Source: an optimization exercise on an open RTL-to-GDS flow (aim: small area and a short achievable clock period). Production flows keep margins and buffers that such runs may drop.
The RTL was checked by simulation tests, not by an equivalence proof against the original design.
Not every run is shown, and edits may drop behaviour that the tests do not exercise.
Power is estimated from default activity; no workload was simulated.

===== design/flow/design.v =====
module AccumulateConfigLogic(
    input clk,
    input reset,
    input [63:0] instruction,
    input [63:0] data_in,
    output reg [63:0] accumulate_result,
    output reg bp_signal  
);
    reg [31:0] capacity_counter;
    reg [27:0] sum_candidate_counter;
    reg accumulate_enabled;
    wire [3:0] opcode = instruction[63:60];
    wire op_cfg = (opcode == 4'h1);
    wire op_acc = (opcode == 4'h2);
    wire op_dis = (opcode == 4'h3);
    wire can_acc = accumulate_enabled && (|capacity_counter) && (|sum_candidate_counter);
    wire do_acc = op_acc && can_acc;
    always @(posedge clk or posedge reset) begin
        if (reset) begin
            capacity_counter <= 32'd10;
            sum_candidate_counter <= 28'd5;
            accumulate_result <= 64'd0;
            bp_signal <= 1'b0;
            accumulate_enabled <= 1'b0;
        end else begin
            if (op_cfg) begin
                capacity_counter <= instruction[31:0];
                sum_candidate_counter <= instruction[59:32];
            end else if (do_acc) begin
                capacity_counter <= capacity_counter - 32'd1;
                sum_candidate_counter <= sum_candidate_counter - 28'd1;
            end
            if (do_acc)
                accumulate_result <= accumulate_result + data_in;
            if (op_cfg)
                accumulate_enabled <= 1'b1;
            else if (op_dis)
                accumulate_enabled <= 1'b0;
            if (op_cfg)
                bp_signal <= 1'b0;
            else if (op_acc)
                bp_signal <= !can_acc;
        end
    end
endmodule
module ProcessCore(
    input clk,
    input reset,
    input [63:0] instruction,
    output reg [63:0] mem_address,
    output reg mem_read_enable,
    output reg [63:0] data_to_accumulate,
    output reg accumulate_enable,
    output reg backpressure,
    output reg [63:0] to_on_switch_buffer,
    input [63:0] from_on_switch_buffer,
    output [63:0] accumulate_result,
    output reg write_enable_swap_reg,
    input [63:0] from_accumulate_logic,
    input [3:0] sum_sel,
    output reg [63:0] sum_value,
    output reg [31:0] sum_count
);
reg [3:0] opcode;
reg [43:0] address_field;
reg [15:0] data_field;
reg [15:0] sum_valid;
reg [63:0] SumValue[0:15];
reg [31:0] SumCandidateCounter[0:15];
reg [63:0] cur_sum;
reg [31:0] cur_cnt;
wire [3:0] upd_idx = data_field[3:0];
wire [3:0] nxt_idx = instruction[3:0];
wire [63:0] new_sum = cur_sum + from_accumulate_logic;
wire [31:0] new_cnt = cur_cnt + 32'd1;
wire nxt_fwd = accumulate_enable && (upd_idx == nxt_idx);
wire [63:0] nxt_sum_tab = sum_valid[nxt_idx] ? SumValue[nxt_idx] : 64'd0;
wire [31:0] nxt_cnt_tab = sum_valid[nxt_idx] ? SumCandidateCounter[nxt_idx] : 32'd0;
integer i;
always @(posedge clk) begin
    for (i = 0; i < 16; i = i + 1) begin
        if (accumulate_enable && upd_idx == i) begin
            SumValue[i] <= new_sum;
            SumCandidateCounter[i] <= new_cnt;
        end
    end
end
always @(posedge clk or posedge reset) begin
    if (reset) begin
        sum_valid <= 16'd0;
        cur_sum <= 64'd0;
        cur_cnt <= 32'd0;
        sum_value <= 64'd0;
        sum_count <= 32'd0;
    end else begin
        if (accumulate_enable)
            sum_valid[upd_idx] <= 1'b1;
        cur_sum <= nxt_fwd ? new_sum : nxt_sum_tab;
        cur_cnt <= nxt_fwd ? new_cnt : nxt_cnt_tab;
        sum_value <= sum_valid[sum_sel] ? SumValue[sum_sel] : 64'd0;
        sum_count <= sum_valid[sum_sel] ? SumCandidateCounter[sum_sel] : 32'd0;
    end
end
wire bp_from_accumulate_logic;
AccumulateConfigLogic accumulateConfigLogic(
    .clk(clk),
    .reset(reset),
    .instruction(instruction),
    .data_in(from_accumulate_logic),
    .accumulate_result(accumulate_result),
    .bp_signal(bp_from_accumulate_logic)
);
always @(posedge clk or posedge reset) begin
    if (reset) begin
        mem_read_enable <= 1'b0;
        mem_address <= 64'd0;
        data_to_accumulate <= 64'd0;
        accumulate_enable <= 1'b0;
        backpressure <= 1'b0;
        to_on_switch_buffer <= 64'd0;
        write_enable_swap_reg <= 1'b0;
        opcode <= 4'd0;
        address_field <= 44'd0;
        data_field <= 16'd0;
    end else begin
        opcode <= instruction[63:60];
        address_field <= instruction[59:16];
        data_field <= instruction[15:0];
        case (opcode)
            4'd1: begin
                mem_read_enable <= 1'b1;
                mem_address <= {address_field, 20'b0};
            end
            4'd2: write_enable_swap_reg <= 1'b1;
            4'd3: begin
                accumulate_enable <= 1'b1;
                data_to_accumulate <= {48'b0, data_field};
            end
            4'd4: ;
            4'd5: to_on_switch_buffer <= {48'b0, data_field};
            default: begin
                mem_read_enable <= 1'b0;
                write_enable_swap_reg <= 1'b0;
                accumulate_enable <= 1'b0;
            end
        endcase
        backpressure <= bp_from_accumulate_logic;
    end
end
endmodule

===== design/flow/run.sh =====
#!/bin/bash
# synth_recipe.tcl (not shown) runs the flow's synth.tcl, then flattens the netlist and writes it again
# the make line also repeats each setting of config.mk as NAME=value (left out here)
make -C /OpenROAD-flow-scripts/flow DESIGN_CONFIG=/design/flow/config.mk WORK_HOME=/design/flow/orfs CLKGATE_MAP_FILE= SYNTH_SCRIPT=/design/flow/synth_recipe.tcl finish

===== design/flow/config.mk =====
export PLATFORM = sky130hd
export DESIGN_NAME = ProcessCore
export DESIGN_NICKNAME = ProcessCore
export VERILOG_FILES = /design/flow/design.v
export SDC_FILE = /design/flow/constraint.sdc
export NUM_CORES = 4
export LEC_CHECK = 0
export ABC_CLOCK_PERIOD_IN_PS = 2000
export CAP_MARGIN = 20
export CORE_MARGIN = 2
export CORE_UTILIZATION = 40
export SETUP_SLACK_MARGIN = 3.5
export SLEW_MARGIN = 20

===== design/flow/constraint.sdc =====
create_clock -name core_clock -period 6.0 [get_ports {clk}]
set_input_delay 1.2000 -clock core_clock [delete_from_list [all_inputs] [get_ports {clk}]]
set_output_delay 1.2000 -clock core_clock [all_outputs]
set_load 0.01 [all_outputs]

==> summary.txt, run 1 <==
part of the power in the clock network=around a third; IO Count=roughly 550; DRC errors left=0; ANT nets after route=0; Startpoint Class=input pin; biggest regs=SumValue x1024, SumCandidateCounter x512; leading area contributor after synthesis=edfxtp_1; Synth-to-Final Area Change=32.7%; cells taking the most area after synthesis=edfxtp_1 52%, dfrtp_1 13%, a22oi_1 8.1%, a21oi_1 2.1%, ha_1 1.9%; Synth Area in Simple Gates=under 10%; Post-Synth XOR/XNOR Area=1.76%; Critical Path RT=roughly 6600 ps; max reg flops=1,024; filler cell count=roughly 18,000; crit-path leading delay family=compound AO/OA/AOI/OAI gates; Final Hold Vio Count=0; gpl congestion=0.928; fraction of area in multi-input gates=between 20% and 30%; most frequent cells in the layout=1,536 x edfxtp_1, 968 x a22oi_1, 461 x buf_4; first-pass GRT wire length=534 mm; Final Skew=about 54 ps; Tmin final=between 3000 and 4000 ps; most common cell after layout, fill and taps aside=edfxtp_1; port buffer count=approximately 370; total CTS buffers=~210; final setup vio count=0; setup TNS=0 ps; synth cell count leaders=1,536 x edfxtp_1, 969 x a22oi_1, 474 x dfrtp_1; share of cells above drive strength 1=a little under a third; Worst Setup End Kind=flip-flop; CTS root buffer=clkbuf_16; largest family of logic cells by synthesized area=compound AO/OA/AOI/OAI gates; # H-tree levels=4; fin cells=between 10,000 and 15,000; kind of critical path=input pin to flip-flop; Largest cell class=sequential cells; status=timing/DRC/antenna clean; clock network contribution to total cell area=6.14%; Die Ht=between 400 and 500 um; internal cell power=between 20,000 and 30,000 uW; Initial DRT Pass Iterations=9; P_clk=approximately 14,000 uW; relative slew slack=about 24%; buffers and inverters on the worst path=3; Seq/total area=approximately half; HP Class=flip-flop to flip-flop; Mean Syn Cell Area=13.1 um2; multi-input combinational cell count=between 4,000 and 5,000; DR iter-0 viols=13,200; pin count of the biggest net entering global routing=97; Switching Share=a little under a third; FP Rows=between 150 and 200; Syn Std Cell Area=about 0.09 mm2; share of the synthesized area in the top cell type=roughly 50%; max_cap viols=0; invs w/o clock=44; Post-CTS Resized=between 2,000 and 2,500; arrival time at the worst endpoint=between 3000 and 4000 ps; Comb power frac=a little over a quarter; Max VDD drop=approximately 310 uV; number of synthesized flops with an enable pin=roughly 1,500; Cell Area, Placed=just under 0.1 mm2; die width=between 400 and 500 um; full die area=between 0.2 and 0.25 mm2; Via Count=between 70,000 and 80,000; NetSw=approximately 13,000 uW; Setup WS pre-CTS=roughly 530 ps; Primary FF master, synth=edfxtp_1; register bank with the most flops=SumValue; Final WS setup=between 2000 and 3000 ps; seq_cells=just over 2,000; RSZ-0062 raised after global routing=true; Top Consumer=registers; Buffers excl. clock=~1,300; part of the power in registers=between 40 and 50%; most frequent cell after synthesis=edfxtp_1; post-synthesis compound-gate area fraction=19.6%; asr flop ratio synth=between 20% and 30%; total leakage power=0.0428 uW; CTS Sinks=2,014; crit-path max FO=8; vias in the first global route=about 72,000; Tap Count=2,975; crit path cell chain=buf_2, ha_4, a21oi_1, o211ai_1, a221o_1, o21ai_4, o31ai_4, a31oi_4, nand2_2, a41oi_2, xnor2_2, buf_6, buf_8; FF+latch count, synth=between 2,000 and 2,500; Post-CTS Setup Bufs=~400; Hold Slack=465 ps; hold_buf cts=0; core area=~0.22 mm2; Avg WL per Cell=between 30 and 40 um; Power Total=about 43,000 uW; sequential area share after synthesis=64.9%; WL final=around 400 mm; Synth cell types=a little over 100; Adder-Cell Fraction of Synth Area=1.93%; total track usage=between 30% and 40%; slowest CP cell=a221o_1; Synth warnings=4; Worst-path clk slew=about 60 ps; placed cell count=a little under 10,000; mux cell area share after synthesis=under 10%; max incr delay on CP=around 400 ps; clock latency (worst-skew pair)=about 900 ps; Pwr Density=358 mW/mm2; clk_buf instances=270; final core utilization=between 50% and 60%; worst-margin pin slew=roughly 1100 ps; via-per-instance ratio=roughly 7; grt ovf=0; Max Root-Sink Buffers=3; CTS tree=done; starting density of the core=40.3%; signal buffers share of area=between 10% and 20%; Nets=8,199; Syn Inst Count=6,812; maximum clock rate=295 MHz; combinational power=~12,000 uW; seq pwr=roughly 17,000 uW; Max Transition Viols Final=0
## run 1: cells by family after synthesis
group,Yosys count
other,1
adder cells (fa/ha/maj),137
XOR/XNOR,180
AO/OA/AOI/OAI,2454
buffers and inverters,634
AND/OR/NAND/NOR,1297
flip-flops,2014
multiplexers,95
## run 1: routing by layer
metal  GRT usage, %  part of all wire, %  up-vias
met2           49.1                   43     7336
li1               -                    -    29400
met3           8.76                   15     1867
met1           41.8                   34    37000
met4           18.7                  7.6       10
met5              0                0.016        -
## run 1: final timing paths
kind                            slack (ps)                                                 endpoint  cells after the start                                         from
min in group asynchronous              820  accumulateConfigLogic.accumulate_result[24]$_DFFE_PP0P_                      2                                        reset
worst max register to register        2640                               SumValue[11][40]$_DFFE_PP_                     12                        cur_sum[14]$_DFF_PP0_
worst min-delay path                   460                                   backpressure$_DFF_PP0_                      0  accumulateConfigLogic.bp_signal$_DFFE_PP0P_
worst min register to register         460                                   backpressure$_DFF_PP0_                      0  accumulateConfigLogic.bp_signal$_DFFE_PP0P_
max in group asynchronous             3960                                     cur_cnt[0]$_DFF_PP0_                      4                                        reset
worst max-delay path                  2620                               SumValue[12][60]$_DFFE_PP_                     13                    from_accumulate_logic[19]
==> run_1/layers.png <==
Scale bar: 100 um.
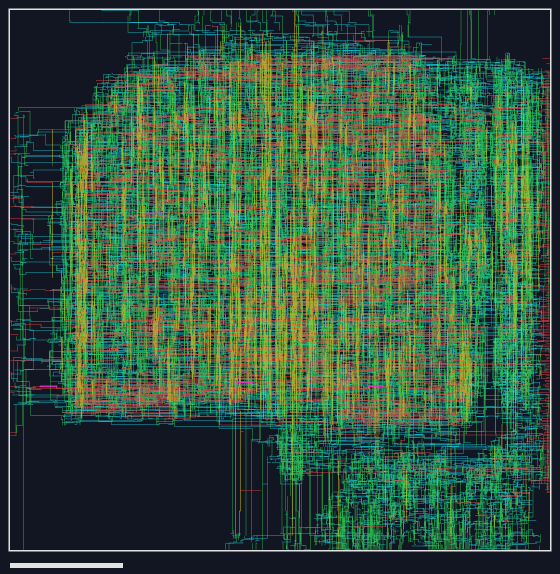
[magenta] M5 | wire length: 64.4 um
[yellow] M4 | wire length: 30.1 mm
[red] M3 | wire length: 60.8 mm
[cyan] M1 | wire length: 134 mm
[green] M2 | wire length: 170 mm

==> run_1/route_heat.png <==
The die is cut into 24 by 24 equal tiles; dark blue is low, red is high, scaled to the fullest tile. Values are wire area over tile area, all layers added.
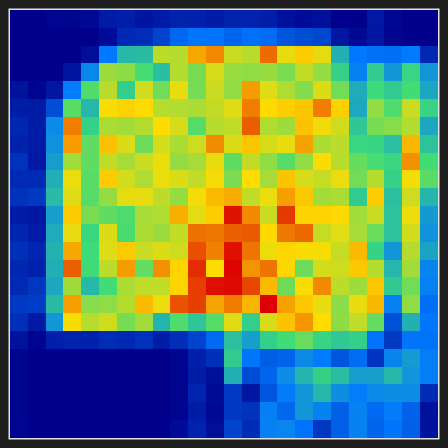
tiles over half the peak: 48%
densest ninth of the die: middle
emptiest ninth of the die: bottom left

==> run_1/clock_wires.png <==
Scale bar: 100 um.
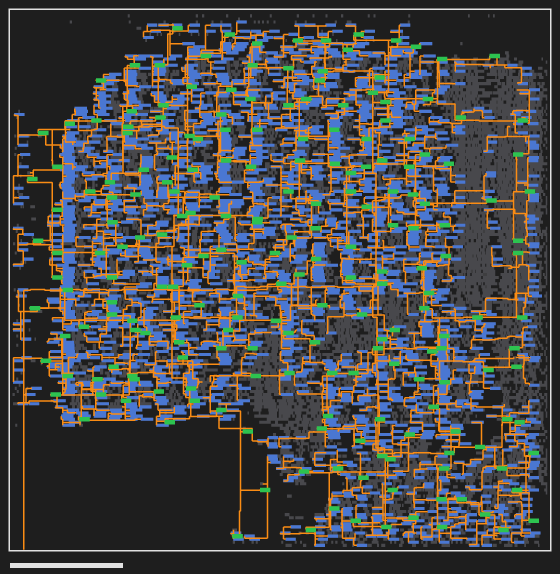
[blue] flip-flops | count: 2,014
[green] clock-net drivers | count: 212
[orange] clock wires | length: 24.5 mm
flops lie: widely spread

## Run 2: files that changed since run 1, shown whole
==> design/flow/design.v <==
module sk_carry #(parameter W = 64, parameter L = 6) (
    input  [W-1:0] a,
    input  [W-1:0] b,
    input          cin,
    output [W-1:0] c,
    output         cout
);
    reg [W:0] g, p, gn, pn;
    integer l, i, j;
    always @* begin
        g = {a & b, cin};
        p = {a ^ b, 1'b0};
        for (l = 0; l < L; l = l + 1) begin
            gn = g;
            pn = p;
            for (i = 0; i <= W; i = i + 1) begin
                if (i & (1 << l)) begin
                    j = ((i >> l) << l) - 1;
                    gn[i] = g[i] | (p[i] & g[j]);
                    pn[i] = p[i] & p[j];
                end
            end
            g = gn;
            p = pn;
        end
    end
    assign c = g[W-1:0];
    assign cout = g[W];
endmodule
module AccumulateConfigLogic(
    input clk,
    input reset,
    input [63:0] instruction,
    input [63:0] data_in,
    output reg [63:0] accumulate_result,
    output reg bp_signal  
);
    reg [31:0] capacity_counter;
    reg [27:0] sum_candidate_counter;
    reg accumulate_enabled;
    wire [3:0] opcode = instruction[63:60];
    wire op_cfg = (opcode == 4'h1);
    wire op_acc = (opcode == 4'h2);
    wire op_dis = (opcode == 4'h3);
    wire can_acc = accumulate_enabled && (|capacity_counter) && (|sum_candidate_counter);
    wire do_acc = op_acc && can_acc;
    wire [63:0] acc_p = accumulate_result ^ data_in;
    wire [63:0] acc_c;
    wire acc_cout;
    sk_carry #(64, 7) acc_carry (.a(accumulate_result), .b(data_in), .cin(1'b0), .c(acc_c), .cout(acc_cout));
    wire [63:0] acc_t0 = do_acc ? acc_p : accumulate_result;
    wire [63:0] acc_t1 = do_acc ? ~acc_p : accumulate_result;
    wire [63:0] acc_next = (acc_c & acc_t1) | (~acc_c & acc_t0);
    always @(posedge clk or posedge reset) begin
        if (reset) begin
            capacity_counter <= 32'd10;
            sum_candidate_counter <= 28'd5;
            accumulate_result <= 64'd0;
            bp_signal <= 1'b0;
            accumulate_enabled <= 1'b0;
        end else begin
            if (op_cfg) begin
                capacity_counter <= instruction[31:0];
                sum_candidate_counter <= instruction[59:32];
            end else if (do_acc) begin
                capacity_counter <= capacity_counter - 32'd1;
                sum_candidate_counter <= sum_candidate_counter - 28'd1;
            end
            accumulate_result <= acc_next;
            if (op_cfg)
                accumulate_enabled <= 1'b1;
            else if (op_dis)
                accumulate_enabled <= 1'b0;
            if (op_cfg)
                bp_signal <= 1'b0;
            else if (op_acc)
                bp_signal <= !can_acc;
        end
    end
endmodule
module ProcessCore(
    input clk,
    input reset,
    input [63:0] instruction,
    output reg [63:0] mem_address,
    output reg mem_read_enable,
    output reg [63:0] data_to_accumulate,
    output reg accumulate_enable,
    output reg backpressure,
    output reg [63:0] to_on_switch_buffer,
    input [63:0] from_on_switch_buffer,
    output [63:0] accumulate_result,
    output reg write_enable_swap_reg,
    input [63:0] from_accumulate_logic,
    input [3:0] sum_sel,
    output reg [63:0] sum_value,
    output reg [31:0] sum_count
);
reg [3:0] opcode;
reg [43:0] address_field;
reg [15:0] data_field;
reg [15:0] sum_valid;
reg [63:0] SumValue[0:15];
reg [31:0] SumCandidateCounter[0:15];
reg [31:0] cur_lo;
reg [31:0] cur_hi;
reg [31:0] cur_cnt;
reg        pend_en;
reg [3:0]  pend_idx;
reg [31:0] pend_lo;
reg        pend_k;
reg [31:0] pend_xhi;
reg [31:0] pend_chi;
wire [3:0] upd_idx = data_field[3:0];
wire [3:0] nxt_idx = instruction[3:0];
wire [31:0] x_lo = from_accumulate_logic[31:0];
wire [31:0] x_hi = from_accumulate_logic[63:32];
wire [31:0] lo_c;
wire lo_k;
sk_carry #(32, 6) lo_carry (.a(cur_lo), .b(x_lo), .cin(1'b0), .c(lo_c), .cout(lo_k));
wire [31:0] lo_new = cur_lo ^ x_lo ^ lo_c;
wire [31:0] hi_new = pend_chi + pend_xhi + {31'd0, pend_k};
wire [63:0] pend_sum = {hi_new, pend_lo};
wire [31:0] new_cnt = cur_cnt + 32'd1;
wire nxt_fwd1 = accumulate_enable && (upd_idx == nxt_idx);
wire nxt_fwd2 = pend_en && (pend_idx == nxt_idx);
wire cur_fwd = pend_en && (pend_idx == upd_idx);
wire [63:0] nxt_sum_tab = sum_valid[nxt_idx] ? SumValue[nxt_idx] : 64'd0;
wire [31:0] nxt_cnt_tab = sum_valid[nxt_idx] ? SumCandidateCounter[nxt_idx] : 32'd0;
wire rd_fwd = pend_en && (pend_idx == sum_sel);
integer i;
always @(posedge clk) begin
    for (i = 0; i < 16; i = i + 1) begin
        if (pend_en && pend_idx == i)
            SumValue[i] <= pend_sum;
        if (accumulate_enable && upd_idx == i)
            SumCandidateCounter[i] <= new_cnt;
    end
    cur_lo <= nxt_fwd1 ? lo_new : nxt_fwd2 ? pend_lo : nxt_sum_tab[31:0];
    cur_hi <= nxt_fwd2 ? hi_new : nxt_sum_tab[63:32];
    cur_cnt <= nxt_fwd1 ? new_cnt : nxt_cnt_tab;
    pend_idx <= upd_idx;
    pend_lo <= lo_new;
    pend_k <= lo_k;
    pend_xhi <= x_hi;
    pend_chi <= cur_fwd ? hi_new : cur_hi;
end
always @(posedge clk or posedge reset) begin
    if (reset) begin
        pend_en <= 1'b0;
        sum_valid <= 16'd0;
        sum_value <= 64'd0;
        sum_count <= 32'd0;
    end else begin
        pend_en <= accumulate_enable;
        if (accumulate_enable)
            sum_valid[upd_idx] <= 1'b1;
        sum_value <= rd_fwd ? pend_sum : (sum_valid[sum_sel] ? SumValue[sum_sel] : 64'd0);
        sum_count <= sum_valid[sum_sel] ? SumCandidateCounter[sum_sel] : 32'd0;
    end
end
wire bp_from_accumulate_logic;
AccumulateConfigLogic accumulateConfigLogic(
    .clk(clk),
    .reset(reset),
    .instruction(instruction),
    .data_in(from_accumulate_logic),
    .accumulate_result(accumulate_result),
    .bp_signal(bp_from_accumulate_logic)
);
always @(posedge clk) begin
    address_field <= instruction[59:16];
    data_field <= instruction[15:0];
end
always @(posedge clk or posedge reset) begin
    if (reset) begin
        mem_read_enable <= 1'b0;
        mem_address <= 64'd0;
        data_to_accumulate <= 64'd0;
        accumulate_enable <= 1'b0;
        backpressure <= 1'b0;
        to_on_switch_buffer <= 64'd0;
        write_enable_swap_reg <= 1'b0;
        opcode <= 4'd0;
    end else begin
        opcode <= instruction[63:60];
        case (opcode)
            4'd1: begin
                mem_read_enable <= 1'b1;
                mem_address <= {address_field, 20'b0};
            end
            4'd2: write_enable_swap_reg <= 1'b1;
            4'd3: begin
                accumulate_enable <= 1'b1;
                data_to_accumulate <= {48'b0, data_field};
            end
            4'd4: ;
            4'd5: to_on_switch_buffer <= {48'b0, data_field};
            default: begin
                mem_read_enable <= 1'b0;
                write_enable_swap_reg <= 1'b0;
                accumulate_enable <= 1'b0;
            end
        endcase
        backpressure <= bp_from_accumulate_logic;
    end
end
endmodule
==> design/flow/config.mk <==
export PLATFORM = sky130hd
export DESIGN_NAME = ProcessCore
export DESIGN_NICKNAME = ProcessCore
export VERILOG_FILES = /design/flow/design.v
export SDC_FILE = /design/flow/constraint.sdc
export NUM_CORES = 4
export LEC_CHECK = 0
export ABC_CLOCK_PERIOD_IN_PS = 2000
export CAP_MARGIN = 20
export CORE_MARGIN = 2
export CORE_UTILIZATION = 40
export SETUP_SLACK_MARGIN = 3.5
export SLEW_MARGIN = 20
export TNS_END_PERCENT = 5
==> run_2/route_heat.png <==
The die is cut into 24 by 24 equal tiles; dark blue is low, red is high, scaled to the fullest tile. Values are wire area over tile area, all layers added.
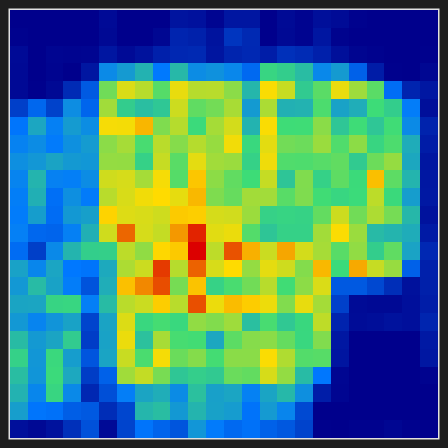
Via Count: 70,700
Avg WL per Cell: 33.9 um
WL final: 357 mm
total track usage: 29.1%

==> run_2/clock_wires.png <==
Scale bar: 100 um.
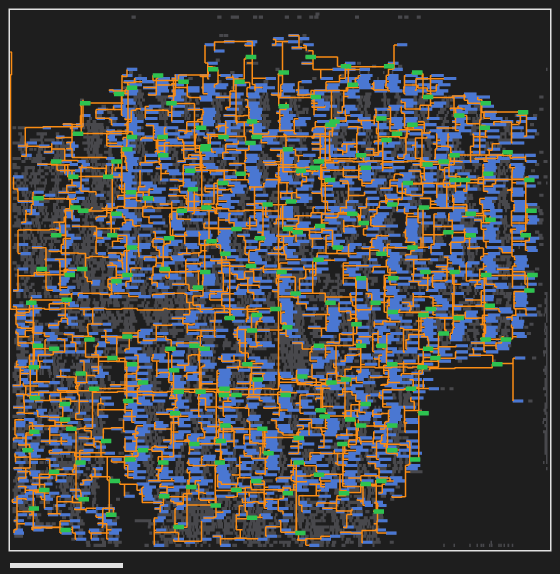
[orange] clock wires | length: 25.5 mm
[green] clock-net drivers | count: 221
[blue] flip-flops | count: 2,116
routed clock nets: 222
flops lie: widely spread

==> summary.txt, run 2 <==
biggest regs=SumValue x1024, SumCandidateCounter x512, sum_value x64; CTS root buffer=clkbuf_16; die width=478 um (+0.23%); Worst Setup End Kind=flip-flop; hold_buf cts=0 (unchanged); IO Count=554 (unchanged); M1 GR Usage=39.0% (-2.8 points); FP Rows=174 (+0.58%); worst-margin pin slew=1220 ps (+83.9 ps); status=timing/DRC/antenna clean; maximum clock rate=265 MHz (-10%); buffers and inverters on the worst path=1 (-2); Final WS setup=2230 ps (-383 ps); Cell Area, Placed=0.0984 mm2 (+0.62%); flop2flop setup slack=2230 ps (-410 ps); Initial DRT Pass Iterations=10 (+1); Startpoint Class=flip-flop; Max Root-Sink Buffers=3 (unchanged); worst setup path end=pend_chi[26]$_DFF_P_; # H-tree levels=4 (unchanged); max reg flops=1,024 (unchanged); met2 wire length=152 mm (-10%); Syn Inst Count=6,750 (-0.91%); CTS Sinks=2,116 (+5.1%); worst setup path start=pend_k$_DFF_P_; relative slew slack=18.1% (-5.9 points); Final Hold Vio Count=0 (unchanged); register bank with the most flops=SumValue; slowest CP cell=fa_2; FF+latch count, synth=2,116 (+5.1%); Tmin final=3770 ps (+383 ps); RSZ-0062 raised after global routing=true; routed length on met3=55.2 mm (-9.2%); cells taking the most area after synthesis=edfxtp_1 51%, dfrtp_1 8.9%, a22oi_1 8.3%, dfxtp_1 5.7%, ha_1 1.8%; final setup vio count=0 (unchanged); final core utilization=49.3% (-4.2 points); arrival time at the worst endpoint=4510 ps (+520 ps); Syn Std Cell Area=0.0900 mm2 (+0.47%); kind of critical path=flip-flop to flip-flop; reg2reg end=pend_chi[26]$_DFF_P_; Register-to-Register Path Depth=12 (unchanged); Hold Startpoint=accumulateConfigLogic.bp_signal$_DFFE_PP0P_; asr flop ratio synth=15.3% (-8.5 points); number of synthesized flops with an enable pin=1,536 (unchanged); GRT Max-Usage Layer=met2; Final Skew=62.8 ps (+8.44 ps); Synth warnings=6 (+2); Pwr Density=356 mW/mm2 (-0.57%); Die Ht=478 um (+0.23%); total CTS buffers=221 (+4.2%); met2 GRT Util=43.5% (-5.6 points); Max Used Layer=met5; Synth cell types=91 (-12%); first-pass GRT wire length=488 mm (-8.6%); share of cells above drive strength 1=17.5% (-13 points); ANT nets after route=0 (unchanged); share of the synthesized area in the top cell type=51.3% (-0.24 points); total leakage power=0.0383 uW (-11%); crit-path leading delay family=compound AO/OA/AOI/OAI gates; Critical Path Stages=12 (-1); gpl congestion=0.891 (-3.9%); max_cap viols=0 (unchanged); Hold Slack=437 ps (-28.0 ps); DRC errors left=0 (unchanged); HP Class=flip-flop to flip-flop; GR Util met3=8.96% (+0.20 points); filler cell count=19,000 (+6.4%); fin cells=10,500 (-4.5%); max incr delay on CP=410 ps (about the same); core area=0.224 mm2 (+0.87%); setup TNS=0 ps (unchanged); grt ovf=0 (unchanged); placed cell count=9,895 (-0.39%); crit path cell chain=fa_2, fa_2, a211o_1, a21o_1, a211oi_4, o31ai_4, a2111oi_4, buf_4, o21ai_2, a31oi_4, xnor2_4, mux2_4; synth cell count leaders=1,536 x edfxtp_1, 989 x a22oi_1, 370 x clkbuf_1; WL met1=129 mm (-3.6%); CTS tree=done; Max Transition Viols Final=0 (unchanged); Worst-path clk slew=70 ps (about the same); vias in the first global route=68,500 (-5.2%); most frequent cells in the layout=1,536 x edfxtp_1, 988 x a22oi_1, 323 x clkdlybuf4s50_1; pin count of the biggest net entering global routing=126 (+30%); starting density of the core=40.1% (-0.16 points); crit-path max FO=5 (-3); R2R Path Start=pend_k$_DFF_P_; most frequent cell after synthesis=edfxtp_1; Setup WS pre-CTS=783 ps (+249 ps); Max VDD drop=323 uV (+4.7%); via-per-instance ratio=6.71 (-2.2%); clock latency (worst-skew pair)=890 ps (about the same)
## run 2: cell families after synthesis
group                    Yosys count  share of synthesized area, %
adder cells (fa/ha/maj)          139                          1.99
other                              1                       0.00417
XOR/XNOR                         140                          1.36
multiplexers                     127                          1.70
buffers and inverters            646                          3.20
AO/OA/AOI/OAI                   2366                          19.0
flip-flops                      2116                          66.0
AND/OR/NAND/NOR                 1215                          6.72
## run 2: area by class of cell
| cell class | count | share of cell area [%] |
|---|---|---|
| tap | 2992 | 3.39 |
| sequential | 2116 | 53.7 |
| antenna | 7 | 0.0159 |
| clock buffer | 278 | 5.47 |
| clock inverter | 143 | 1.52 |
| multi-input combinational | 4106 | 27.9 |
| timing repair buffer | 826 | 7.73 |
| timing repair inverter | 2 | 0.0136 |
| inverter | 68 | 0.240 |
## run 2: timing repair
action / 4_1_cts / 5_1_grt
endpoints found under the setup margin: 2473 / 2409
pin swaps: 73 / 85
setup buffers: 85 / 101
gates cloned: 5 / 21
resized for setup: 323 / 268
## run 2: where the power goes
part | internal [uW] | switching [uW]
Clock | 8410 | 6080
Combinational | 2950 | 3830
Sequential | 17100 | 934
==> run_2/layers.png <==
Scale bar: 100 um.
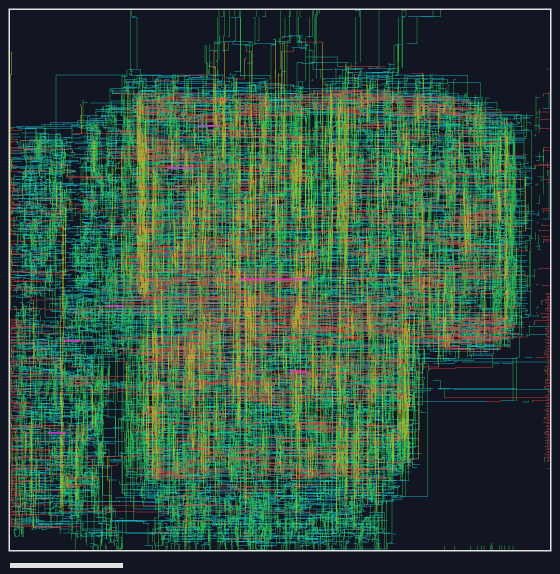

--- run 3 (diff from run 2) ---
--- a/design/flow/design.v
+++ b/design/flow/design.v
@@ -44,4 +44,30 @@
     wire op_dis = (opcode == 4'h3);
-    wire can_acc = accumulate_enabled && (|capacity_counter) && (|sum_candidate_counter);
+    reg can_acc;
     wire do_acc = op_acc && can_acc;
+    wire [31:0] cap_borrow;
+    wire [27:0] scc_borrow;
+    genvar gi;
+    generate
+        for (gi = 0; gi < 32; gi = gi + 1) begin : cb
+            if (gi == 0) begin : z
+                assign cap_borrow[gi] = 1'b1;
+            end else begin : nz
+                assign cap_borrow[gi] = ~|capacity_counter[gi-1:0];
+            end
+        end
+        for (gi = 0; gi < 28; gi = gi + 1) begin : sb
+            if (gi == 0) begin : z
+                assign scc_borrow[gi] = 1'b1;
+            end else begin : nz
+                assign scc_borrow[gi] = ~|sum_candidate_counter[gi-1:0];
+            end
+        end
+    endgenerate
+    wire [31:0] cap_dec = capacity_counter ^ cap_borrow;
+    wire [27:0] scc_dec = sum_candidate_counter ^ scc_borrow;
+    wire cap_dec_nz = |capacity_counter[31:1];
+    wire scc_dec_nz = |sum_candidate_counter[27:1];
+    wire next_en = op_cfg ? 1'b1 : op_dis ? 1'b0 : accumulate_enabled;
+    wire next_cap_nz = op_cfg ? (|instruction[31:0]) : do_acc ? cap_dec_nz : (|capacity_counter);
+    wire next_scc_nz = op_cfg ? (|instruction[59:32]) : do_acc ? scc_dec_nz : (|sum_candidate_counter);
     wire [63:0] acc_p = accumulate_result ^ data_in;
@@ -57,2 +83,3 @@
             sum_candidate_counter <= 28'd5;
+            can_acc <= 1'b0;
             accumulate_result <= 64'd0;
@@ -65,5 +92,6 @@
             end else if (do_acc) begin
-                capacity_counter <= capacity_counter - 32'd1;
-                sum_candidate_counter <= sum_candidate_counter - 28'd1;
-            end
+                capacity_counter <= cap_dec;
+                sum_candidate_counter <= scc_dec;
+            end
+            can_acc <= next_en && next_cap_nz && next_scc_nz;
             accumulate_result <= acc_next;
@@ -117,9 +145,2 @@
 wire [31:0] x_hi = from_accumulate_logic[63:32];
-wire [31:0] lo_c;
-wire lo_k;
-sk_carry #(32, 6) lo_carry (.a(cur_lo), .b(x_lo), .cin(1'b0), .c(lo_c), .cout(lo_k));
-wire [31:0] lo_new = cur_lo ^ x_lo ^ lo_c;
-wire [31:0] hi_new = pend_chi + pend_xhi + {31'd0, pend_k};
-wire [63:0] pend_sum = {hi_new, pend_lo};
-wire [31:0] new_cnt = cur_cnt + 32'd1;
 wire nxt_fwd1 = accumulate_enable && (upd_idx == nxt_idx);
@@ -129,2 +150,29 @@
 wire [31:0] nxt_cnt_tab = sum_valid[nxt_idx] ? SumCandidateCounter[nxt_idx] : 32'd0;
+wire [31:0] lo_c;
+wire lo_k;
+sk_carry #(32, 6) lo_carry (.a(cur_lo), .b(x_lo), .cin(1'b0), .c(lo_c), .cout(lo_k));
+wire [31:0] lo_p = cur_lo ^ x_lo;
+wire [31:0] lo_new = (lo_c & ({32{accumulate_enable}} & ~lo_p)) | (~lo_c & ({32{accumulate_enable}} & lo_p));
+wire [31:0] nxt_lo_alt = nxt_fwd2 ? pend_lo : nxt_sum_tab[31:0];
+wire [31:0] nxt_lo_t0 = nxt_fwd1 ? lo_p : nxt_lo_alt;
+wire [31:0] nxt_lo_t1 = nxt_fwd1 ? ~lo_p : nxt_lo_alt;
+wire [31:0] nxt_lo = (lo_c & nxt_lo_t1) | (~lo_c & nxt_lo_t0);
+wire [31:0] hi_c;
+wire hi_cout;
+sk_carry #(32, 6) hi_carry (.a(pend_chi), .b(pend_xhi), .cin(pend_k), .c(hi_c), .cout(hi_cout));
+wire [31:0] hi_p = pend_chi ^ pend_xhi;
+wire [31:0] hi_new = (hi_c & ({32{pend_en}} & ~hi_p)) | (~hi_c & ({32{pend_en}} & hi_p));
+wire [63:0] pend_sum = {hi_new, pend_lo};
+wire [31:0] cnt_carry;
+genvar gi;
+generate
+    for (gi = 0; gi < 32; gi = gi + 1) begin : cc
+        if (gi == 0) begin : z
+            assign cnt_carry[gi] = 1'b1;
+        end else begin : nz
+            assign cnt_carry[gi] = &cur_cnt[gi-1:0];
+        end
+    end
+endgenerate
+wire [31:0] new_cnt = {32{accumulate_enable}} & (cur_cnt ^ cnt_carry);
 wire rd_fwd = pend_en && (pend_idx == sum_sel);
@@ -138,3 +186,3 @@
     end
-    cur_lo <= nxt_fwd1 ? lo_new : nxt_fwd2 ? pend_lo : nxt_sum_tab[31:0];
+    cur_lo <= nxt_lo;
     cur_hi <= nxt_fwd2 ? hi_new : nxt_sum_tab[63:32];
--- a/design/flow/config.mk
+++ b/design/flow/config.mk
@@ -11,4 +11,4 @@
 export CORE_UTILIZATION = 40
-export SETUP_SLACK_MARGIN = 3.5
+export SETUP_SLACK_MARGIN = 3.2
 export SLEW_MARGIN = 20
-export TNS_END_PERCENT = 5
+export TNS_END_PERCENT = 20
==> run_3/layers.png <==
Scale bar: 100 um.
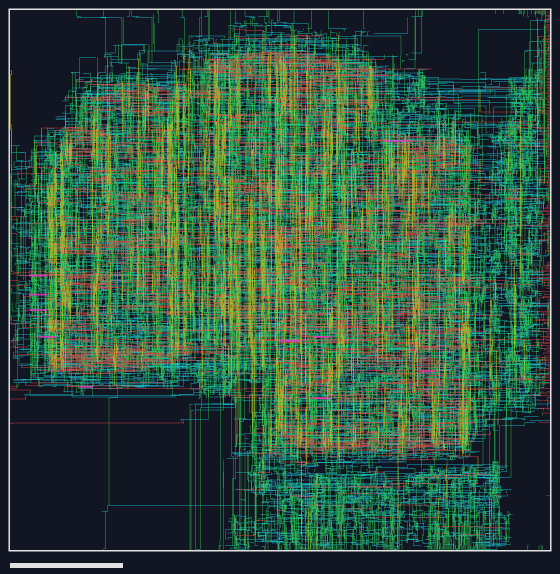
total track usage: 30.7%
Avg WL per Cell: 34.7 um
Via Count: 71,100
WL final: 367 mm

==> run_3/route_heat.png <==
The die is cut into 24 by 24 equal tiles; dark blue is low, red is high, scaled to the fullest tile. Values are wire area over tile area, all layers added.
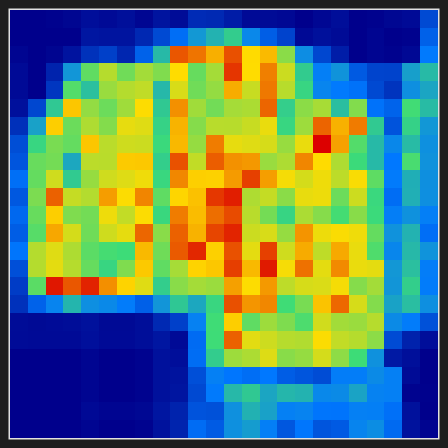

==> summary.txt, run 3 <==
Critical Path Stages=14 (+2); R2R Path Start=pend_xhi[0]$_DFF_P_; # H-tree levels=4 (unchanged); Startpoint Class=flip-flop; clock latency (worst-skew pair)=930 ps (+40 ps); reg2reg end=sum_value[63]$_DFF_PP0_; Synth warnings=6 (unchanged); status=timing/DRC/antenna clean; ANT nets after route=0 (unchanged); leading area contributor after synthesis=edfxtp_1; die width=478 um (about the same); Seq/total area=53.8% (+0.11 points); register bank with the most flops=SumValue; Syn Std Cell Area=0.0899 mm2 (about the same); invs w/o clock=59 (-16%); DRC errors left=0 (unchanged); setup TNS=0 ps (unchanged); biggest regs=SumValue x1024, SumCandidateCounter x512, sum_value x64; flop2flop setup slack=2570 ps (+340 ps); asr flop ratio synth=15.3% (+0.040 points); Primary FF master, synth=edfxtp_1; crit-path max FO=5 (unchanged); Register-to-Register Path Depth=14 (+2); placed cell count=9,882 (-0.13%); synth cell count leaders=1,536 x edfxtp_1, 922 x a22oi_1, 355 x clkbuf_1; port buffer count=around 370; Synth cell types=83 (-8.8%); Syn Inst Count=6,738 (-0.18%); total leakage power=0.0382 uW (-0.20%); cells taking the most area after synthesis=edfxtp_1 51%, dfrtp_1 8.9%, a22oi_1 7.7%, dfxtp_1 5.7%, a221oi_1 2.2%; full die area=about 0.23 mm2; Tap Count=2,992 (unchanged); final core utilization=49.2% (-0.050 points); maximum clock rate=292 MHz (+9.9%); Pwr Density=338 mW/mm2 (-5.0%); first-pass GRT wire length=507 mm (+3.9%); clock network contribution to total cell area=6.81% (-0.18 points); seq_cells=2,117 (+0.047%); final cycle utilization of the critical path=between 50% and 60%; Power Total=between 30,000 and 40,000 uW; IO Count=554 (unchanged); total CTS buffers=220 (-0.45%); grt ovf=0 (unchanged); crit path cell chain=ha_4, a21oi_4, o211ai_1, a32o_2, a21o_4, a211oi_4, o31ai_4, buf_12, a21oi_4, buf_12, o21bai_4, xnor2_2, buf_6, o21ai_4; number of synthesized flops with an enable pin=1,536 (unchanged); HP Class=flip-flop to flip-flop; via-per-instance ratio=6.73 (+0.33%); Die Ht=478 um (about the same); starting density of the core=40.1% (about the same); Setup WS pre-CTS=915 ps (+132 ps); initial antenna violation count=17; worst-margin pin slew=1340 ps (+120 ps); Final Skew=107 ps (+44.1 ps); DR iter-0 viols=approximately 12,000; filler cell count=19,200 (+0.73%); worst setup path start=pend_xhi[0]$_DFF_P_; FP Rows=174 (unchanged); Cell Area, Placed=0.0983 mm2 (-0.17%); signal buffers share of area=8.01% (+0.28 points); max_cap viols=0 (unchanged); pin count of the biggest net entering global routing=119 (-5.6%); relative slew slack=10.7% (-7.5 points); CTS tree=done; RSZ-0062 raised after global routing=true; antenna cells=13 (+6); Max Root-Sink Buffers=3 (unchanged); slowest CP cell=dfxtp_4; kind of critical path=flip-flop to flip-flop; CTS Sinks=2,117 (+0.047%); Worst-path clk slew=60 ps (about the same); worst setup path end=sum_value[63]$_DFF_PP0_; Hold Slack=419 ps (-17.6 ps); Post-DP HPWL=196 mm; Synth-to-Final Area Change=22.7%; Largest cell class=sequential cells; most frequent cells in the layout=1,536 x edfxtp_1, 922 x a22oi_1, 343 x buf_4; multi-input combinational cell count=4,104 (-0.049%); most frequent cell after synthesis=edfxtp_1; area of the multi-input gates=between 0.03 and 0.04 mm2; Critical Path RT=around 6700 ps; Final WS setup=2570 ps (+340 ps); Register Area=0.0594 mm2; buffers and inverters on the worst path=3 (+2); Max VDD drop=263 uV (-19%); Initial DRT Pass Iterations=7 (-3); CTS root buffer=clkbuf_16; hold path depth=0; Mean Syn Cell Area=around 13 um2; arrival time at the worst endpoint=4120 ps (-390 ps); Hold Startpoint=accumulateConfigLogic.bp_signal$_DFFE_PP0P_; clk_buf instances=291 (+4.7%); Worst Setup End Kind=flip-flop; Nets=7,701; share of the synthesized area in the top cell type=51.3% (about the same); gpl congestion=0.888 (-0.34%); max reg flops=1,024 (unchanged); core area=0.224 mm2 (unchanged); Final Hold Vio Count=0 (unchanged); Tmin final=3430 ps (-340 ps); share of cells above drive strength 1=18.1% (+0.53 points); Buffers excl. clock=855 (+3.5%); final setup vio count=0 (unchanged); crit-path leading delay family=compound AO/OA/AOI/OAI gates; FF+latch count, synth=2,117 (+0.047%); max incr delay on CP=420 ps (about the same); most common cell after layout, fill and taps aside=edfxtp_1; fraction of area in multi-input gates=27.7% (-0.19 points); sequential area share after synthesis=about two thirds; vias in the first global route=69,200 (+0.93%); Final Cell Area=0.110 mm2; fin cells=10,600 (+0.21%); Max Transition Viols Final=0 (unchanged); Worst Hold End=backpressure$_DFF_PP0_
-- run 3: kinds of logic (layout without fill, tap and decap cells) --
| group | after synthesis | in the layout | share of synthesized area, % |
|---|---|---|---|
| AOI/OAI and AO/OA | 2271 | 2271 | 18.3 |
| xor gates and xnor gates | 175 | 175 | 1.70 |
| adders and majority gates | 146 | 146 | 2.03 |
| buffers and inverters | 647 | 1334 | 3.25 |
| DFF | 2117 | 2117 | 66.0 |
| muxes | 126 | 126 | 1.67 |
| other | 1 | 129 | 0.00417 |
| and+or+nand+nor | 1255 | 1270 | 7.00 |
-- run 3: power breakdown --
group          internal, uW  switching [uW]
clock                  8190            6020
sequential            16300             569
combinational          2860            3400
-- run 3: repair_timing --
item,4_1_cts,5_1_grt
resized for setup,456,197
gates cloned,16,10
hold endpoints to repair,0,0
setup buffers,146,73
pin swaps,111,64
hold buffers,0,0
endpoints found under the setup margin,2080,2028
-- run 3: per-layer routing --
layer  global-route usage [%]  vias to the layer above  routed length [um]
li1                         -                    28200                   -
met1                     39.5                    34900              129000
met2                     46.2                     6376              159000
met3                     9.69                     1638               54200
met4                     16.2                       20               23800
met5                        0                        -                 136
--- run 4 (diff from run 3) ---
--- a/design/flow/design.v
+++ b/design/flow/design.v
@@ -132,4 +132,4 @@
 reg [31:0] SumCandidateCounter[0:15];
-reg [31:0] cur_lo;
-reg [31:0] cur_hi;
+reg [39:0] cur_lo;
+reg [23:0] cur_hi;
 reg [31:0] cur_cnt;
@@ -137,10 +137,10 @@
 reg [3:0]  pend_idx;
-reg [31:0] pend_lo;
+reg [39:0] pend_lo;
 reg        pend_k;
-reg [31:0] pend_xhi;
-reg [31:0] pend_chi;
+reg [23:0] pend_xhi;
+reg [23:0] pend_chi;
 wire [3:0] upd_idx = data_field[3:0];
 wire [3:0] nxt_idx = instruction[3:0];
-wire [31:0] x_lo = from_accumulate_logic[31:0];
-wire [31:0] x_hi = from_accumulate_logic[63:32];
+wire [39:0] x_lo = from_accumulate_logic[39:0];
+wire [23:0] x_hi = from_accumulate_logic[63:40];
 wire nxt_fwd1 = accumulate_enable && (upd_idx == nxt_idx);
@@ -150,16 +150,16 @@
 wire [31:0] nxt_cnt_tab = sum_valid[nxt_idx] ? SumCandidateCounter[nxt_idx] : 32'd0;
-wire [31:0] lo_c;
+wire [39:0] lo_c;
 wire lo_k;
-sk_carry #(32, 6) lo_carry (.a(cur_lo), .b(x_lo), .cin(1'b0), .c(lo_c), .cout(lo_k));
-wire [31:0] lo_p = cur_lo ^ x_lo;
-wire [31:0] lo_new = (lo_c & ({32{accumulate_enable}} & ~lo_p)) | (~lo_c & ({32{accumulate_enable}} & lo_p));
-wire [31:0] nxt_lo_alt = nxt_fwd2 ? pend_lo : nxt_sum_tab[31:0];
-wire [31:0] nxt_lo_t0 = nxt_fwd1 ? lo_p : nxt_lo_alt;
-wire [31:0] nxt_lo_t1 = nxt_fwd1 ? ~lo_p : nxt_lo_alt;
-wire [31:0] nxt_lo = (lo_c & nxt_lo_t1) | (~lo_c & nxt_lo_t0);
-wire [31:0] hi_c;
+sk_carry #(40, 6) lo_carry (.a(cur_lo), .b(x_lo), .cin(1'b0), .c(lo_c), .cout(lo_k));
+wire [39:0] lo_p = cur_lo ^ x_lo;
+wire [39:0] lo_new = (lo_c & ({40{accumulate_enable}} & ~lo_p)) | (~lo_c & ({40{accumulate_enable}} & lo_p));
+wire [39:0] nxt_lo_alt = nxt_fwd2 ? pend_lo : nxt_sum_tab[39:0];
+wire [39:0] nxt_lo_t0 = nxt_fwd1 ? lo_p : nxt_lo_alt;
+wire [39:0] nxt_lo_t1 = nxt_fwd1 ? ~lo_p : nxt_lo_alt;
+wire [39:0] nxt_lo = (lo_c & nxt_lo_t1) | (~lo_c & nxt_lo_t0);
+wire [23:0] hi_c;
 wire hi_cout;
-sk_carry #(32, 6) hi_carry (.a(pend_chi), .b(pend_xhi), .cin(pend_k), .c(hi_c), .cout(hi_cout));
-wire [31:0] hi_p = pend_chi ^ pend_xhi;
-wire [31:0] hi_new = (hi_c & ({32{pend_en}} & ~hi_p)) | (~hi_c & ({32{pend_en}} & hi_p));
+sk_carry #(24, 5) hi_carry (.a(pend_chi), .b(pend_xhi), .cin(pend_k), .c(hi_c), .cout(hi_cout));
+wire [23:0] hi_p = pend_chi ^ pend_xhi;
+wire [23:0] hi_new = (hi_c & ({24{pend_en}} & ~hi_p)) | (~hi_c & ({24{pend_en}} & hi_p));
 wire [63:0] pend_sum = {hi_new, pend_lo};
@@ -187,3 +187,3 @@
     cur_lo <= nxt_lo;
-    cur_hi <= nxt_fwd2 ? hi_new : nxt_sum_tab[63:32];
+    cur_hi <= nxt_fwd2 ? hi_new : nxt_sum_tab[63:40];
     cur_cnt <= nxt_fwd1 ? new_cnt : nxt_cnt_tab;
--- a/design/flow/config.mk
+++ b/design/flow/config.mk
@@ -10,5 +10,8 @@
 export CORE_MARGIN = 2
-export CORE_UTILIZATION = 40
-export SETUP_SLACK_MARGIN = 3.2
+export CORE_UTILIZATION = 60
+export CTS_BUF_LIST = sky130_fd_sc_hd__clkbuf_16 sky130_fd_sc_hd__clkbuf_8
+export CTS_CLUSTER_DIAMETER = 60
+export CTS_CLUSTER_SIZE = 30
+export PLACE_DENSITY = 0.7
+export SETUP_SLACK_MARGIN = 3.1
 export SLEW_MARGIN = 20
-export TNS_END_PERCENT = 20
==> run_4/route_heat.png <==
The die is cut into 39 by 39 equal tiles; dark blue is low, red is high, scaled to the fullest tile. Values are wire area over tile area, all layers added.
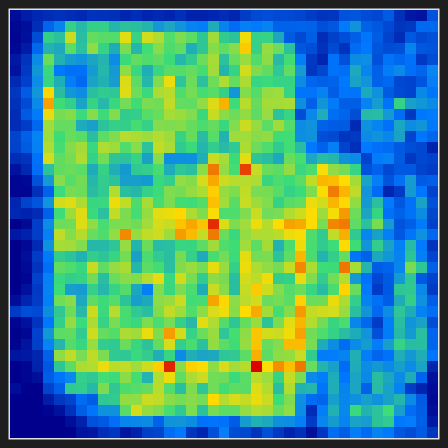
total track usage: 44.0%
Avg WL per Cell: 37.2 um

==> summary.txt, run 4 <==
arrival time at the worst endpoint=4090 ps (-30 ps); asr flop ratio synth=15.4% (+0.058 points); fin cells=9,366 (-11%); core area=0.148 mm2 (-34%); seq pwr=16,800 uW (about the same); # H-tree levels=4 (unchanged); DR iter-0 viols=14,100 (+13%); Synth warnings=7 (+1); Pwr Density=320 mW/mm2 (-5.5%); Cell Area, Placed=0.0965 mm2 (-1.8%); RSZ-0062 raised after global routing=true; Max Transition Viols Final=0 (unchanged); share of the synthesized area in the top cell type=51.6% (+0.32 points); Synth-to-Final Area Change=19.9%; Post-CTS Resized=900 (+97%); cells taking the most area after synthesis=edfxtp_1 52%, dfrtp_1 9.0%, a22oi_1 8.6%, dfxtp_1 5.6%, ha_1 2.0%; vias in the first global route=68,000 (-1.7%); Register-to-Register Path Depth=12 (-2); Max Used Layer=met5; Setup WS pre-CTS=918 ps (+2.43 ps); slowest CP cell=or4b_4; filler cell count=9,486 (-50%); Post-Synth XOR/XNOR Area=1.77% (+0.070 points); Synth Area in Simple Gates=6.99% (-0.0092 points); mux cell area share after synthesis=1.40% (-0.27 points); most frequent cells in the layout=1,536 x edfxtp_1, 1,017 x a22oi_1, 350 x buf_4; number of synthesized flops with an enable pin=1,536 (unchanged); met2 wire length=142 mm (-11%); CTS tree=done; status=timing/DRC/antenna clean; post-synthesis compound-gate area fraction=18.3% (about the same); internal cell power=24,400 uW (-11%); starting density of the core=60.5% (+20 points); maximum clock rate=298 MHz (+2.2%); Initial DRT Pass Iterations=10 (+3); Worst Hold End=pend_chi[20]$_DFF_P_; NetSw=9820 uW (-1.8%); max incr delay on CP=530 ps (+110 ps); Syn Inst Count=6,741 (+0.045%); initial antenna violation count=22 (+5); Primary FF master, synth=edfxtp_1; final setup vio count=0 (unchanged); Nets=7,645 (-0.73%); grt ovf=0 (unchanged); WL final=348 mm (-5.0%); Max Root-Sink Buffers=3 (unchanged); synth cell count leaders=1,536 x edfxtp_1, 1,018 x a22oi_1, 394 x clkbuf_1; share of cells above drive strength 1=18.6% (+0.52 points); Post-CTS Setup Bufs=182 (+25%); Mean Syn Cell Area=13.3 um2 (-0.67%); total CTS buffers=139 (-37%); Hold Slack=425 ps (+5.21 ps); Die Ht=390 um (-18%); combinational power=6610 uW (+5.6%); routed length on met3=67.8 mm (+25%); Tmin final=3350 ps (-74.7 ps); most common cell after layout, fill and taps aside=edfxtp_1; GR Util met3=20.0% (+10 points); port buffer count=373 (unchanged); Hold Startpoint=cur_hi[20]$_DFF_P_; Startpoint Class=input pin; via-per-instance ratio=7.65 (+14%); P_clk=10,800 uW (-24%); Worst-path clk slew=90 ps (+30 ps); Final WS setup=2650 ps (+74.7 ps); crit-path max FO=3 (-2); most frequent cell after synthesis=edfxtp_1; hold path depth=2 (+2); Critical Path RT=6740 ps (+40 ps); crit path cell chain=clkdlybuf4s15_2, ha_4, nand4_1, nor2_4, nand2_1, o22ai_4, nor3_4, o31a_1, o311a_1, or4b_4, o211ai_2, xor2_1; Adder-Cell Fraction of Synth Area=2.04% (+0.013 points); max reg flops=1,024 (unchanged); final cycle utilization of the critical path=55.9% (-1.2 points); met2 GRT Util=61.5% (+15 points); sequential area share after synthesis=66.3% (+0.24 points); part of the power in registers=49.2% (+4.0 points); DRC errors left=0 (unchanged); GRT Max-Usage Layer=met2; Final Hold Vio Count=0 (unchanged); Synth cell types=77 (-7.2%); crit-path leading delay family=simple AND/OR/NAND/NOR gates; full die area=0.152 mm2 (-33%); biggest regs=SumValue x1024, SumCandidateCounter x512, sum_value x64; HP Class=flip-flop to flip-flop; Critical Path Stages=12 (-2); ANT nets after route=0 (unchanged); Syn Std Cell Area=0.0894 mm2 (-0.62%); hold_buf cts=0 (unchanged); worst-margin pin slew=1380 ps (+39.3 ps); die width=390 um (-18%); leading area contributor after synthesis=edfxtp_1
==> run_4/gates.png <==
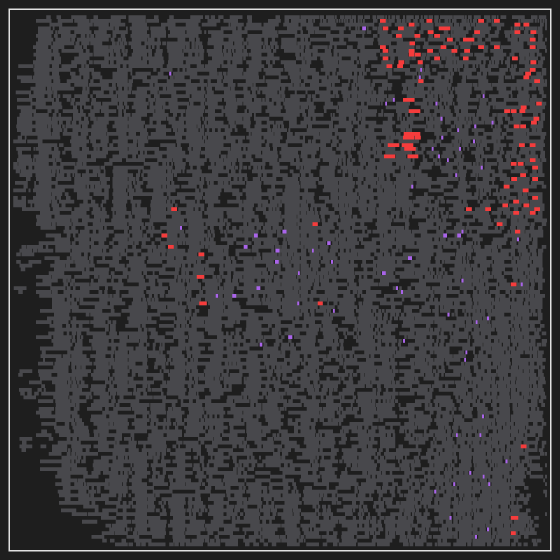
[purple] inv cells | cells: 66 | most used: inv_1
[red] mux cells | cells: 104 | most used: mux2_2 | where: top right

-- run 4: cell count changes after synthesis, moves of 39 or more --
| cell | delta |
|---|---|
| o22ai_1 | +70 |
| a221oi_1 | -57 |
| a22oi_1 | +96 |
| o31ai_1 | +39 |
| a22o_1 | -46 |
| clkbuf_1 | +39 |
| a21oi_1 | +39 |
| o221ai_1 | -56 |
| buf_2 | -41 |
-- run 4: layout make-up --
type | count | area, um2 | share of cell area, %
Inverter | 60 | 262 | 0.244
Tap cell | 1930 | 2410 | 2.25
Sequential cell | 2109 | 59200 | 55.3
Clock inverter | 107 | 1280 | 1.19
Timing Repair Buffer | 873 | 8880 | 8.28
Clock buffer | 153 | 3790 | 3.54
Timing Repair inverter | 6 | 40.0 | 0.0374
Multi-Input combinational cell | 4112 | 31200 | 29.1
Antenna cell | 16 | 40.0 | 0.0374
-- run 4: kinds of logic (layout without fill, tap and decap cells) --
kind of cell             count (synthesis)  count (layout)
AO/OA/AOI/OAI                         2305            2305
flip-flops                            2109            2109
AND/OR/NAND/NOR                       1250            1260
buffers and inverters                  645            1199
XOR/XNOR                               181             181
adder cells (fa/ha/maj)                146             146
multiplexers                           104             104
other                                    1             132
--- run 5 (diff from run 4) ---
--- a/design/flow/design.v
+++ b/design/flow/design.v
@@ -132,4 +132,4 @@
 reg [31:0] SumCandidateCounter[0:15];
-reg [39:0] cur_lo;
-reg [23:0] cur_hi;
+reg [31:0] cur_lo;
+reg [31:0] cur_hi;
 reg [31:0] cur_cnt;
@@ -137,10 +137,12 @@
 reg [3:0]  pend_idx;
-reg [39:0] pend_lo;
+reg [31:0] pend_lo;
 reg        pend_k;
-reg [23:0] pend_xhi;
-reg [23:0] pend_chi;
+reg [31:0] pend_hi0;
+reg [31:0] pend_hi1;
+reg [15:0] cnt_we;
+reg [15:0] sum_we;
 wire [3:0] upd_idx = data_field[3:0];
 wire [3:0] nxt_idx = instruction[3:0];
-wire [39:0] x_lo = from_accumulate_logic[39:0];
-wire [23:0] x_hi = from_accumulate_logic[63:40];
+wire [31:0] x_lo = from_accumulate_logic[31:0];
+wire [31:0] x_hi = from_accumulate_logic[63:32];
 wire nxt_fwd1 = accumulate_enable && (upd_idx == nxt_idx);
@@ -150,17 +152,21 @@
 wire [31:0] nxt_cnt_tab = sum_valid[nxt_idx] ? SumCandidateCounter[nxt_idx] : 32'd0;
-wire [39:0] lo_c;
+wire [31:0] hi_new = pend_k ? pend_hi1 : pend_hi0;
+wire [63:0] pend_sum = {hi_new, pend_lo};
+wire [31:0] lo_c;
 wire lo_k;
-sk_carry #(40, 6) lo_carry (.a(cur_lo), .b(x_lo), .cin(1'b0), .c(lo_c), .cout(lo_k));
-wire [39:0] lo_p = cur_lo ^ x_lo;
-wire [39:0] lo_new = (lo_c & ({40{accumulate_enable}} & ~lo_p)) | (~lo_c & ({40{accumulate_enable}} & lo_p));
-wire [39:0] nxt_lo_alt = nxt_fwd2 ? pend_lo : nxt_sum_tab[39:0];
-wire [39:0] nxt_lo_t0 = nxt_fwd1 ? lo_p : nxt_lo_alt;
-wire [39:0] nxt_lo_t1 = nxt_fwd1 ? ~lo_p : nxt_lo_alt;
-wire [39:0] nxt_lo = (lo_c & nxt_lo_t1) | (~lo_c & nxt_lo_t0);
-wire [23:0] hi_c;
-wire hi_cout;
-sk_carry #(24, 5) hi_carry (.a(pend_chi), .b(pend_xhi), .cin(pend_k), .c(hi_c), .cout(hi_cout));
-wire [23:0] hi_p = pend_chi ^ pend_xhi;
-wire [23:0] hi_new = (hi_c & ({24{pend_en}} & ~hi_p)) | (~hi_c & ({24{pend_en}} & hi_p));
-wire [63:0] pend_sum = {hi_new, pend_lo};
+sk_carry #(32, 6) lo_carry (.a(cur_lo), .b(x_lo), .cin(1'b0), .c(lo_c), .cout(lo_k));
+wire [31:0] lo_p = cur_lo ^ x_lo;
+wire [31:0] lo_new = (lo_c & ({32{accumulate_enable}} & ~lo_p)) | (~lo_c & ({32{accumulate_enable}} & lo_p));
+wire [31:0] nxt_lo_alt = nxt_fwd2 ? pend_lo : nxt_sum_tab[31:0];
+wire [31:0] nxt_lo_t0 = nxt_fwd1 ? lo_p : nxt_lo_alt;
+wire [31:0] nxt_lo_t1 = nxt_fwd1 ? ~lo_p : nxt_lo_alt;
+wire [31:0] nxt_lo = (lo_c & nxt_lo_t1) | (~lo_c & nxt_lo_t0);
+wire [31:0] hi_base = cur_fwd ? hi_new : cur_hi;
+wire [31:0] hi_p = hi_base ^ x_hi;
+wire [31:0] hi_c0, hi_c1;
+wire hi_k0, hi_k1;
+sk_carry #(32, 6) hi_carry0 (.a(hi_base), .b(x_hi), .cin(1'b0), .c(hi_c0), .cout(hi_k0));
+sk_carry #(32, 6) hi_carry1 (.a(hi_base), .b(x_hi), .cin(1'b1), .c(hi_c1), .cout(hi_k1));
+wire [31:0] hi0 = (hi_c0 & ({32{accumulate_enable}} & ~hi_p)) | (~hi_c0 & ({32{accumulate_enable}} & hi_p));
+wire [31:0] hi1 = (hi_c1 & ({32{accumulate_enable}} & ~hi_p)) | (~hi_c1 & ({32{accumulate_enable}} & hi_p));
 wire [31:0] cnt_carry;
@@ -178,2 +184,5 @@
 wire rd_fwd = pend_en && (pend_idx == sum_sel);
+wire opcode_other = !(opcode == 4'd1 || opcode == 4'd2 || opcode == 4'd3 ||
+                      opcode == 4'd4 || opcode == 4'd5);
+wire acc_en_next = (opcode == 4'd3) || (accumulate_enable && !opcode_other);
 integer i;
@@ -181,5 +190,5 @@
     for (i = 0; i < 16; i = i + 1) begin
-        if (pend_en && pend_idx == i)
+        if (sum_we[i])
             SumValue[i] <= pend_sum;
-        if (accumulate_enable && upd_idx == i)
+        if (cnt_we[i])
             SumCandidateCounter[i] <= new_cnt;
@@ -187,3 +196,3 @@
     cur_lo <= nxt_lo;
-    cur_hi <= nxt_fwd2 ? hi_new : nxt_sum_tab[63:40];
+    cur_hi <= nxt_fwd2 ? hi_new : nxt_sum_tab[63:32];
     cur_cnt <= nxt_fwd1 ? new_cnt : nxt_cnt_tab;
@@ -192,4 +201,4 @@
     pend_k <= lo_k;
-    pend_xhi <= x_hi;
-    pend_chi <= cur_fwd ? hi_new : cur_hi;
+    pend_hi0 <= hi0;
+    pend_hi1 <= hi1;
 end
@@ -198,2 +207,4 @@
         pend_en <= 1'b0;
+        cnt_we <= 16'd0;
+        sum_we <= 16'd0;
         sum_valid <= 16'd0;
@@ -203,4 +214,6 @@
         pend_en <= accumulate_enable;
-        if (accumulate_enable)
-            sum_valid[upd_idx] <= 1'b1;
+        for (i = 0; i < 16; i = i + 1)
+            cnt_we[i] <= acc_en_next && (nxt_idx == i);
+        sum_we <= cnt_we;
+        sum_valid <= sum_valid | cnt_we;
         sum_value <= rd_fwd ? pend_sum : (sum_valid[sum_sel] ? SumValue[sum_sel] : 64'd0);
==> run_5/ir_map.png <==
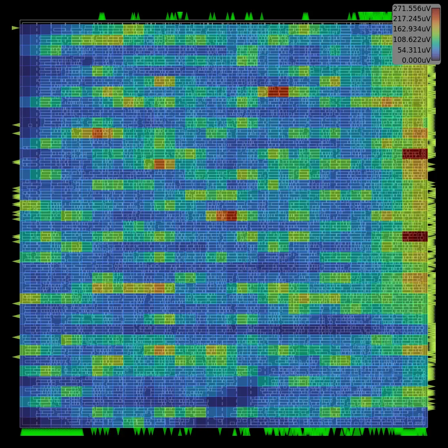
NetSw: 9870 uW
Pwr Density: 319 mW/mm2

==> summary.txt, run 5 <==
max_cap viols=0; final core utilization=71.6%; CTS tree=done; Adder-Cell Fraction of Synth Area=1.99% (-0.059 points); Post-Synth XOR/XNOR Area=1.64% (-0.13 points); share of cells above drive strength 1=17.9% (-0.73 points); Primary FF master, synth=edfxtp_1; Initial DRT Pass Iterations=10 (unchanged); M1 GR Usage=56.0%; max reg flops=1,024 (unchanged); CTS root buffer=clkbuf_16; WL final=349 mm (about the same); cells taking the most area after synthesis=edfxtp_1 50%, dfrtp_1 9.6%, a22oi_1 6.6%, dfxtp_1 5.6%, a221oi_1 2.8%; Avg WL per Cell=36.6 um (-1.5%); gpl congestion=between 0.9 and 1; GRT Max-Usage Layer=met2; GR Util met3=16.9% (-3.1 points); most frequent cell after synthesis=edfxtp_1; maximum clock rate=271 MHz (-9.1%); Critical Path RT=6660 ps (-80 ps); Hold Slack=414 ps (-10.5 ps); core area=0.152 mm2 (+2.5%); grt ovf=0 (unchanged); post-synthesis compound-gate area fraction=18.5% (+0.18 points); RSZ-0062 raised after global routing=true; Nets=7,691 (+0.60%); sequential area share after synthesis=65.9% (-0.40 points); Switching Share=28.5%; buffers and inverters on the worst path=3; Mean Syn Cell Area=13.3 um2 (+0.16%); leading area contributor after synthesis=edfxtp_1; hold_buf cts=0 (unchanged); final cycle utilization of the critical path=61.5% (+5.6 points); mux cell area share after synthesis=1.65% (+0.25 points); Syn Inst Count=6,881 (+2.1%); port buffer count=373 (unchanged); Max Transition Viols Final=0 (unchanged); routed length on met3=61.8 mm (-8.8%); Max VDD drop=between 300 and 400 uV; Tmin final=3690 ps (+337 ps); Synth cell types=89 (+16%); Worst Setup End Kind=flip-flop; register bank with the most flops=SumValue; crit-path leading delay family=compound AO/OA/AOI/OAI gates; final setup vio count=0 (unchanged); asr flop ratio synth=16.6% (+1.2 points); part of the power in registers=49.2% (about the same); setup TNS=0 ps; part of the power in the clock network=between 30% and 40%; Synth warnings=6 (-1); Comb power frac=18.6%; total track usage=43.7% (-0.34 points); Via Count=71,800; Final Cell Area=between 0.1 and 0.15 mm2; WL met1=114 mm; number of synthesized flops with an enable pin=1,536 (unchanged); first-pass GRT wire length=489 mm; die width=394 um (+1.1%); relative slew slack=between 10% and 20%; IO Count=554; Cell Area, Placed=0.0988 mm2 (+2.4%); slowest CP cell=dfxtp_4; Post-CTS Setup Bufs=158 (-13%); Startpoint Class=flip-flop; Synth Area in Simple Gates=7.05% (+0.059 points); Final Skew=47.0 ps; placed cell count=8,988; initial antenna violation count=20 (-9.1%); arrival time at the worst endpoint=4350 ps (+260 ps); pin count of the biggest net entering global routing=161; full die area=0.155 mm2 (+2.2%); Max Root-Sink Buffers=3 (unchanged); Setup WS pre-CTS=937 ps (+19.7 ps); largest family of logic cells by synthesized area=compound AO/OA/AOI/OAI gates; DRC errors left=0 (unchanged); kind of critical path=flip-flop to flip-flop; FF+latch count, synth=between 2,000 and 2,500; most common cell after layout, fill and taps aside=edfxtp_1; HP Class=flip-flop to flip-flop; total leakage power=about 0.038 uW; DR iter-0 viols=12,700 (-9.8%); Final Hold Vio Count=0 (unchanged); total CTS buffers=145 (+4.3%); crit-path max FO=22 (+19); status=timing/DRC/antenna clean; Syn Std Cell Area=0.0914 mm2 (+2.2%); biggest regs=SumValue x1024, SumCandidateCounter x512, sum_value x64; # H-tree levels=4 (unchanged); fin cells=9,512 (+1.6%); met2 GRT Util=62.9% (+1.3 points); CTS Sinks=2,149; clock latency (worst-skew pair)=840 ps; Worst-path clk slew=80 ps (about the same); vias in the first global route=69,700 (+2.6%); met2 wire length=146 mm (+2.9%); ANT nets after route=0 (unchanged); Post-CTS Resized=738 (-18%); worst-margin pin slew=1270 ps (-109 ps); synth cell count leaders=1,536 x edfxtp_1, 801 x a22oi_1, 361 x clkbuf_1; share of the synthesized area in the top cell type=50.5% (-1.1 points); max incr delay on CP=360 ps (-170 ps); starting density of the core=60.3% (-0.16 points); Die Ht=394 um (+1.1%); Synth-to-Final Area Change=18.7%; Max Used Layer=met5; Post-DP HPWL=roughly 180 mm; internal cell power=24,700 uW (+1.3%); Power Total=34,600 uW; via-per-instance ratio=7.55 (-1.3%); Final WS setup=2310 ps (-337 ps); FP Rows=approximately 140; crit path cell chain=xor2_2, nor4_4, buf_12, buf_16, nor2_1, a21oi_2, inv_1, ha_1, nor2b_4, o21ai_2, a21o_1, a21boi_2, o21ai_4, a21o_4, a211oi_4, o21ai_1, a21boi_0, nor3_1; most frequent cells in the layout=1,536 x edfxtp_1, 800 x a22oi_1, 317 x nand2_1
==> run_5/gates.png <==
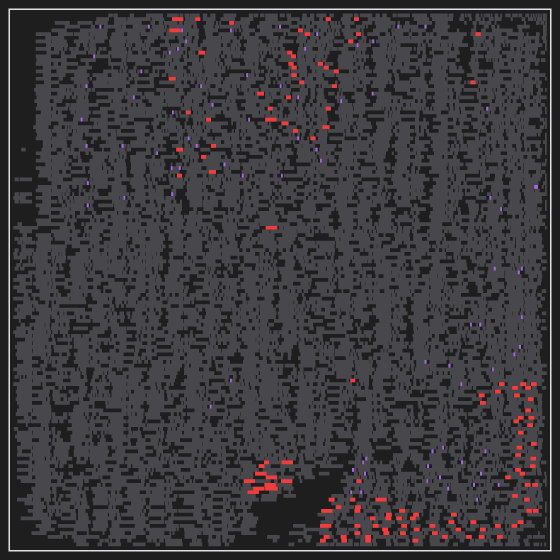
[red] mux cells | cells: 131 | most used: mux2_2
[purple] inv cells | cells: 81 | most used: inv_1 | where: widely spread

==> run 5: layout make-up <==
cell class	instances	area [um2]
clock inverters	110	1320
multi-input cells	4173	31800
inverters	81	308
diodes	12	30.0
fillers	10100	43100
clock buffers	159	3950
well taps	2030	2540
flip-flops and latches	2149	60300
repair buffers	798	8250
==> run 5: power groups by stage <==
stage	Clock [uW]	Sequential (uW)	Combinational [uW]
after global placement	0	17300	5320
after global routing	11600	17100	6860
after CTS	11100	17000	5910
after floorplan	0	17400	3270
after detailed placement	0	17300	5430
final	11100	17000	6450
==> run 5: worst paths after layout <==
path / startpoint / to / slack [ps] / cells past startpoint
worst min register to register: data_field[2]$_DFF_P_ / pend_idx[2]$_DFF_P_ / 410 / 0
worst max register to register: pend_idx[2]$_DFF_P_ / pend_hi1[27]$_DFF_P_ / 2310 / 18
min in group asynchronous: reset / sum_value[29]$_DFF_PP0_ / 840 / 2
worst max-delay path: pend_idx[2]$_DFF_P_ / pend_hi1[27]$_DFF_P_ / 2310 / 18
max in group asynchronous: reset / data_to_accumulate[13]$_DFFE_PP0P_ / 3850 / 3
worst min-delay path: data_field[2]$_DFF_P_ / pend_idx[2]$_DFF_P_ / 410 / 0
--- run 6 (diff from run 5) ---
--- a/design/flow/design.v
+++ b/design/flow/design.v
@@ -18,2 +18,31 @@
                     j = ((i >> l) << l) - 1;
+                    gn[i] = g[i] | (p[i] & g[j]);
+                    pn[i] = p[i] & p[j];
+                end
+            end
+            g = gn;
+            p = pn;
+        end
+    end
+    assign c = g[W-1:0];
+    assign cout = g[W];
+endmodule
+module ks_carry #(parameter W = 64, parameter L = 6) (
+    input  [W-1:0] a,
+    input  [W-1:0] b,
+    input          cin,
+    output [W-1:0] c,
+    output         cout
+);
+    reg [W:0] g, p, gn, pn;
+    integer l, i, j;
+    always @* begin
+        g = {a & b, cin};
+        p = {a ^ b, 1'b0};
+        for (l = 0; l < L; l = l + 1) begin
+            gn = g;
+            pn = p;
+            for (i = 0; i <= W; i = i + 1) begin
+                if (i >= (1 << l)) begin
+                    j = i - (1 << l);
                     gn[i] = g[i] | (p[i] & g[j]);
@@ -75,3 +104,3 @@
     wire acc_cout;
-    sk_carry #(64, 7) acc_carry (.a(accumulate_result), .b(data_in), .cin(1'b0), .c(acc_c), .cout(acc_cout));
+    ks_carry #(64, 7) acc_carry (.a(accumulate_result), .b(data_in), .cin(1'b0), .c(acc_c), .cout(acc_cout));
     wire [63:0] acc_t0 = do_acc ? acc_p : accumulate_result;
@@ -149,3 +178,2 @@
 wire nxt_fwd2 = pend_en && (pend_idx == nxt_idx);
-wire cur_fwd = pend_en && (pend_idx == upd_idx);
 wire [63:0] nxt_sum_tab = sum_valid[nxt_idx] ? SumValue[nxt_idx] : 64'd0;
@@ -163,21 +191,23 @@
 wire [31:0] nxt_lo = (lo_c & nxt_lo_t1) | (~lo_c & nxt_lo_t0);
-wire [31:0] hi_base = cur_fwd ? hi_new : cur_hi;
-wire [31:0] hi_p = hi_base ^ x_hi;
+wire [31:0] hi_p = cur_hi ^ x_hi;
 wire [31:0] hi_c0, hi_c1;
 wire hi_k0, hi_k1;
-sk_carry #(32, 6) hi_carry0 (.a(hi_base), .b(x_hi), .cin(1'b0), .c(hi_c0), .cout(hi_k0));
-sk_carry #(32, 6) hi_carry1 (.a(hi_base), .b(x_hi), .cin(1'b1), .c(hi_c1), .cout(hi_k1));
+sk_carry #(32, 6) hi_carry0 (.a(cur_hi), .b(x_hi), .cin(1'b0), .c(hi_c0), .cout(hi_k0));
+sk_carry #(32, 6) hi_carry1 (.a(cur_hi), .b(x_hi), .cin(1'b1), .c(hi_c1), .cout(hi_k1));
 wire [31:0] hi0 = (hi_c0 & ({32{accumulate_enable}} & ~hi_p)) | (~hi_c0 & ({32{accumulate_enable}} & hi_p));
 wire [31:0] hi1 = (hi_c1 & ({32{accumulate_enable}} & ~hi_p)) | (~hi_c1 & ({32{accumulate_enable}} & hi_p));
-wire [31:0] cnt_carry;
-genvar gi;
-generate
-    for (gi = 0; gi < 32; gi = gi + 1) begin : cc
-        if (gi == 0) begin : z
-            assign cnt_carry[gi] = 1'b1;
-        end else begin : nz
-            assign cnt_carry[gi] = &cur_cnt[gi-1:0];
-        end
-    end
-endgenerate
+reg [31:0] cnt_carry;
+reg [31:0] cnt_pre, cnt_pn;
+integer cl, ci;
+always @* begin
+    cnt_pre = cur_cnt;
+    for (cl = 0; cl < 5; cl = cl + 1) begin
+        cnt_pn = cnt_pre;
+        for (ci = 0; ci < 32; ci = ci + 1)
+            if (ci & (1 << cl))
+                cnt_pn[ci] = cnt_pre[ci] & cnt_pre[((ci >> cl) << cl) - 1];
+        cnt_pre = cnt_pn;
+    end
+    cnt_carry = {cnt_pre[30:0], 1'b1};
+end
 wire [31:0] new_cnt = {32{accumulate_enable}} & (cur_cnt ^ cnt_carry);
@@ -196,3 +226,3 @@
     cur_lo <= nxt_lo;
-    cur_hi <= nxt_fwd2 ? hi_new : nxt_sum_tab[63:32];
+    cur_hi <= nxt_fwd1 ? (lo_k ? hi1 : hi0) : nxt_fwd2 ? hi_new : nxt_sum_tab[63:32];
     cur_cnt <= nxt_fwd1 ? new_cnt : nxt_cnt_tab;
==> run_6/route_heat.png <==
The die is cut into 40 by 40 equal tiles; dark blue is low, red is high, scaled to the fullest tile. Values are wire area over tile area, all layers added.
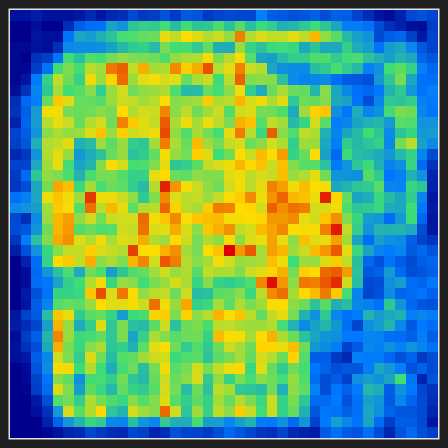
Via Count: 75,600
total track usage: 44.5%
Avg WL per Cell: 37.3 um
WL final: 368 mm

==> summary.txt, run 6 <==
status=timing/DRC/antenna clean; asr flop ratio synth=16.6% (unchanged); Synth cell types=92 (+3.4%); cells taking the most area after synthesis=edfxtp_1 49%, dfrtp_1 9.4%, a22oi_1 7.2%, dfxtp_1 5.5%, a221oi_1 2.4%; Startpoint Class=input pin; Synth warnings=6 (unchanged); worst setup path start=instruction[2]; seq pwr=17,200 uW (about the same); sequential area share after synthesis=64.5% (-1.4 points); total CTS buffers=141 (-2.8%); gpl congestion=0.934 (+2.8%); Setup WS pre-CTS=707 ps (-230 ps); placed cell count=9,313 (+3.6%); part of the power in registers=48.2% (-1.0 points); first-pass GRT wire length=505 mm (+3.3%); combinational power=7740 uW (+20%); Nets=8,037 (+4.5%); Final Cell Area=0.110 mm2 (+1.9%); Post-DP HPWL=199 mm (+13%); Pwr Density=324 mW/mm2 (+1.5%); Max VDD drop=359 uV (+6.5%); Worst Hold End=pend_idx[3]$_DFF_P_; Initial DRT Pass Iterations=8 (-2); final setup vio count=0 (unchanged); Worst Setup End Kind=flip-flop; Hold Startpoint=data_field[3]$_DFF_P_; flop2flop setup slack=2980 ps (+670 ps); reg2reg end=cur_hi[17]$_DFF_P_; Critical Path RT=6690 ps (+30 ps); Syn Inst Count=7,180 (+4.3%); Comb power frac=21.6% (+3.0 points); DR iter-0 viols=15,500 (+22%); CTS tree=done; final cycle utilization of the critical path=53.5% (-8.0 points); starting density of the core=60.5% (+0.22 points); max incr delay on CP=440 ps (+80 ps); clock network contribution to total cell area=4.49% (-0.36 points); share of cells above drive strength 1=18.3% (+0.39 points); crit-path leading delay family=compound AO/OA/AOI/OAI gates; full die area=0.159 mm2 (+2.1%); signal buffers share of area=8.02% (+0.42 points); Post-Synth XOR/XNOR Area=1.43% (-0.21 points); leading area contributor after synthesis=edfxtp_1; Switching Share=30.1% (+1.6 points); Tmin final=3210 ps (-478 ps); Adder-Cell Fraction of Synth Area=1.90% (-0.082 points); most frequent cells in the layout=1,536 x edfxtp_1, 886 x a22oi_1, 368 x buf_4; number of synthesized flops with an enable pin=1,536 (unchanged); buffers and inverters on the worst path=4 (+1); final core utilization=71.6% (about the same); hold path depth=0 (unchanged); CTS root buffer=clkbuf_16; Final WS setup=2790 ps (+478 ps); worst-margin pin slew=1220 ps (-51.7 ps); vias in the first global route=70,900 (+1.7%); fraction of area in multi-input gates=30.3% (+1.0 points); mux cell area share after synthesis=2.30% (+0.65 points); port buffer count=373 (unchanged); slowest CP cell=nand4_1; clk_buf instances=150 (-5.7%); RSZ-0062 raised after global routing=true; Die Ht=398 um (+1.1%); pin count of the biggest net entering global routing=170 (+5.6%); Register Area=0.0603 mm2 (about the same); grt ovf=0 (unchanged); Final Hold Vio Count=0 (unchanged); HP Class=flip-flop to flip-flop; Max Root-Sink Buffers=3 (unchanged)
==> run_6/ir_map.png <==
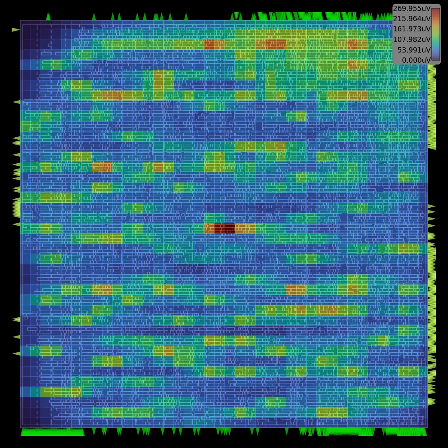
NetSw: 10,800 uW
internal cell power: 25,000 uW
Power Total: 35,800 uW

run 6: cell types whose count changed in the layout (fill, tap and decap cells not counted), sizes merged, moves of 23 or more:
| cell | previous run | this run |
|---|---|---|
| a21oi | 270 | 339 |
| nand3 | 190 | 234 |
| mux2i | 44 | 84 |
| nor3 | 63 | 99 |
| a221oi | 297 | 253 |
| buf | 445 | 539 |
| mux2 | 77 | 100 |
| o22ai | 133 | 162 |
| o31ai | 53 | 76 |
| a22oi | 801 | 890 |
| o2111ai | 41 | 1 |
run 6: routing by layer:
layer	track usage (%)	vias up	part of all wire, %
met1	59.6	36300	33
met4	26.2	16	7.5
met3	16.5	1862	18
li1	-	29600	-
met2	62.3	7812	41
met5	0	-	0.026
run 6: timing repair:
| action | 4_1_cts | 5_1_grt |
|---|---|---|
| resized for setup | 766 | 268 |
| pin swaps | 84 | 116 |
| setup buffers | 140 | 116 |
| gates cloned | 16 | 12 |
| hold endpoints to repair | 0 | 0 |
| endpoints found under the setup margin | 827 | 305 |
--- run 7 (diff from run 6) ---
==> design/flow/flow/run.sh (new file) <==
#!/bin/bash
# The standard layout (standard.sh: ORFS from the standard synthesis
# to the routed layout), except that the port buffers inserted before global
# placement are plain buffers (buf_4) instead of the default delay-type buffer.
# The full output of the ORFS make run is kept in standard_make.log; ORFS also
# keeps each step's log under orfs/logs/.
set -euo pipefail
export BUFFER_PORTS_ARGS="-buffer_cell sky130_fd_sc_hd__buf_4"
bash standard.sh > standard_make.log 2>&1
==> design/flow/standard.sh (new file) <==
#!/bin/bash
# synth_recipe.tcl (not shown) runs the flow's synth.tcl, then flattens the netlist and writes it again
# the make line also repeats each setting of config.mk as NAME=value (left out here)
make -C /OpenROAD-flow-scripts/flow DESIGN_CONFIG=/design/flow/config.mk WORK_HOME=/design/flow/orfs CLKGATE_MAP_FILE= SYNTH_SCRIPT=/design/flow/synth_recipe.tcl "${@:-finish}"
removed: design/flow/run.sh
==> run_7/layers.png <==
Scale bar: 100 um.
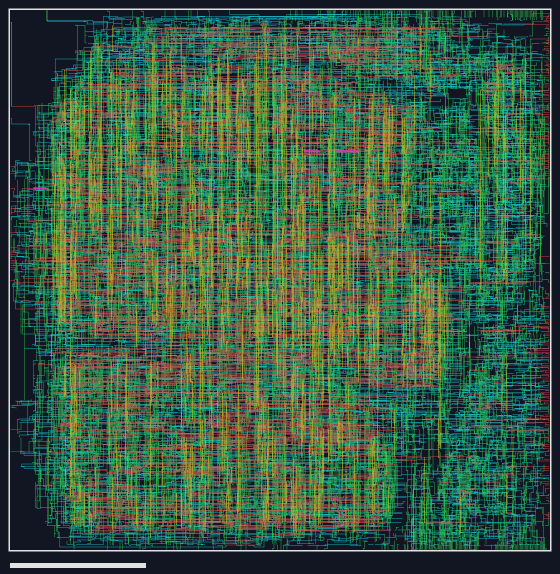
total track usage: 43.7%
WL final: 358 mm
Via Count: 74,400
Avg WL per Cell: 36.6 um

==> run_7/clock_wires.png <==
Scale bar: 100 um.
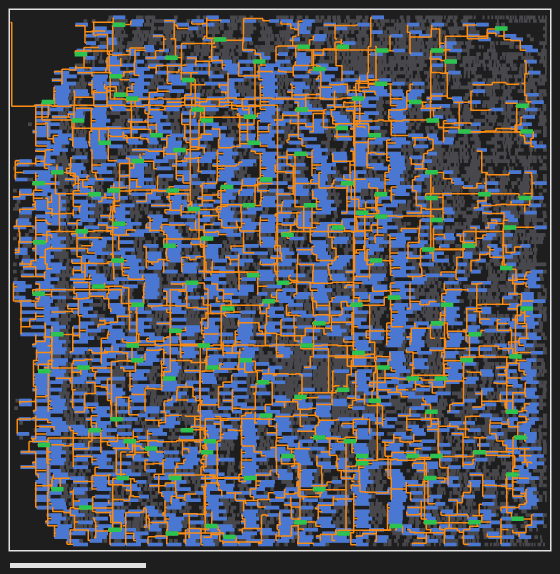
clock latency (worst-skew pair): 850 ps
Final Skew: 48.9 ps
P_clk: 11,300 uW
part of the power in the clock network: 31.4%

==> summary.txt, run 7 <==
Syn Inst Count=7,180 (unchanged); max incr delay on CP=660 ps (+220 ps); Die Ht=398 um (unchanged); Nets=7,959 (-0.97%); worst-margin pin slew=1310 ps (+97.3 ps); Max Transition Viols Final=0; Worst-path clk slew=around 90 ps; Register-to-Register Path Depth=8; FF+latch count, synth=between 2,000 and 2,500; cells taking the most area after synthesis=edfxtp_1 49%, dfrtp_1 9.4%, a22oi_1 7.2%, dfxtp_1 5.5%, a221oi_1 2.4%; sequential area share after synthesis=64.5% (unchanged); Synth cell types=92 (unchanged); CTS root buffer=clkbuf_16; most frequent cell after synthesis=edfxtp_1; Post-Synth XOR/XNOR Area=1.43% (unchanged); placed cell count=9,305 (-0.086%); first-pass GRT wire length=497 mm (-1.5%); starting density of the core=60.5% (unchanged); Final WS setup=2910 ps (+124 ps); CTS Sinks=about 2,100; worst setup path start=cur_lo[30]$_DFF_P_; hold_buf cts=0; number of synthesized flops with an enable pin=1,536 (unchanged); grt ovf=0 (unchanged); RSZ-0062 raised after global routing=true; Synth warnings=6 (unchanged); Max Root-Sink Buffers=3 (unchanged); Final Hold Vio Count=0 (unchanged); Primary FF master, synth=edfxtp_1; DR iter-0 viols=14,300 (-7.5%); biggest regs=SumValue x1024, SumCandidateCounter x512, sum_value x64; FP Rows=about 140; final core utilization=70.5% (-1.1 points); share of the synthesized area in the top cell type=slightly below 50%; gpl congestion=0.969 (+3.7%); share of cells above drive strength 1=20.8% (+2.6 points); relative slew slack=between 10 and 15%; port buffer count=373 (unchanged); total CTS buffers=143 (+1.4%); Critical Path RT=6710 ps (+20 ps); vias in the first global route=70,200 (-1.0%); Setup WS pre-CTS=1340 ps (+633 ps); Pwr Density=331 mW/mm2 (+2.4%); Hold Startpoint=data_field[2]$_DFF_P_; Initial DRT Pass Iterations=10 (+2); hold path depth=0 (unchanged); final cycle utilization of the critical path=51.4% (-2.1 points); Post-CTS Resized=144 (-81%); Post-DP HPWL=199 mm (about the same); flop2flop setup slack=2910 ps (-70 ps); Final Cell Area=0.109 mm2 (-1.6%); leading area contributor after synthesis=edfxtp_1; status=timing/DRC/antenna clean; HP Class=flip-flop to flip-flop; kind of critical path=flip-flop to flip-flop; mux cell area share after synthesis=2.30% (unchanged); Max VDD drop=334 uV (-6.8%); most common cell after layout, fill and taps aside=edfxtp_1; maximum clock rate=approximately 320 MHz; Startpoint Class=flip-flop; pin count of the biggest net entering global routing=115 (-32%); # H-tree levels=4; initial antenna violation count=7; Worst Hold End=pend_idx[2]$_DFF_P_; crit-path max FO=7; via-per-instance ratio=~7.6; Hold Slack=between 400 and 500 ps; Power Total=36,000 uW (+0.75%); slowest CP cell=nor2_1; Adder-Cell Fraction of Synth Area=1.90% (unchanged); ANT nets after route=0; R2R Path Start=cur_lo[30]$_DFF_P_; post-synthesis compound-gate area fraction=between 10% and 20%; Post-CTS Setup Bufs=129 (-7.9%); full die area=0.159 mm2 (unchanged); Worst Setup End Kind=flip-flop; reg2reg end=cur_hi[8]$_DFF_P_; CTS tree=done; most frequent cells in the layout=1,536 x edfxtp_1, 884 x a22oi_1, 687 x buf_4; Synth Area in Simple Gates=7.44%; DRC errors left=0; IO Count=roughly 550; largest family of logic cells by synthesized area=compound AO/OA/AOI/OAI gates; crit path cell chain=ha_1, nor3_1, nor2_1, o41a_4, buf_6, nor2_4, and2_4, a311o_1; asr flop ratio synth=16.6% (unchanged); final setup vio count=0 (unchanged); worst setup path end=cur_hi[8]$_DFF_P_; setup TNS=0 ps; Tmin final=3090 ps (-124 ps); arrival time at the worst endpoint=between 3000 and 4000 ps
-- run 7: logic make-up (layout without fill, tap and decap cells) --
logic type,Yosys count,count (layout)
other,1,122
AND/OR/NAND/NOR,1379,1388
adder cells (fa/ha/maj),142,142
multiplexers,192,192
AO/OA/AOI/OAI,2458,2459
flip-flops,2149,2149
buffers and inverters,707,1144
XOR/XNOR,152,152
-- run 7: where the power goes --
group          leakage [uW]  total, uW  switching (uW)  internal [uW]
sequential           0.0207      17300             681          16600
combinational        0.0153       7410            4320           3090
clock               0.00261      11300            5800           5520
-- run 7: final cells by class --
cell class	instances	area [um2]
Inverter	75	285
Fill cell	10500	45500
Clock buffer	157	3910
Timing Repair Buffer	801	7240
Tap cell	2044	2560
Clock inverter	111	1390
Antenna cell	6	15.0
Multi-Input combinational cell	4449	33100
Sequential cell	2149	60300
-- run 7: worst max-delay path, delay by kind of cell, from the launching register on --
kind	cells	cell delay (ps)
simple gates	4	950
fa+ha+maj	1	550
compound gates	2	760
buf+inv	1	170
flops	1	500
-- run 7: layer usage --
layer	global-route usage, %	share of wire [%]	vias to the layer above
met3	17.0	18	1785
li1	-	-	29500
met1	58.5	34	35500
met4	23.6	7.1	6
met5	0	0.0095	-
met2	61.5	41	7728
--- run 8 (diff from run 7) ---
--- a/design/flow/design.v
+++ b/design/flow/design.v
@@ -1,13 +1,12 @@
-module sk_carry #(parameter W = 64, parameter L = 6) (
+module sk_prefix #(parameter W = 32, parameter L = 5) (
     input  [W-1:0] a,
     input  [W-1:0] b,
-    input          cin,
-    output [W-1:0] c,
-    output         cout
-);
-    reg [W:0] g, p, gn, pn;
+    output [W-1:0] G,
+    output [W-1:0] P
+);
+    reg [W-1:0] g, p, gn, pn;
     integer l, i, j;
     always @* begin
-        g = {a & b, cin};
-        p = {a ^ b, 1'b0};
+        g = a & b;
+        p = a ^ b;
         for (l = 0; l < L; l = l + 1) begin
@@ -15,3 +14,3 @@
             pn = p;
-            for (i = 0; i <= W; i = i + 1) begin
+            for (i = 0; i < W; i = i + 1) begin
                 if (i & (1 << l)) begin
@@ -26,33 +25,4 @@
     end
-    assign c = g[W-1:0];
-    assign cout = g[W];
-endmodule
-module ks_carry #(parameter W = 64, parameter L = 6) (
-    input  [W-1:0] a,
-    input  [W-1:0] b,
-    input          cin,
-    output [W-1:0] c,
-    output         cout
-);
-    reg [W:0] g, p, gn, pn;
-    integer l, i, j;
-    always @* begin
-        g = {a & b, cin};
-        p = {a ^ b, 1'b0};
-        for (l = 0; l < L; l = l + 1) begin
-            gn = g;
-            pn = p;
-            for (i = 0; i <= W; i = i + 1) begin
-                if (i >= (1 << l)) begin
-                    j = i - (1 << l);
-                    gn[i] = g[i] | (p[i] & g[j]);
-                    pn[i] = p[i] & p[j];
-                end
-            end
-            g = gn;
-            p = pn;
-        end
-    end
-    assign c = g[W-1:0];
-    assign cout = g[W];
+    assign G = g;
+    assign P = p;
 endmodule
@@ -102,5 +72,5 @@
     wire [63:0] acc_p = accumulate_result ^ data_in;
-    wire [63:0] acc_c;
-    wire acc_cout;
-    ks_carry #(64, 7) acc_carry (.a(accumulate_result), .b(data_in), .cin(1'b0), .c(acc_c), .cout(acc_cout));
+    wire [63:0] acc_G, acc_P;
+    sk_prefix #(64, 6) acc_prefix (.a(accumulate_result), .b(data_in), .G(acc_G), .P(acc_P));
+    wire [63:0] acc_c = {acc_G[62:0], 1'b0};
     wire [63:0] acc_t0 = do_acc ? acc_p : accumulate_result;
@@ -182,5 +152,6 @@
 wire [63:0] pend_sum = {hi_new, pend_lo};
-wire [31:0] lo_c;
-wire lo_k;
-sk_carry #(32, 6) lo_carry (.a(cur_lo), .b(x_lo), .cin(1'b0), .c(lo_c), .cout(lo_k));
+wire [31:0] lo_G, lo_P;
+sk_prefix #(32, 5) lo_prefix (.a(cur_lo), .b(x_lo), .G(lo_G), .P(lo_P));
+wire [31:0] lo_c = {lo_G[30:0], 1'b0};
+wire lo_k = lo_G[31];
 wire [31:0] lo_p = cur_lo ^ x_lo;
@@ -192,6 +163,6 @@
 wire [31:0] hi_p = cur_hi ^ x_hi;
-wire [31:0] hi_c0, hi_c1;
-wire hi_k0, hi_k1;
-sk_carry #(32, 6) hi_carry0 (.a(cur_hi), .b(x_hi), .cin(1'b0), .c(hi_c0), .cout(hi_k0));
-sk_carry #(32, 6) hi_carry1 (.a(cur_hi), .b(x_hi), .cin(1'b1), .c(hi_c1), .cout(hi_k1));
+wire [31:0] hi_G, hi_P;
+sk_prefix #(32, 5) hi_prefix (.a(cur_hi), .b(x_hi), .G(hi_G), .P(hi_P));
+wire [31:0] hi_c0 = {hi_G[30:0], 1'b0};
+wire [31:0] hi_c1 = {hi_G[30:0] | hi_P[30:0], 1'b1};
 wire [31:0] hi0 = (hi_c0 & ({32{accumulate_enable}} & ~hi_p)) | (~hi_c0 & ({32{accumulate_enable}} & hi_p));
==> run_8/route_heat.png <==
The die is cut into 39 by 39 equal tiles; dark blue is low, red is high, scaled to the fullest tile. Values are wire area over tile area, all layers added.
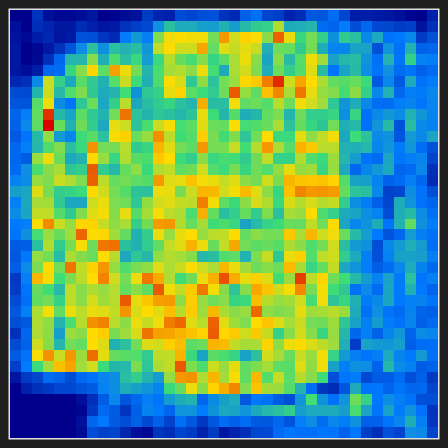
fullest tile: 0.89
nearly empty tiles: 2.7%
densest ninth of the die: middle
mean over tiles: 0.41
tiles over half the peak: 46%

==> run_8/clock_wires.png <==
Scale bar: 100 um.
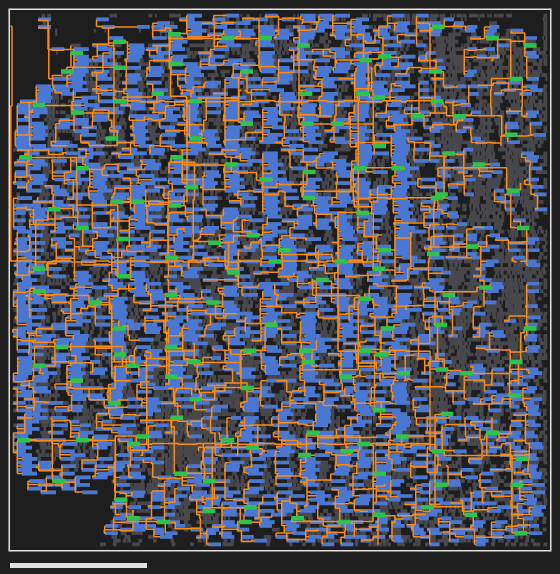
[blue] flip-flops | count: 2,149
[green] clock-net drivers | count: 141
[orange] clock wires | length: 21.6 mm
routed clock nets: 142
flops lie: widely spread

==> summary.txt, run 8 <==
signal buffers share of area=6.82% (+0.17 points); HP Class=flip-flop to flip-flop; Final WS setup=2900 ps (-14.9 ps); ANT nets after route=0 (unchanged); Hold Startpoint=cnt_we[2]$_DFF_PP0_; Max VDD drop=291 uV (-13%); final cycle utilization of the critical path=51.7% (+0.25 points); clock network contribution to total cell area=4.76% (-0.10 points); Synth warnings=6 (unchanged); Primary FF master, synth=edfxtp_1; vias in the first global route=68,700 (-2.2%); internal cell power=24,500 uW (-2.8%); share of the synthesized area in the top cell type=50.4% (+1.0 points); Post-DP HPWL=186 mm (-6.6%); FF+latch count, synth=2,149 (unchanged); sequential area share after synthesis=65.8% (+1.3 points); Final Skew=50.8 ps (+1.93 ps); status=timing/DRC/antenna clean; Pwr Density=319 mW/mm2 (-3.7%); Seq/total area=56.5% (+1.0 points); clk_buf instances=154 (-1.9%); DR iter-0 viols=12,300 (-14%); setup TNS=0 ps (unchanged); arrival time at the worst endpoint=3780 ps (-20 ps); total CTS buffers=141 (-1.4%); gpl congestion=0.931 (-3.9%); mux cell area share after synthesis=1.91% (-0.39 points); most frequent cell after synthesis=edfxtp_1; IO Count=554 (unchanged); worst setup path end=sum_value[30]$_DFF_PP0_; via-per-instance ratio=7.49 (-1.5%); multi-input combinational cell count=4,177 (-6.1%); Post-Synth XOR/XNOR Area=1.79% (+0.36 points); largest family of logic cells by synthesized area=compound AO/OA/AOI/OAI gates; Max Root-Sink Buffers=3 (unchanged); area of the multi-input gates=0.0313 mm2 (-5.5%); Die Ht=394 um (-1.0%); max incr delay on CP=540 ps (-120 ps); grt ovf=0 (unchanged); fraction of area in multi-input gates=29.3% (-1.1 points); hold path depth=0 (unchanged); Final Hold Vio Count=0 (unchanged); Register Area=0.0603 mm2 (about the same); maximum clock rate=322 MHz (-0.48%); Final Cell Area=0.107 mm2 (-1.9%); leading area contributor after synthesis=edfxtp_1; CTS tree=done; starting density of the core=60.3% (-0.24 points); FP Rows=143 (-0.69%); DRC errors left=0 (unchanged); WL final=338 mm (-5.5%); Critical Path RT=6680 ps (-30 ps); seq_cells=2,149 (unchanged); worst setup path start=sum_sel[3]; hold_buf cts=0 (unchanged); Adder-Cell Fraction of Synth Area=1.94% (+0.039 points); number of synthesized flops with an enable pin=1,536 (unchanged); crit-path max FO=32 (+25); part of the power in the clock network=32.0% (+0.6 points); Worst Setup End Kind=flip-flop; final core utilization=70.4% (-0.16 points); NetSw=9540 uW (-12%); crit-path leading delay family=buffers and inverters; placed cell count=9,003 (-3.2%); Avg WL per Cell=35.7 um (-2.5%)
==> run 8: cell families (layout without fill, tap and decap cells) <==
logic type               count (synthesis)  count (layout)
AO/OA/AOI/OAI                         2304            2304
multiplexers                           151             151
AND/OR/NAND/NOR                       1270            1277
flip-flops                            2149            2149
adder cells (fa/ha/maj)                142             142
other                                    1             123
buffers and inverters                  665            1126
XOR/XNOR                               187             187
==> run 8: timing repair <==
item	4_1_cts	5_1_grt
resized for setup	146	190
cloned	8	4
pin swaps	74	103
endpoints found under the setup margin	684	258
buffers inserted	134	70
==> run 8: per-layer routing <==
metal	GRT usage [%]	part of all wire, %	routed length (um)
met1	54.2	33	112000
met2	62.1	43	144000
met3	14.8	17	56300
met4	25.5	7.8	26400
met5	0	0.061	207
==> run 8: power groups by stage <==
stage          Sequential, uW  Clock, uW  Combinational, uW
2_1_floorplan           17400          0               3260
3_3_place_gp            17300          0               5180
3_5_place_dp            17300          0               5280
5_1_grt                 17100      11500               6530
6_report                17000      10900               6130
4_1_cts                 17000      10900               5600
==> run 8: through the flow <==
step	hold slack [ps]	power [uW]
3_3_place_gp	369	22500
5_1_grt	419	35100
4_1_cts	416	33500
3_5_place_dp	385	22600
2_1_floorplan	368	20600
6_report	413	34100
==> run_8/layers.png <==
Scale bar: 100 um.
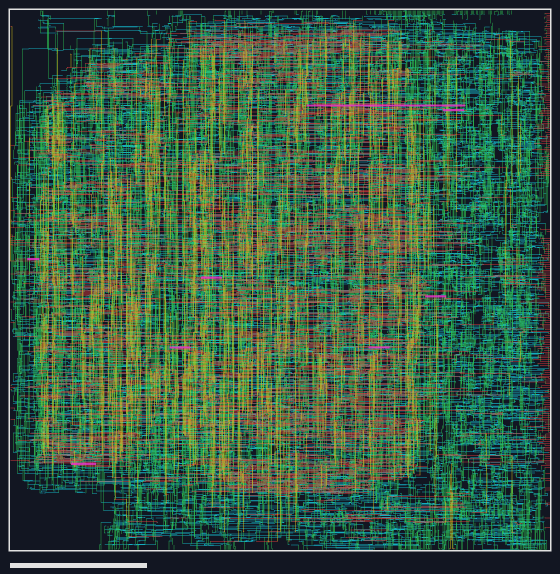

--- run 9 (diff from run 8) ---
--- a/design/flow/config.mk
+++ b/design/flow/config.mk
@@ -10,3 +10,3 @@
 export CORE_MARGIN = 2
-export CORE_UTILIZATION = 60
+export CORE_UTILIZATION = 65
 export CTS_BUF_LIST = sky130_fd_sc_hd__clkbuf_16 sky130_fd_sc_hd__clkbuf_8
@@ -14,3 +14,3 @@
 export CTS_CLUSTER_SIZE = 30
-export PLACE_DENSITY = 0.7
+export PLACE_DENSITY = 0.75
 export SETUP_SLACK_MARGIN = 3.1
==> run_9/layers.png <==
Scale bar: 100 um.
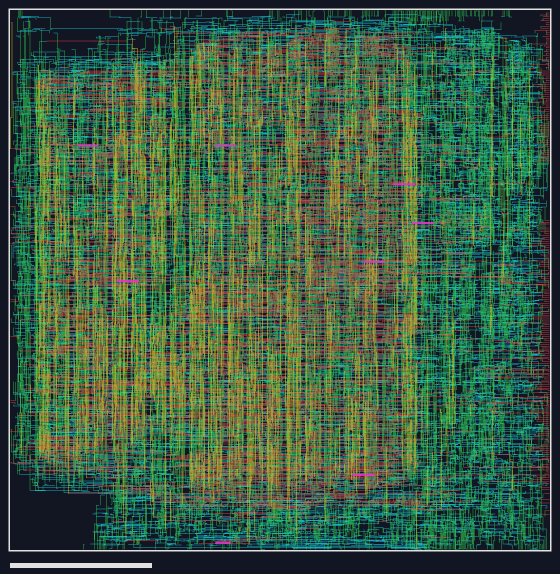
[green] M2 | wire length: 143 mm
[magenta] M5 | wire length: 105 um
[yellow] M4 | wire length: 28.9 mm
[red] M3 | wire length: 61.9 mm
[cyan] M1 | wire length: 107 mm

==> summary.txt, run 9 <==
synth cell count leaders=1,536 x edfxtp_1, 974 x a22oi_1, 356 x clkbuf_1; met2 wire length=143 mm (-0.43%); DR iter-0 viols=13,500 (+9.4%); placed cell count=8,830 (-1.9%); Post-DP HPWL=180 mm (-3.1%); Synth-to-Final Area Change=16.8%; crit-path max FO=33 (+3.1%); FF+latch count, synth=2,149 (unchanged); Initial DRT Pass Iterations=10; final cycle utilization of the critical path=51.8% (+0.091 points); IO Count=554 (unchanged); Final Cell Area=0.107 mm2 (about the same); largest family of logic cells by synthesized area=compound AO/OA/AOI/OAI gates; arrival time at the worst endpoint=3740 ps (-40 ps); part of the power in registers=just under 50%; Max Transition Viols Final=0; fin cells=just over 9,000; Final Hold Vio Count=0 (unchanged); ANT nets after route=0 (unchanged); register bank with the most flops=SumValue; most frequent cell after synthesis=edfxtp_1; setup TNS=0 ps (unchanged); M1 GR Usage=58.5% (+4.3 points); starting density of the core=65.6% (+5.3 points); number of synthesized flops with an enable pin=1,536 (unchanged); RSZ-0062 raised after global routing=true; cells taking the most area after synthesis=edfxtp_1 50%, dfrtp_1 9.6%, a22oi_1 8.0%, dfxtp_1 5.6%, ha_1 1.9%; post-synthesis compound-gate area fraction=between 10% and 20%; WL met1=107 mm (-3.9%); total leakage power=between 0.03 and 0.04 uW; Syn Std Cell Area=about 0.091 mm2; GRT Max-Usage Layer=met2; asr flop ratio synth=approximately 17%; leading area contributor after synthesis=edfxtp_1; WL final=341 mm (+0.92%); Max Used Layer=met5; Switching Share=~28%; Final WS setup=2890 ps (-5.49 ps); NetSw=9800 uW (+2.8%); Hold Startpoint=data_field[3]$_DFF_P_; CTS root buffer=clkbuf_16; die width=379 um; Tmin final=about 3100 ps; hold path depth=0 (unchanged); CTS Sinks=roughly 2,100; worst-margin pin slew=~1200 ps; Synth cell types=slightly above 90; Power Total=34,600 uW (+1.5%); Max VDD drop=329 uV (+13%); maximum clock rate=322 MHz (-0.18%); share of the synthesized area in the top cell type=50.4% (unchanged); Comb power frac=a little under a fifth; Nets=7,684; most frequent cells in the layout=1,536 x edfxtp_1, 973 x a22oi_1, 693 x buf_4; Via Count=approximately 72,000; Max Root-Sink Buffers=3 (unchanged); Critical Path RT=6640 ps (-40 ps); status=timing/DRC/antenna clean; clock latency (worst-skew pair)=roughly 840 ps; HP Class=flip-flop to flip-flop; total CTS buffers=140 (-0.71%); Post-CTS Resized=178 (+22%); Die Ht=379 um (-3.9%); Setup WS pre-CTS=roughly 1300 ps; via-per-instance ratio=7.73 (+3.2%); Cell Area, Placed=about 0.1 mm2; routed length on met3=61.9 mm (+10%); flop2flop setup slack=between 2000 and 3000 ps; GR Util met3=16.3% (+1.6 points); total track usage=about 46%; full die area=~0.14 mm2; final setup vio count=0; share of cells above drive strength 1=between 20% and 30%; hold_buf cts=0 (unchanged); first-pass GRT wire length=roughly 470 mm; sequential area share after synthesis=65.8% (unchanged); Final Skew=53.7 ps (+2.88 ps); mux cell area share after synthesis=1.91% (unchanged); Post-CTS Setup Bufs=156 (+16%); port buffer count=373; Worst Hold End=pend_idx[3]$_DFF_P_; most common cell after layout, fill and taps aside=edfxtp_1; Mean Syn Cell Area=13.3 um2; Register-to-Register Path Depth=12; Synth warnings=6 (unchanged); Post-Synth XOR/XNOR Area=1.79% (unchanged); Startpoint Class=input pin; Adder-Cell Fraction of Synth Area=1.94% (unchanged); initial antenna violation count=14; vias in the first global route=69,900 (+1.7%); final core utilization=76.5% (+6.2 points); grt ovf=0 (unchanged); Pwr Density=324 mW/mm2 (+1.5%); gpl congestion=0.940 (+0.95%); DRC errors left=0 (unchanged); internal cell power=24,800 uW (+1.1%); CTS tree=done; core area=0.140 mm2; Hold Slack=407 ps (-5.27 ps); Syn Inst Count=slightly below 7,000; FP Rows=137 (-4.2%); Avg WL per Cell=36.5 um (+2.4%); pin count of the biggest net entering global routing=between 100 and 150; Worst-path clk slew=90 ps; part of the power in the clock network=32.2% (+0.2 points); Worst Setup End Kind=flip-flop; max_cap viols=0; met2 GRT Util=67.4% (+5.2 points); biggest regs=SumValue x1024, SumCandidateCounter x512, sum_value x64; kind of critical path=input pin to flip-flop; relative slew slack=a little under a fifth; Primary FF master, synth=edfxtp_1; Synth Area in Simple Gates=around 6.9%; max reg flops=slightly above 1,000; # H-tree levels=4
==> run_9/clock_wires.png <==
Scale bar: 100 um.
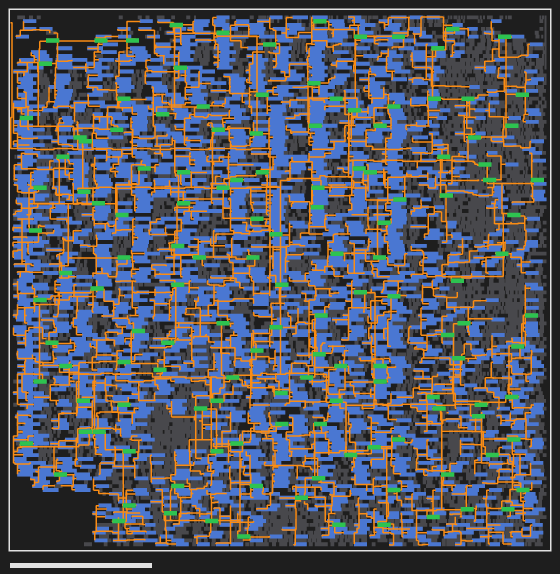
[blue] flip-flops | count: 2,149
[green] clock-net drivers | count: 140
[orange] clock wires | length: 21.3 mm
flops lie: widely spread

## run 9: cell counts after synthesis
No cell type changed its count.
## run 9: layout make-up
cell class	count	area [um2]
timing repair buffer	811	7250
clock inverter	107	1430
inverter	66	269
clock buffer	155	3810
sequential	2149	60300
multi-input combinational	4176	31400
antenna	8	20.0
tap	1876	2350
fill	8320	32700
## run 9: power by group through the flow
stage | Clock, uW | Combinational (uW) | Sequential (uW)
after floorplan | 0 | 3260 | 17400
after global placement | 0 | 5180 | 17300
after detailed placement | 0 | 5290 | 17300
after CTS | 11100 | 5800 | 17000
after global routing | 11600 | 6800 | 17100
final | 11200 | 6410 | 17000
## run 9: critical path: stages
cell	delay [ps]
buf_4	320
nand2_1	360
nor3_4	330
clkbuf_16	310
a22oi_1	140
nand4_1	130
o22ai_1	130
o31ai_4	700
## run 9: worst max path at each step
stage                                    to                       from  slack (ps)
finish              sum_value[59]$_DFF_PP0_                 sum_sel[3]        2890
global route             cur_hi[25]$_DFF_P_  from_accumulate_logic[33]        2870
CTS                               flip-flop                  flip-flop        2970
detailed placement        cur_lo[8]$_DFF_P_             instruction[0]        1310
global placement                  flip-flop  from_accumulate_logic[10]        1280
floorplan                         async pin                      reset          30
==> run_9/gates.png <==
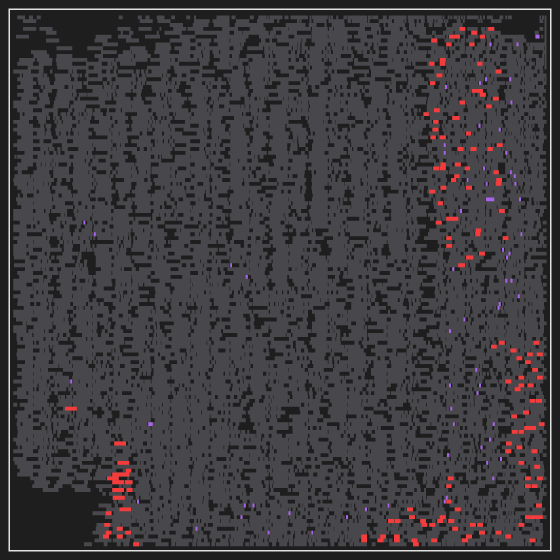

--- run 10 (diff from run 9) ---
==> design/flow/run.sh (new file) <==
#!/bin/bash
# synth_recipe.tcl (not shown) runs the flow's synth.tcl, then flattens the netlist and writes it again
# the make line also repeats each setting of config.mk as NAME=value (left out here)
make -C /OpenROAD-flow-scripts/flow DESIGN_CONFIG=/design/flow/config.mk WORK_HOME=/design/flow/orfs CLKGATE_MAP_FILE= SYNTH_SCRIPT=/design/flow/synth_recipe.tcl finish
--- a/design/flow/config.mk
+++ b/design/flow/config.mk
@@ -10,3 +10,3 @@
 export CORE_MARGIN = 2
-export CORE_UTILIZATION = 65
+export CORE_UTILIZATION = 60
 export CTS_BUF_LIST = sky130_fd_sc_hd__clkbuf_16 sky130_fd_sc_hd__clkbuf_8
@@ -14,3 +14,3 @@
 export CTS_CLUSTER_SIZE = 30
-export PLACE_DENSITY = 0.75
+export PLACE_DENSITY = 0.7
 export SETUP_SLACK_MARGIN = 3.1
removed: design/flow/flow/run.sh
removed: design/flow/standard.sh
==> run_10/gates.png <==
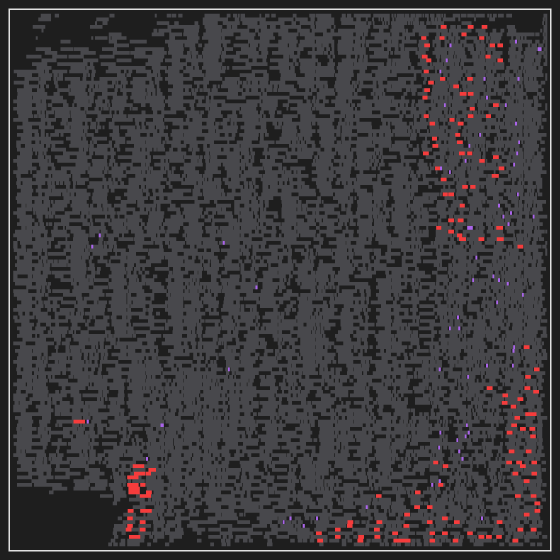
[red] mux cells | cells: 151 | most used: mux2_2 | where: widely spread
[purple] inv cells | cells: 66 | most used: inv_1

==> run_10/route_heat.png <==
The die is cut into 39 by 39 equal tiles; dark blue is low, red is high, scaled to the fullest tile. Values are wire area over tile area, all layers added.
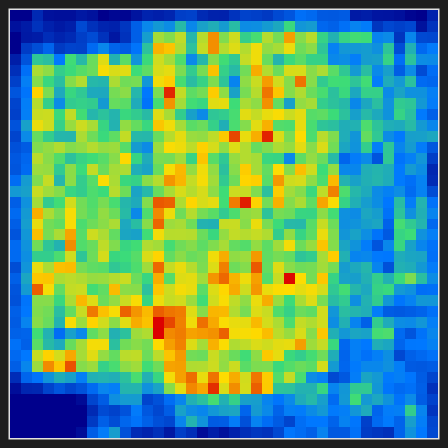
WL final: 345 mm
Avg WL per Cell: 36.1 um
total track usage: 42.9%
Via Count: 71,800

==> summary.txt, run 10 <==
buffers and inverters on the worst path=3 (+1); crit path cell chain=buf_4, buf_6, nand2_8, nor2_4, buf_12, a22oi_1, nand4_1, o22ai_1, o21ai_0, a221o_1; cells taking the most area after synthesis=edfxtp_1 50%, dfrtp_1 9.6%, a22oi_1 8.0%, dfxtp_1 5.6%, ha_1 1.9%; Cell Area, Placed=0.0992 mm2 (+1.8%); kind of critical path=input pin to flip-flop; Hold Startpoint=data_field[2]$_DFF_P_; Post-Synth XOR/XNOR Area=1.79% (unchanged); DR iter-0 viols=13,100 (-2.6%); sequential area share after synthesis=65.8% (unchanged); Nets=7,739 (+0.72%); status=timing/DRC/antenna clean; most frequent cell after synthesis=edfxtp_1; Synth-to-Final Area Change=18.7%; Synth Area in Simple Gates=6.91% (unchanged); Adder-Cell Fraction of Synth Area=1.94% (unchanged); Final WS setup=2960 ps (+67.7 ps); worst-margin pin slew=1230 ps (+17.9 ps); Setup WS pre-CTS=926 ps (-388 ps); gpl congestion=0.932 (-0.82%); Final Cell Area=0.109 mm2 (+1.6%); final cycle utilization of the critical path=50.7% (-1.1 points); hold_buf cts=0 (unchanged); share of cells above drive strength 1=18.8% (-3.0 points); pin count of the biggest net entering global routing=159 (+31%); via-per-instance ratio=7.52 (-2.7%); share of the synthesized area in the top cell type=50.4% (unchanged); Initial DRT Pass Iterations=8 (-2); DRC errors left=0 (unchanged); post-synthesis compound-gate area fraction=18.3% (unchanged); register bank with the most flops=SumValue; Critical Path RT=6700 ps (+60 ps); Pwr Density=317 mW/mm2 (-2.1%); port buffer count=373 (unchanged); Worst Hold End=pend_idx[2]$_DFF_P_; Worst Setup End Kind=flip-flop; final core utilization=71.5% (-5.0 points); final setup vio count=0 (unchanged); Primary FF master, synth=edfxtp_1; clock latency (worst-skew pair)=840 ps (about the same); Startpoint Class=input pin; filler cell count=10,100 (+22%); Syn Std Cell Area=0.0915 mm2 (unchanged); Power Total=34,400 uW (-0.57%); arrival time at the worst endpoint=3740 ps (about the same); Synth cell types=92 (unchanged); Worst-path clk slew=80 ps (about the same); full die area=0.156 mm2 (+8.2%); worst setup path end=cur_hi[11]$_DFF_P_; total leakage power=0.0383 uW (+1.7%); Hold Slack=403 ps (-4.73 ps); setup TNS=0 ps (unchanged); asr flop ratio synth=16.6% (unchanged); core area=0.152 mm2 (+8.7%); crit-path max FO=55 (+67%); total CTS buffers=142 (+1.4%); max reg flops=1,024 (unchanged); Mean Syn Cell Area=13.3 um2 (unchanged); synth cell count leaders=1,536 x edfxtp_1, 974 x a22oi_1, 356 x clkbuf_1; max incr delay on CP=500 ps (-200 ps); hold path depth=0 (unchanged); biggest regs=SumValue x1024, SumCandidateCounter x512, sum_value x64; FP Rows=143 (+4.4%); initial antenna violation count=12 (-2); number of synthesized flops with an enable pin=1,536 (unchanged); CTS Sinks=2,149 (unchanged); IO Count=554 (unchanged); worst setup path start=instruction[3]; most common cell after layout, fill and taps aside=edfxtp_1; CTS tree=done; Die Ht=394 um (+4.0%); Max Transition Viols Final=0 (unchanged); largest family of logic cells by synthesized area=compound AO/OA/AOI/OAI gates; starting density of the core=60.3% (-5.3 points); vias in the first global route=70,100 (+0.34%); slowest CP cell=buf_12; Final Skew=44.2 ps (-9.46 ps); Tmin final=3040 ps (-67.7 ps); fin cells=9,553 (+2.2%); RSZ-0062 raised after global routing=true; leading area contributor after synthesis=edfxtp_1; ANT nets after route=0 (unchanged); Max VDD drop=360 uV (+9.4%); # H-tree levels=4 (unchanged); mux cell area share after synthesis=1.91% (unchanged); Critical Path Stages=10 (+2); CTS root buffer=clkbuf_16; die width=394 um (+4.0%); max_cap viols=0 (unchanged); FF+latch count, synth=2,149 (unchanged); maximum clock rate=329 MHz (+2.2%); relative slew slack=17.7% (-1.2 points); first-pass GRT wire length=485 mm (+2.5%); Final Hold Vio Count=0 (unchanged); HP Class=flip-flop to flip-flop; Synth warnings=6 (unchanged); Post-DP HPWL=188 mm (+4.4%); grt ovf=0 (unchanged); flop2flop setup slack=3030 ps (+50 ps); most frequent cells in the layout=1,536 x edfxtp_1, 973 x a22oi_1, 367 x buf_4; Max Root-Sink Buffers=3 (unchanged); crit-path leading delay family=buffers and inverters; placed cell count=9,032 (+2.3%); Syn Inst Count=6,869 (unchanged); Register-to-Register Path Depth=12 (unchanged)
[run 10: cell counts after synthesis]
No cell type changed its count.
[run 10: cell type report]
class	count	area [um2]	area share, %
sequential	2149	60300	55.5
multi-input combinational	4175	31900	29.4
timing repair buffer	865	8480	7.81
clock buffer	149	3720	3.43
tap	2030	2540	2.34
clock inverter	114	1320	1.22
inverter	66	262	0.241
antenna	5	12.5	0.0115
[run 10: report_power, final]
part	internal, uW	switching [uW]	total [uW]
registers	16500	515	17000
clock network	5160	5650	10800
logic	2950	3640	6580
total	24600	9800	34400
[run 10: metal layers]
| metal | share of wire [%] | GRT usage, % | wire, um |
|---|---|---|---|
| met1 | 33 | 54.5 | 113000 |
| met2 | 43 | 63.6 | 147000 |
| met3 | 16 | 14.6 | 55900 |
| met4 | 8.3 | 26.9 | 28600 |
| met5 | 0.023 | 0 | 80 |
[run 10: what timing repair did]
action,4_1_cts,5_1_grt
endpoints found under the setup margin,1034,296
setup buffers,177,65
gates resized for setup,807,211
pin swaps,145,138
cloned,8,3

==> layout pictures side by side <==
Clock network drawn from the DEF.
Scale bar: 100 um.
(a)
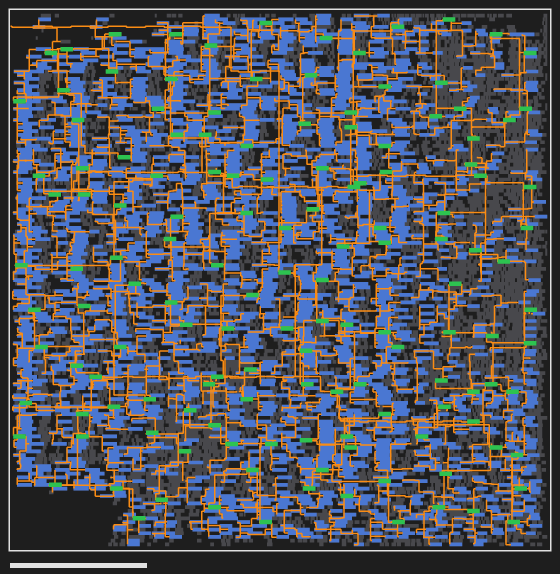
(b)
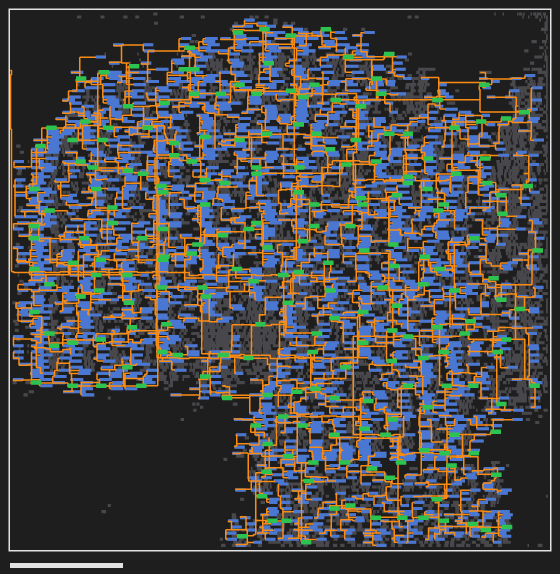
(c)
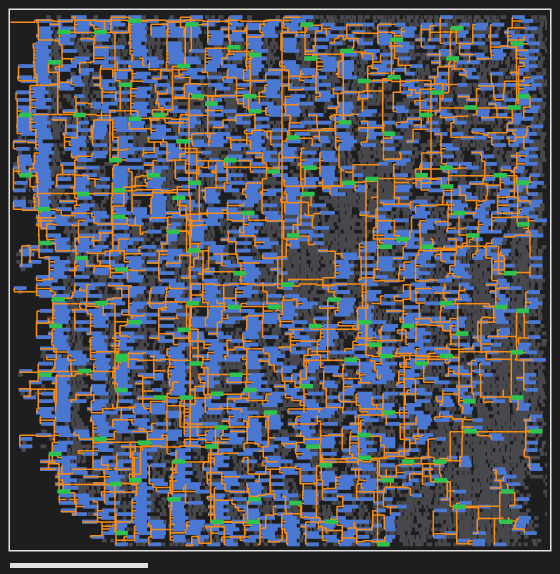
(d)
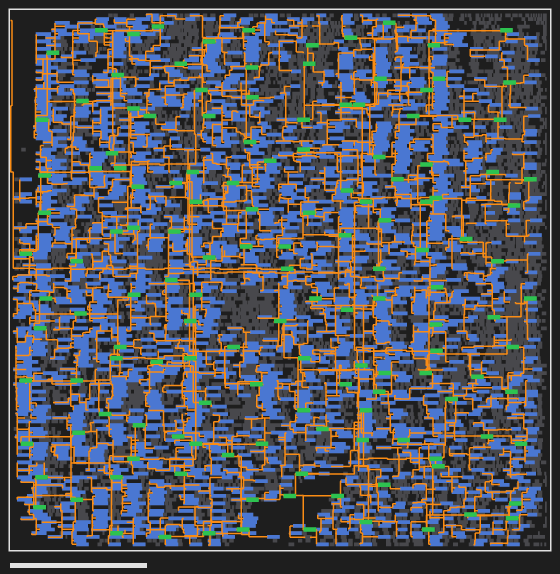
(e)
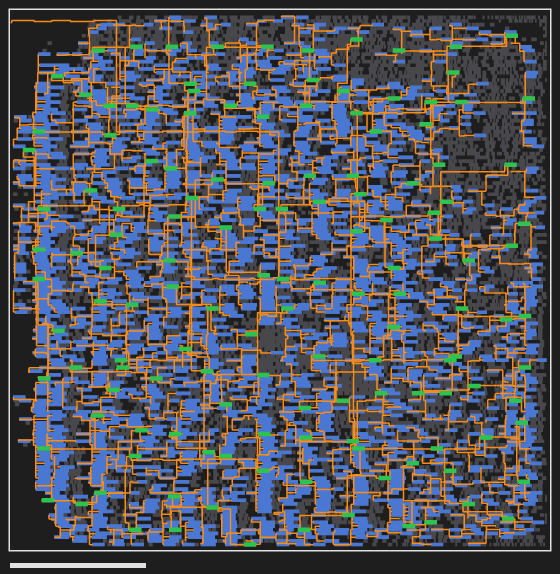
| from | picture |
|---|---|
| run 5 | (d) |
| run 3 | (b) |
| run 6 | (e) |
| run 4 | (c) |
| run 10 | (a) |

Key to (d):
[orange] clock wires | length: 22.0 mm
[blue] flip-flops | count: 2,149
[green] clock-net drivers | count: 145
routed clock nets: 146
flops lie: widely spread


==> notes/layouts.md <==
Pictures saved along the way, in no particular order.

IR drop over the die.
Plate I
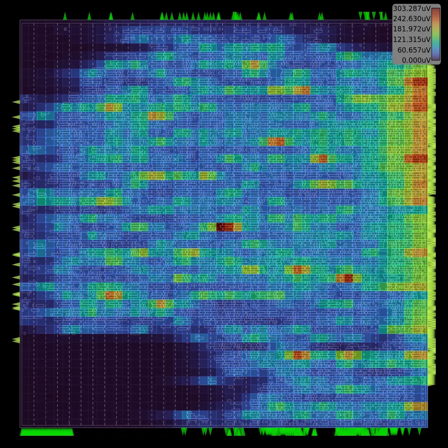
Plate II
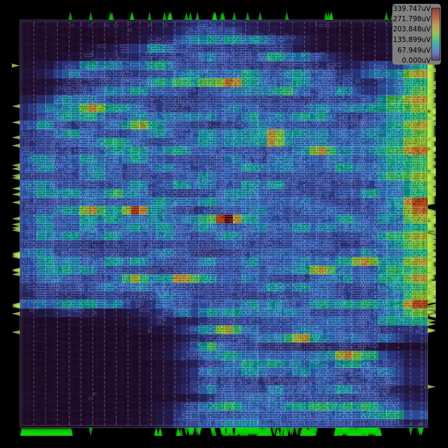
Plate III
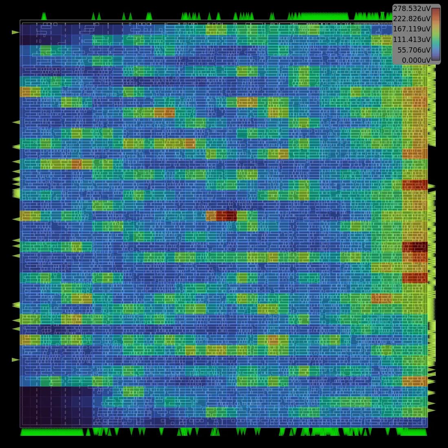
Plate IV
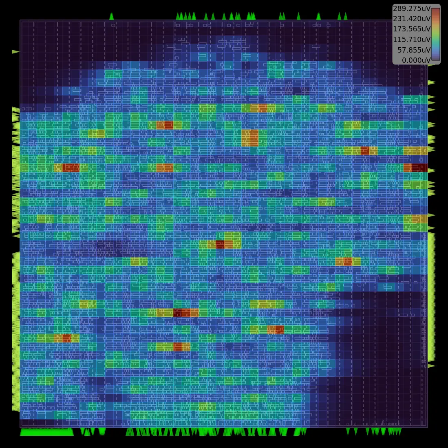
Plate III is run 10.
Plate IV is run 2.
Plate II is run 3.
Plate I is run 1.

## re-timing with driven ports
The flow's constraints put no driver on any port. The routed layouts listed below were extracted and timed again, unchanged, in two steps.
Step 1 (the two cells are an assumption about what drives the block):
set clk [get_ports {clk}]
set_driving_cell -lib_cell sky130_fd_sc_hd__clkbuf_16 $clk
set_driving_cell -lib_cell sky130_fd_sc_hd__buf_2 [delete_from_list [all_inputs] $clk]
Step 2, shift: input delay + t, output delay - t, t = (earliest + latest rising clock arrival at the registers) / 2. This alone moves slack from input paths to output paths.
Three values: ideal, step 1, step 2; two values: the first two.
run	t, ns	setup WS [ns]	worst setup path after step 2	latest minus earliest clock arrival (ns)
run 1	0.959	2.616 / 2.645 / 1.699	input to register	0.057 / 0.057
run 2	0.963	2.233 / 2.233 / 1.820	input to register	0.075 / 0.076
run 3	0.971	2.573 / 2.573 / 2.017	input to register	0.110 / 0.110
run 4	0.905	2.648 / 2.703 / 1.798	input to register	0.046 / 0.047
run 5	0.897	2.311 / 2.311 / 1.977	input to register	0.052 / 0.053
run 6	0.913	2.789 / 2.784 / 1.871	input to register	0.046 / 0.046
run 7	0.919	2.913 / 2.910 / 1.991	input to register	0.061 / 0.061
run 8	0.903	2.899 / 2.955 / 2.052	input to register	0.056 / 0.056
run 9	0.898	2.893 / 2.917 / 2.019	input to register	0.056 / 0.056
run 10	0.899	2.961 / 2.934 / 2.114	input to register	0.048 / 0.049
After both steps every run listed still meets setup and hold. The setup slack of run 7, which loses most, moves by -0.003 ns with the drivers and by -0.922 ns with both steps.
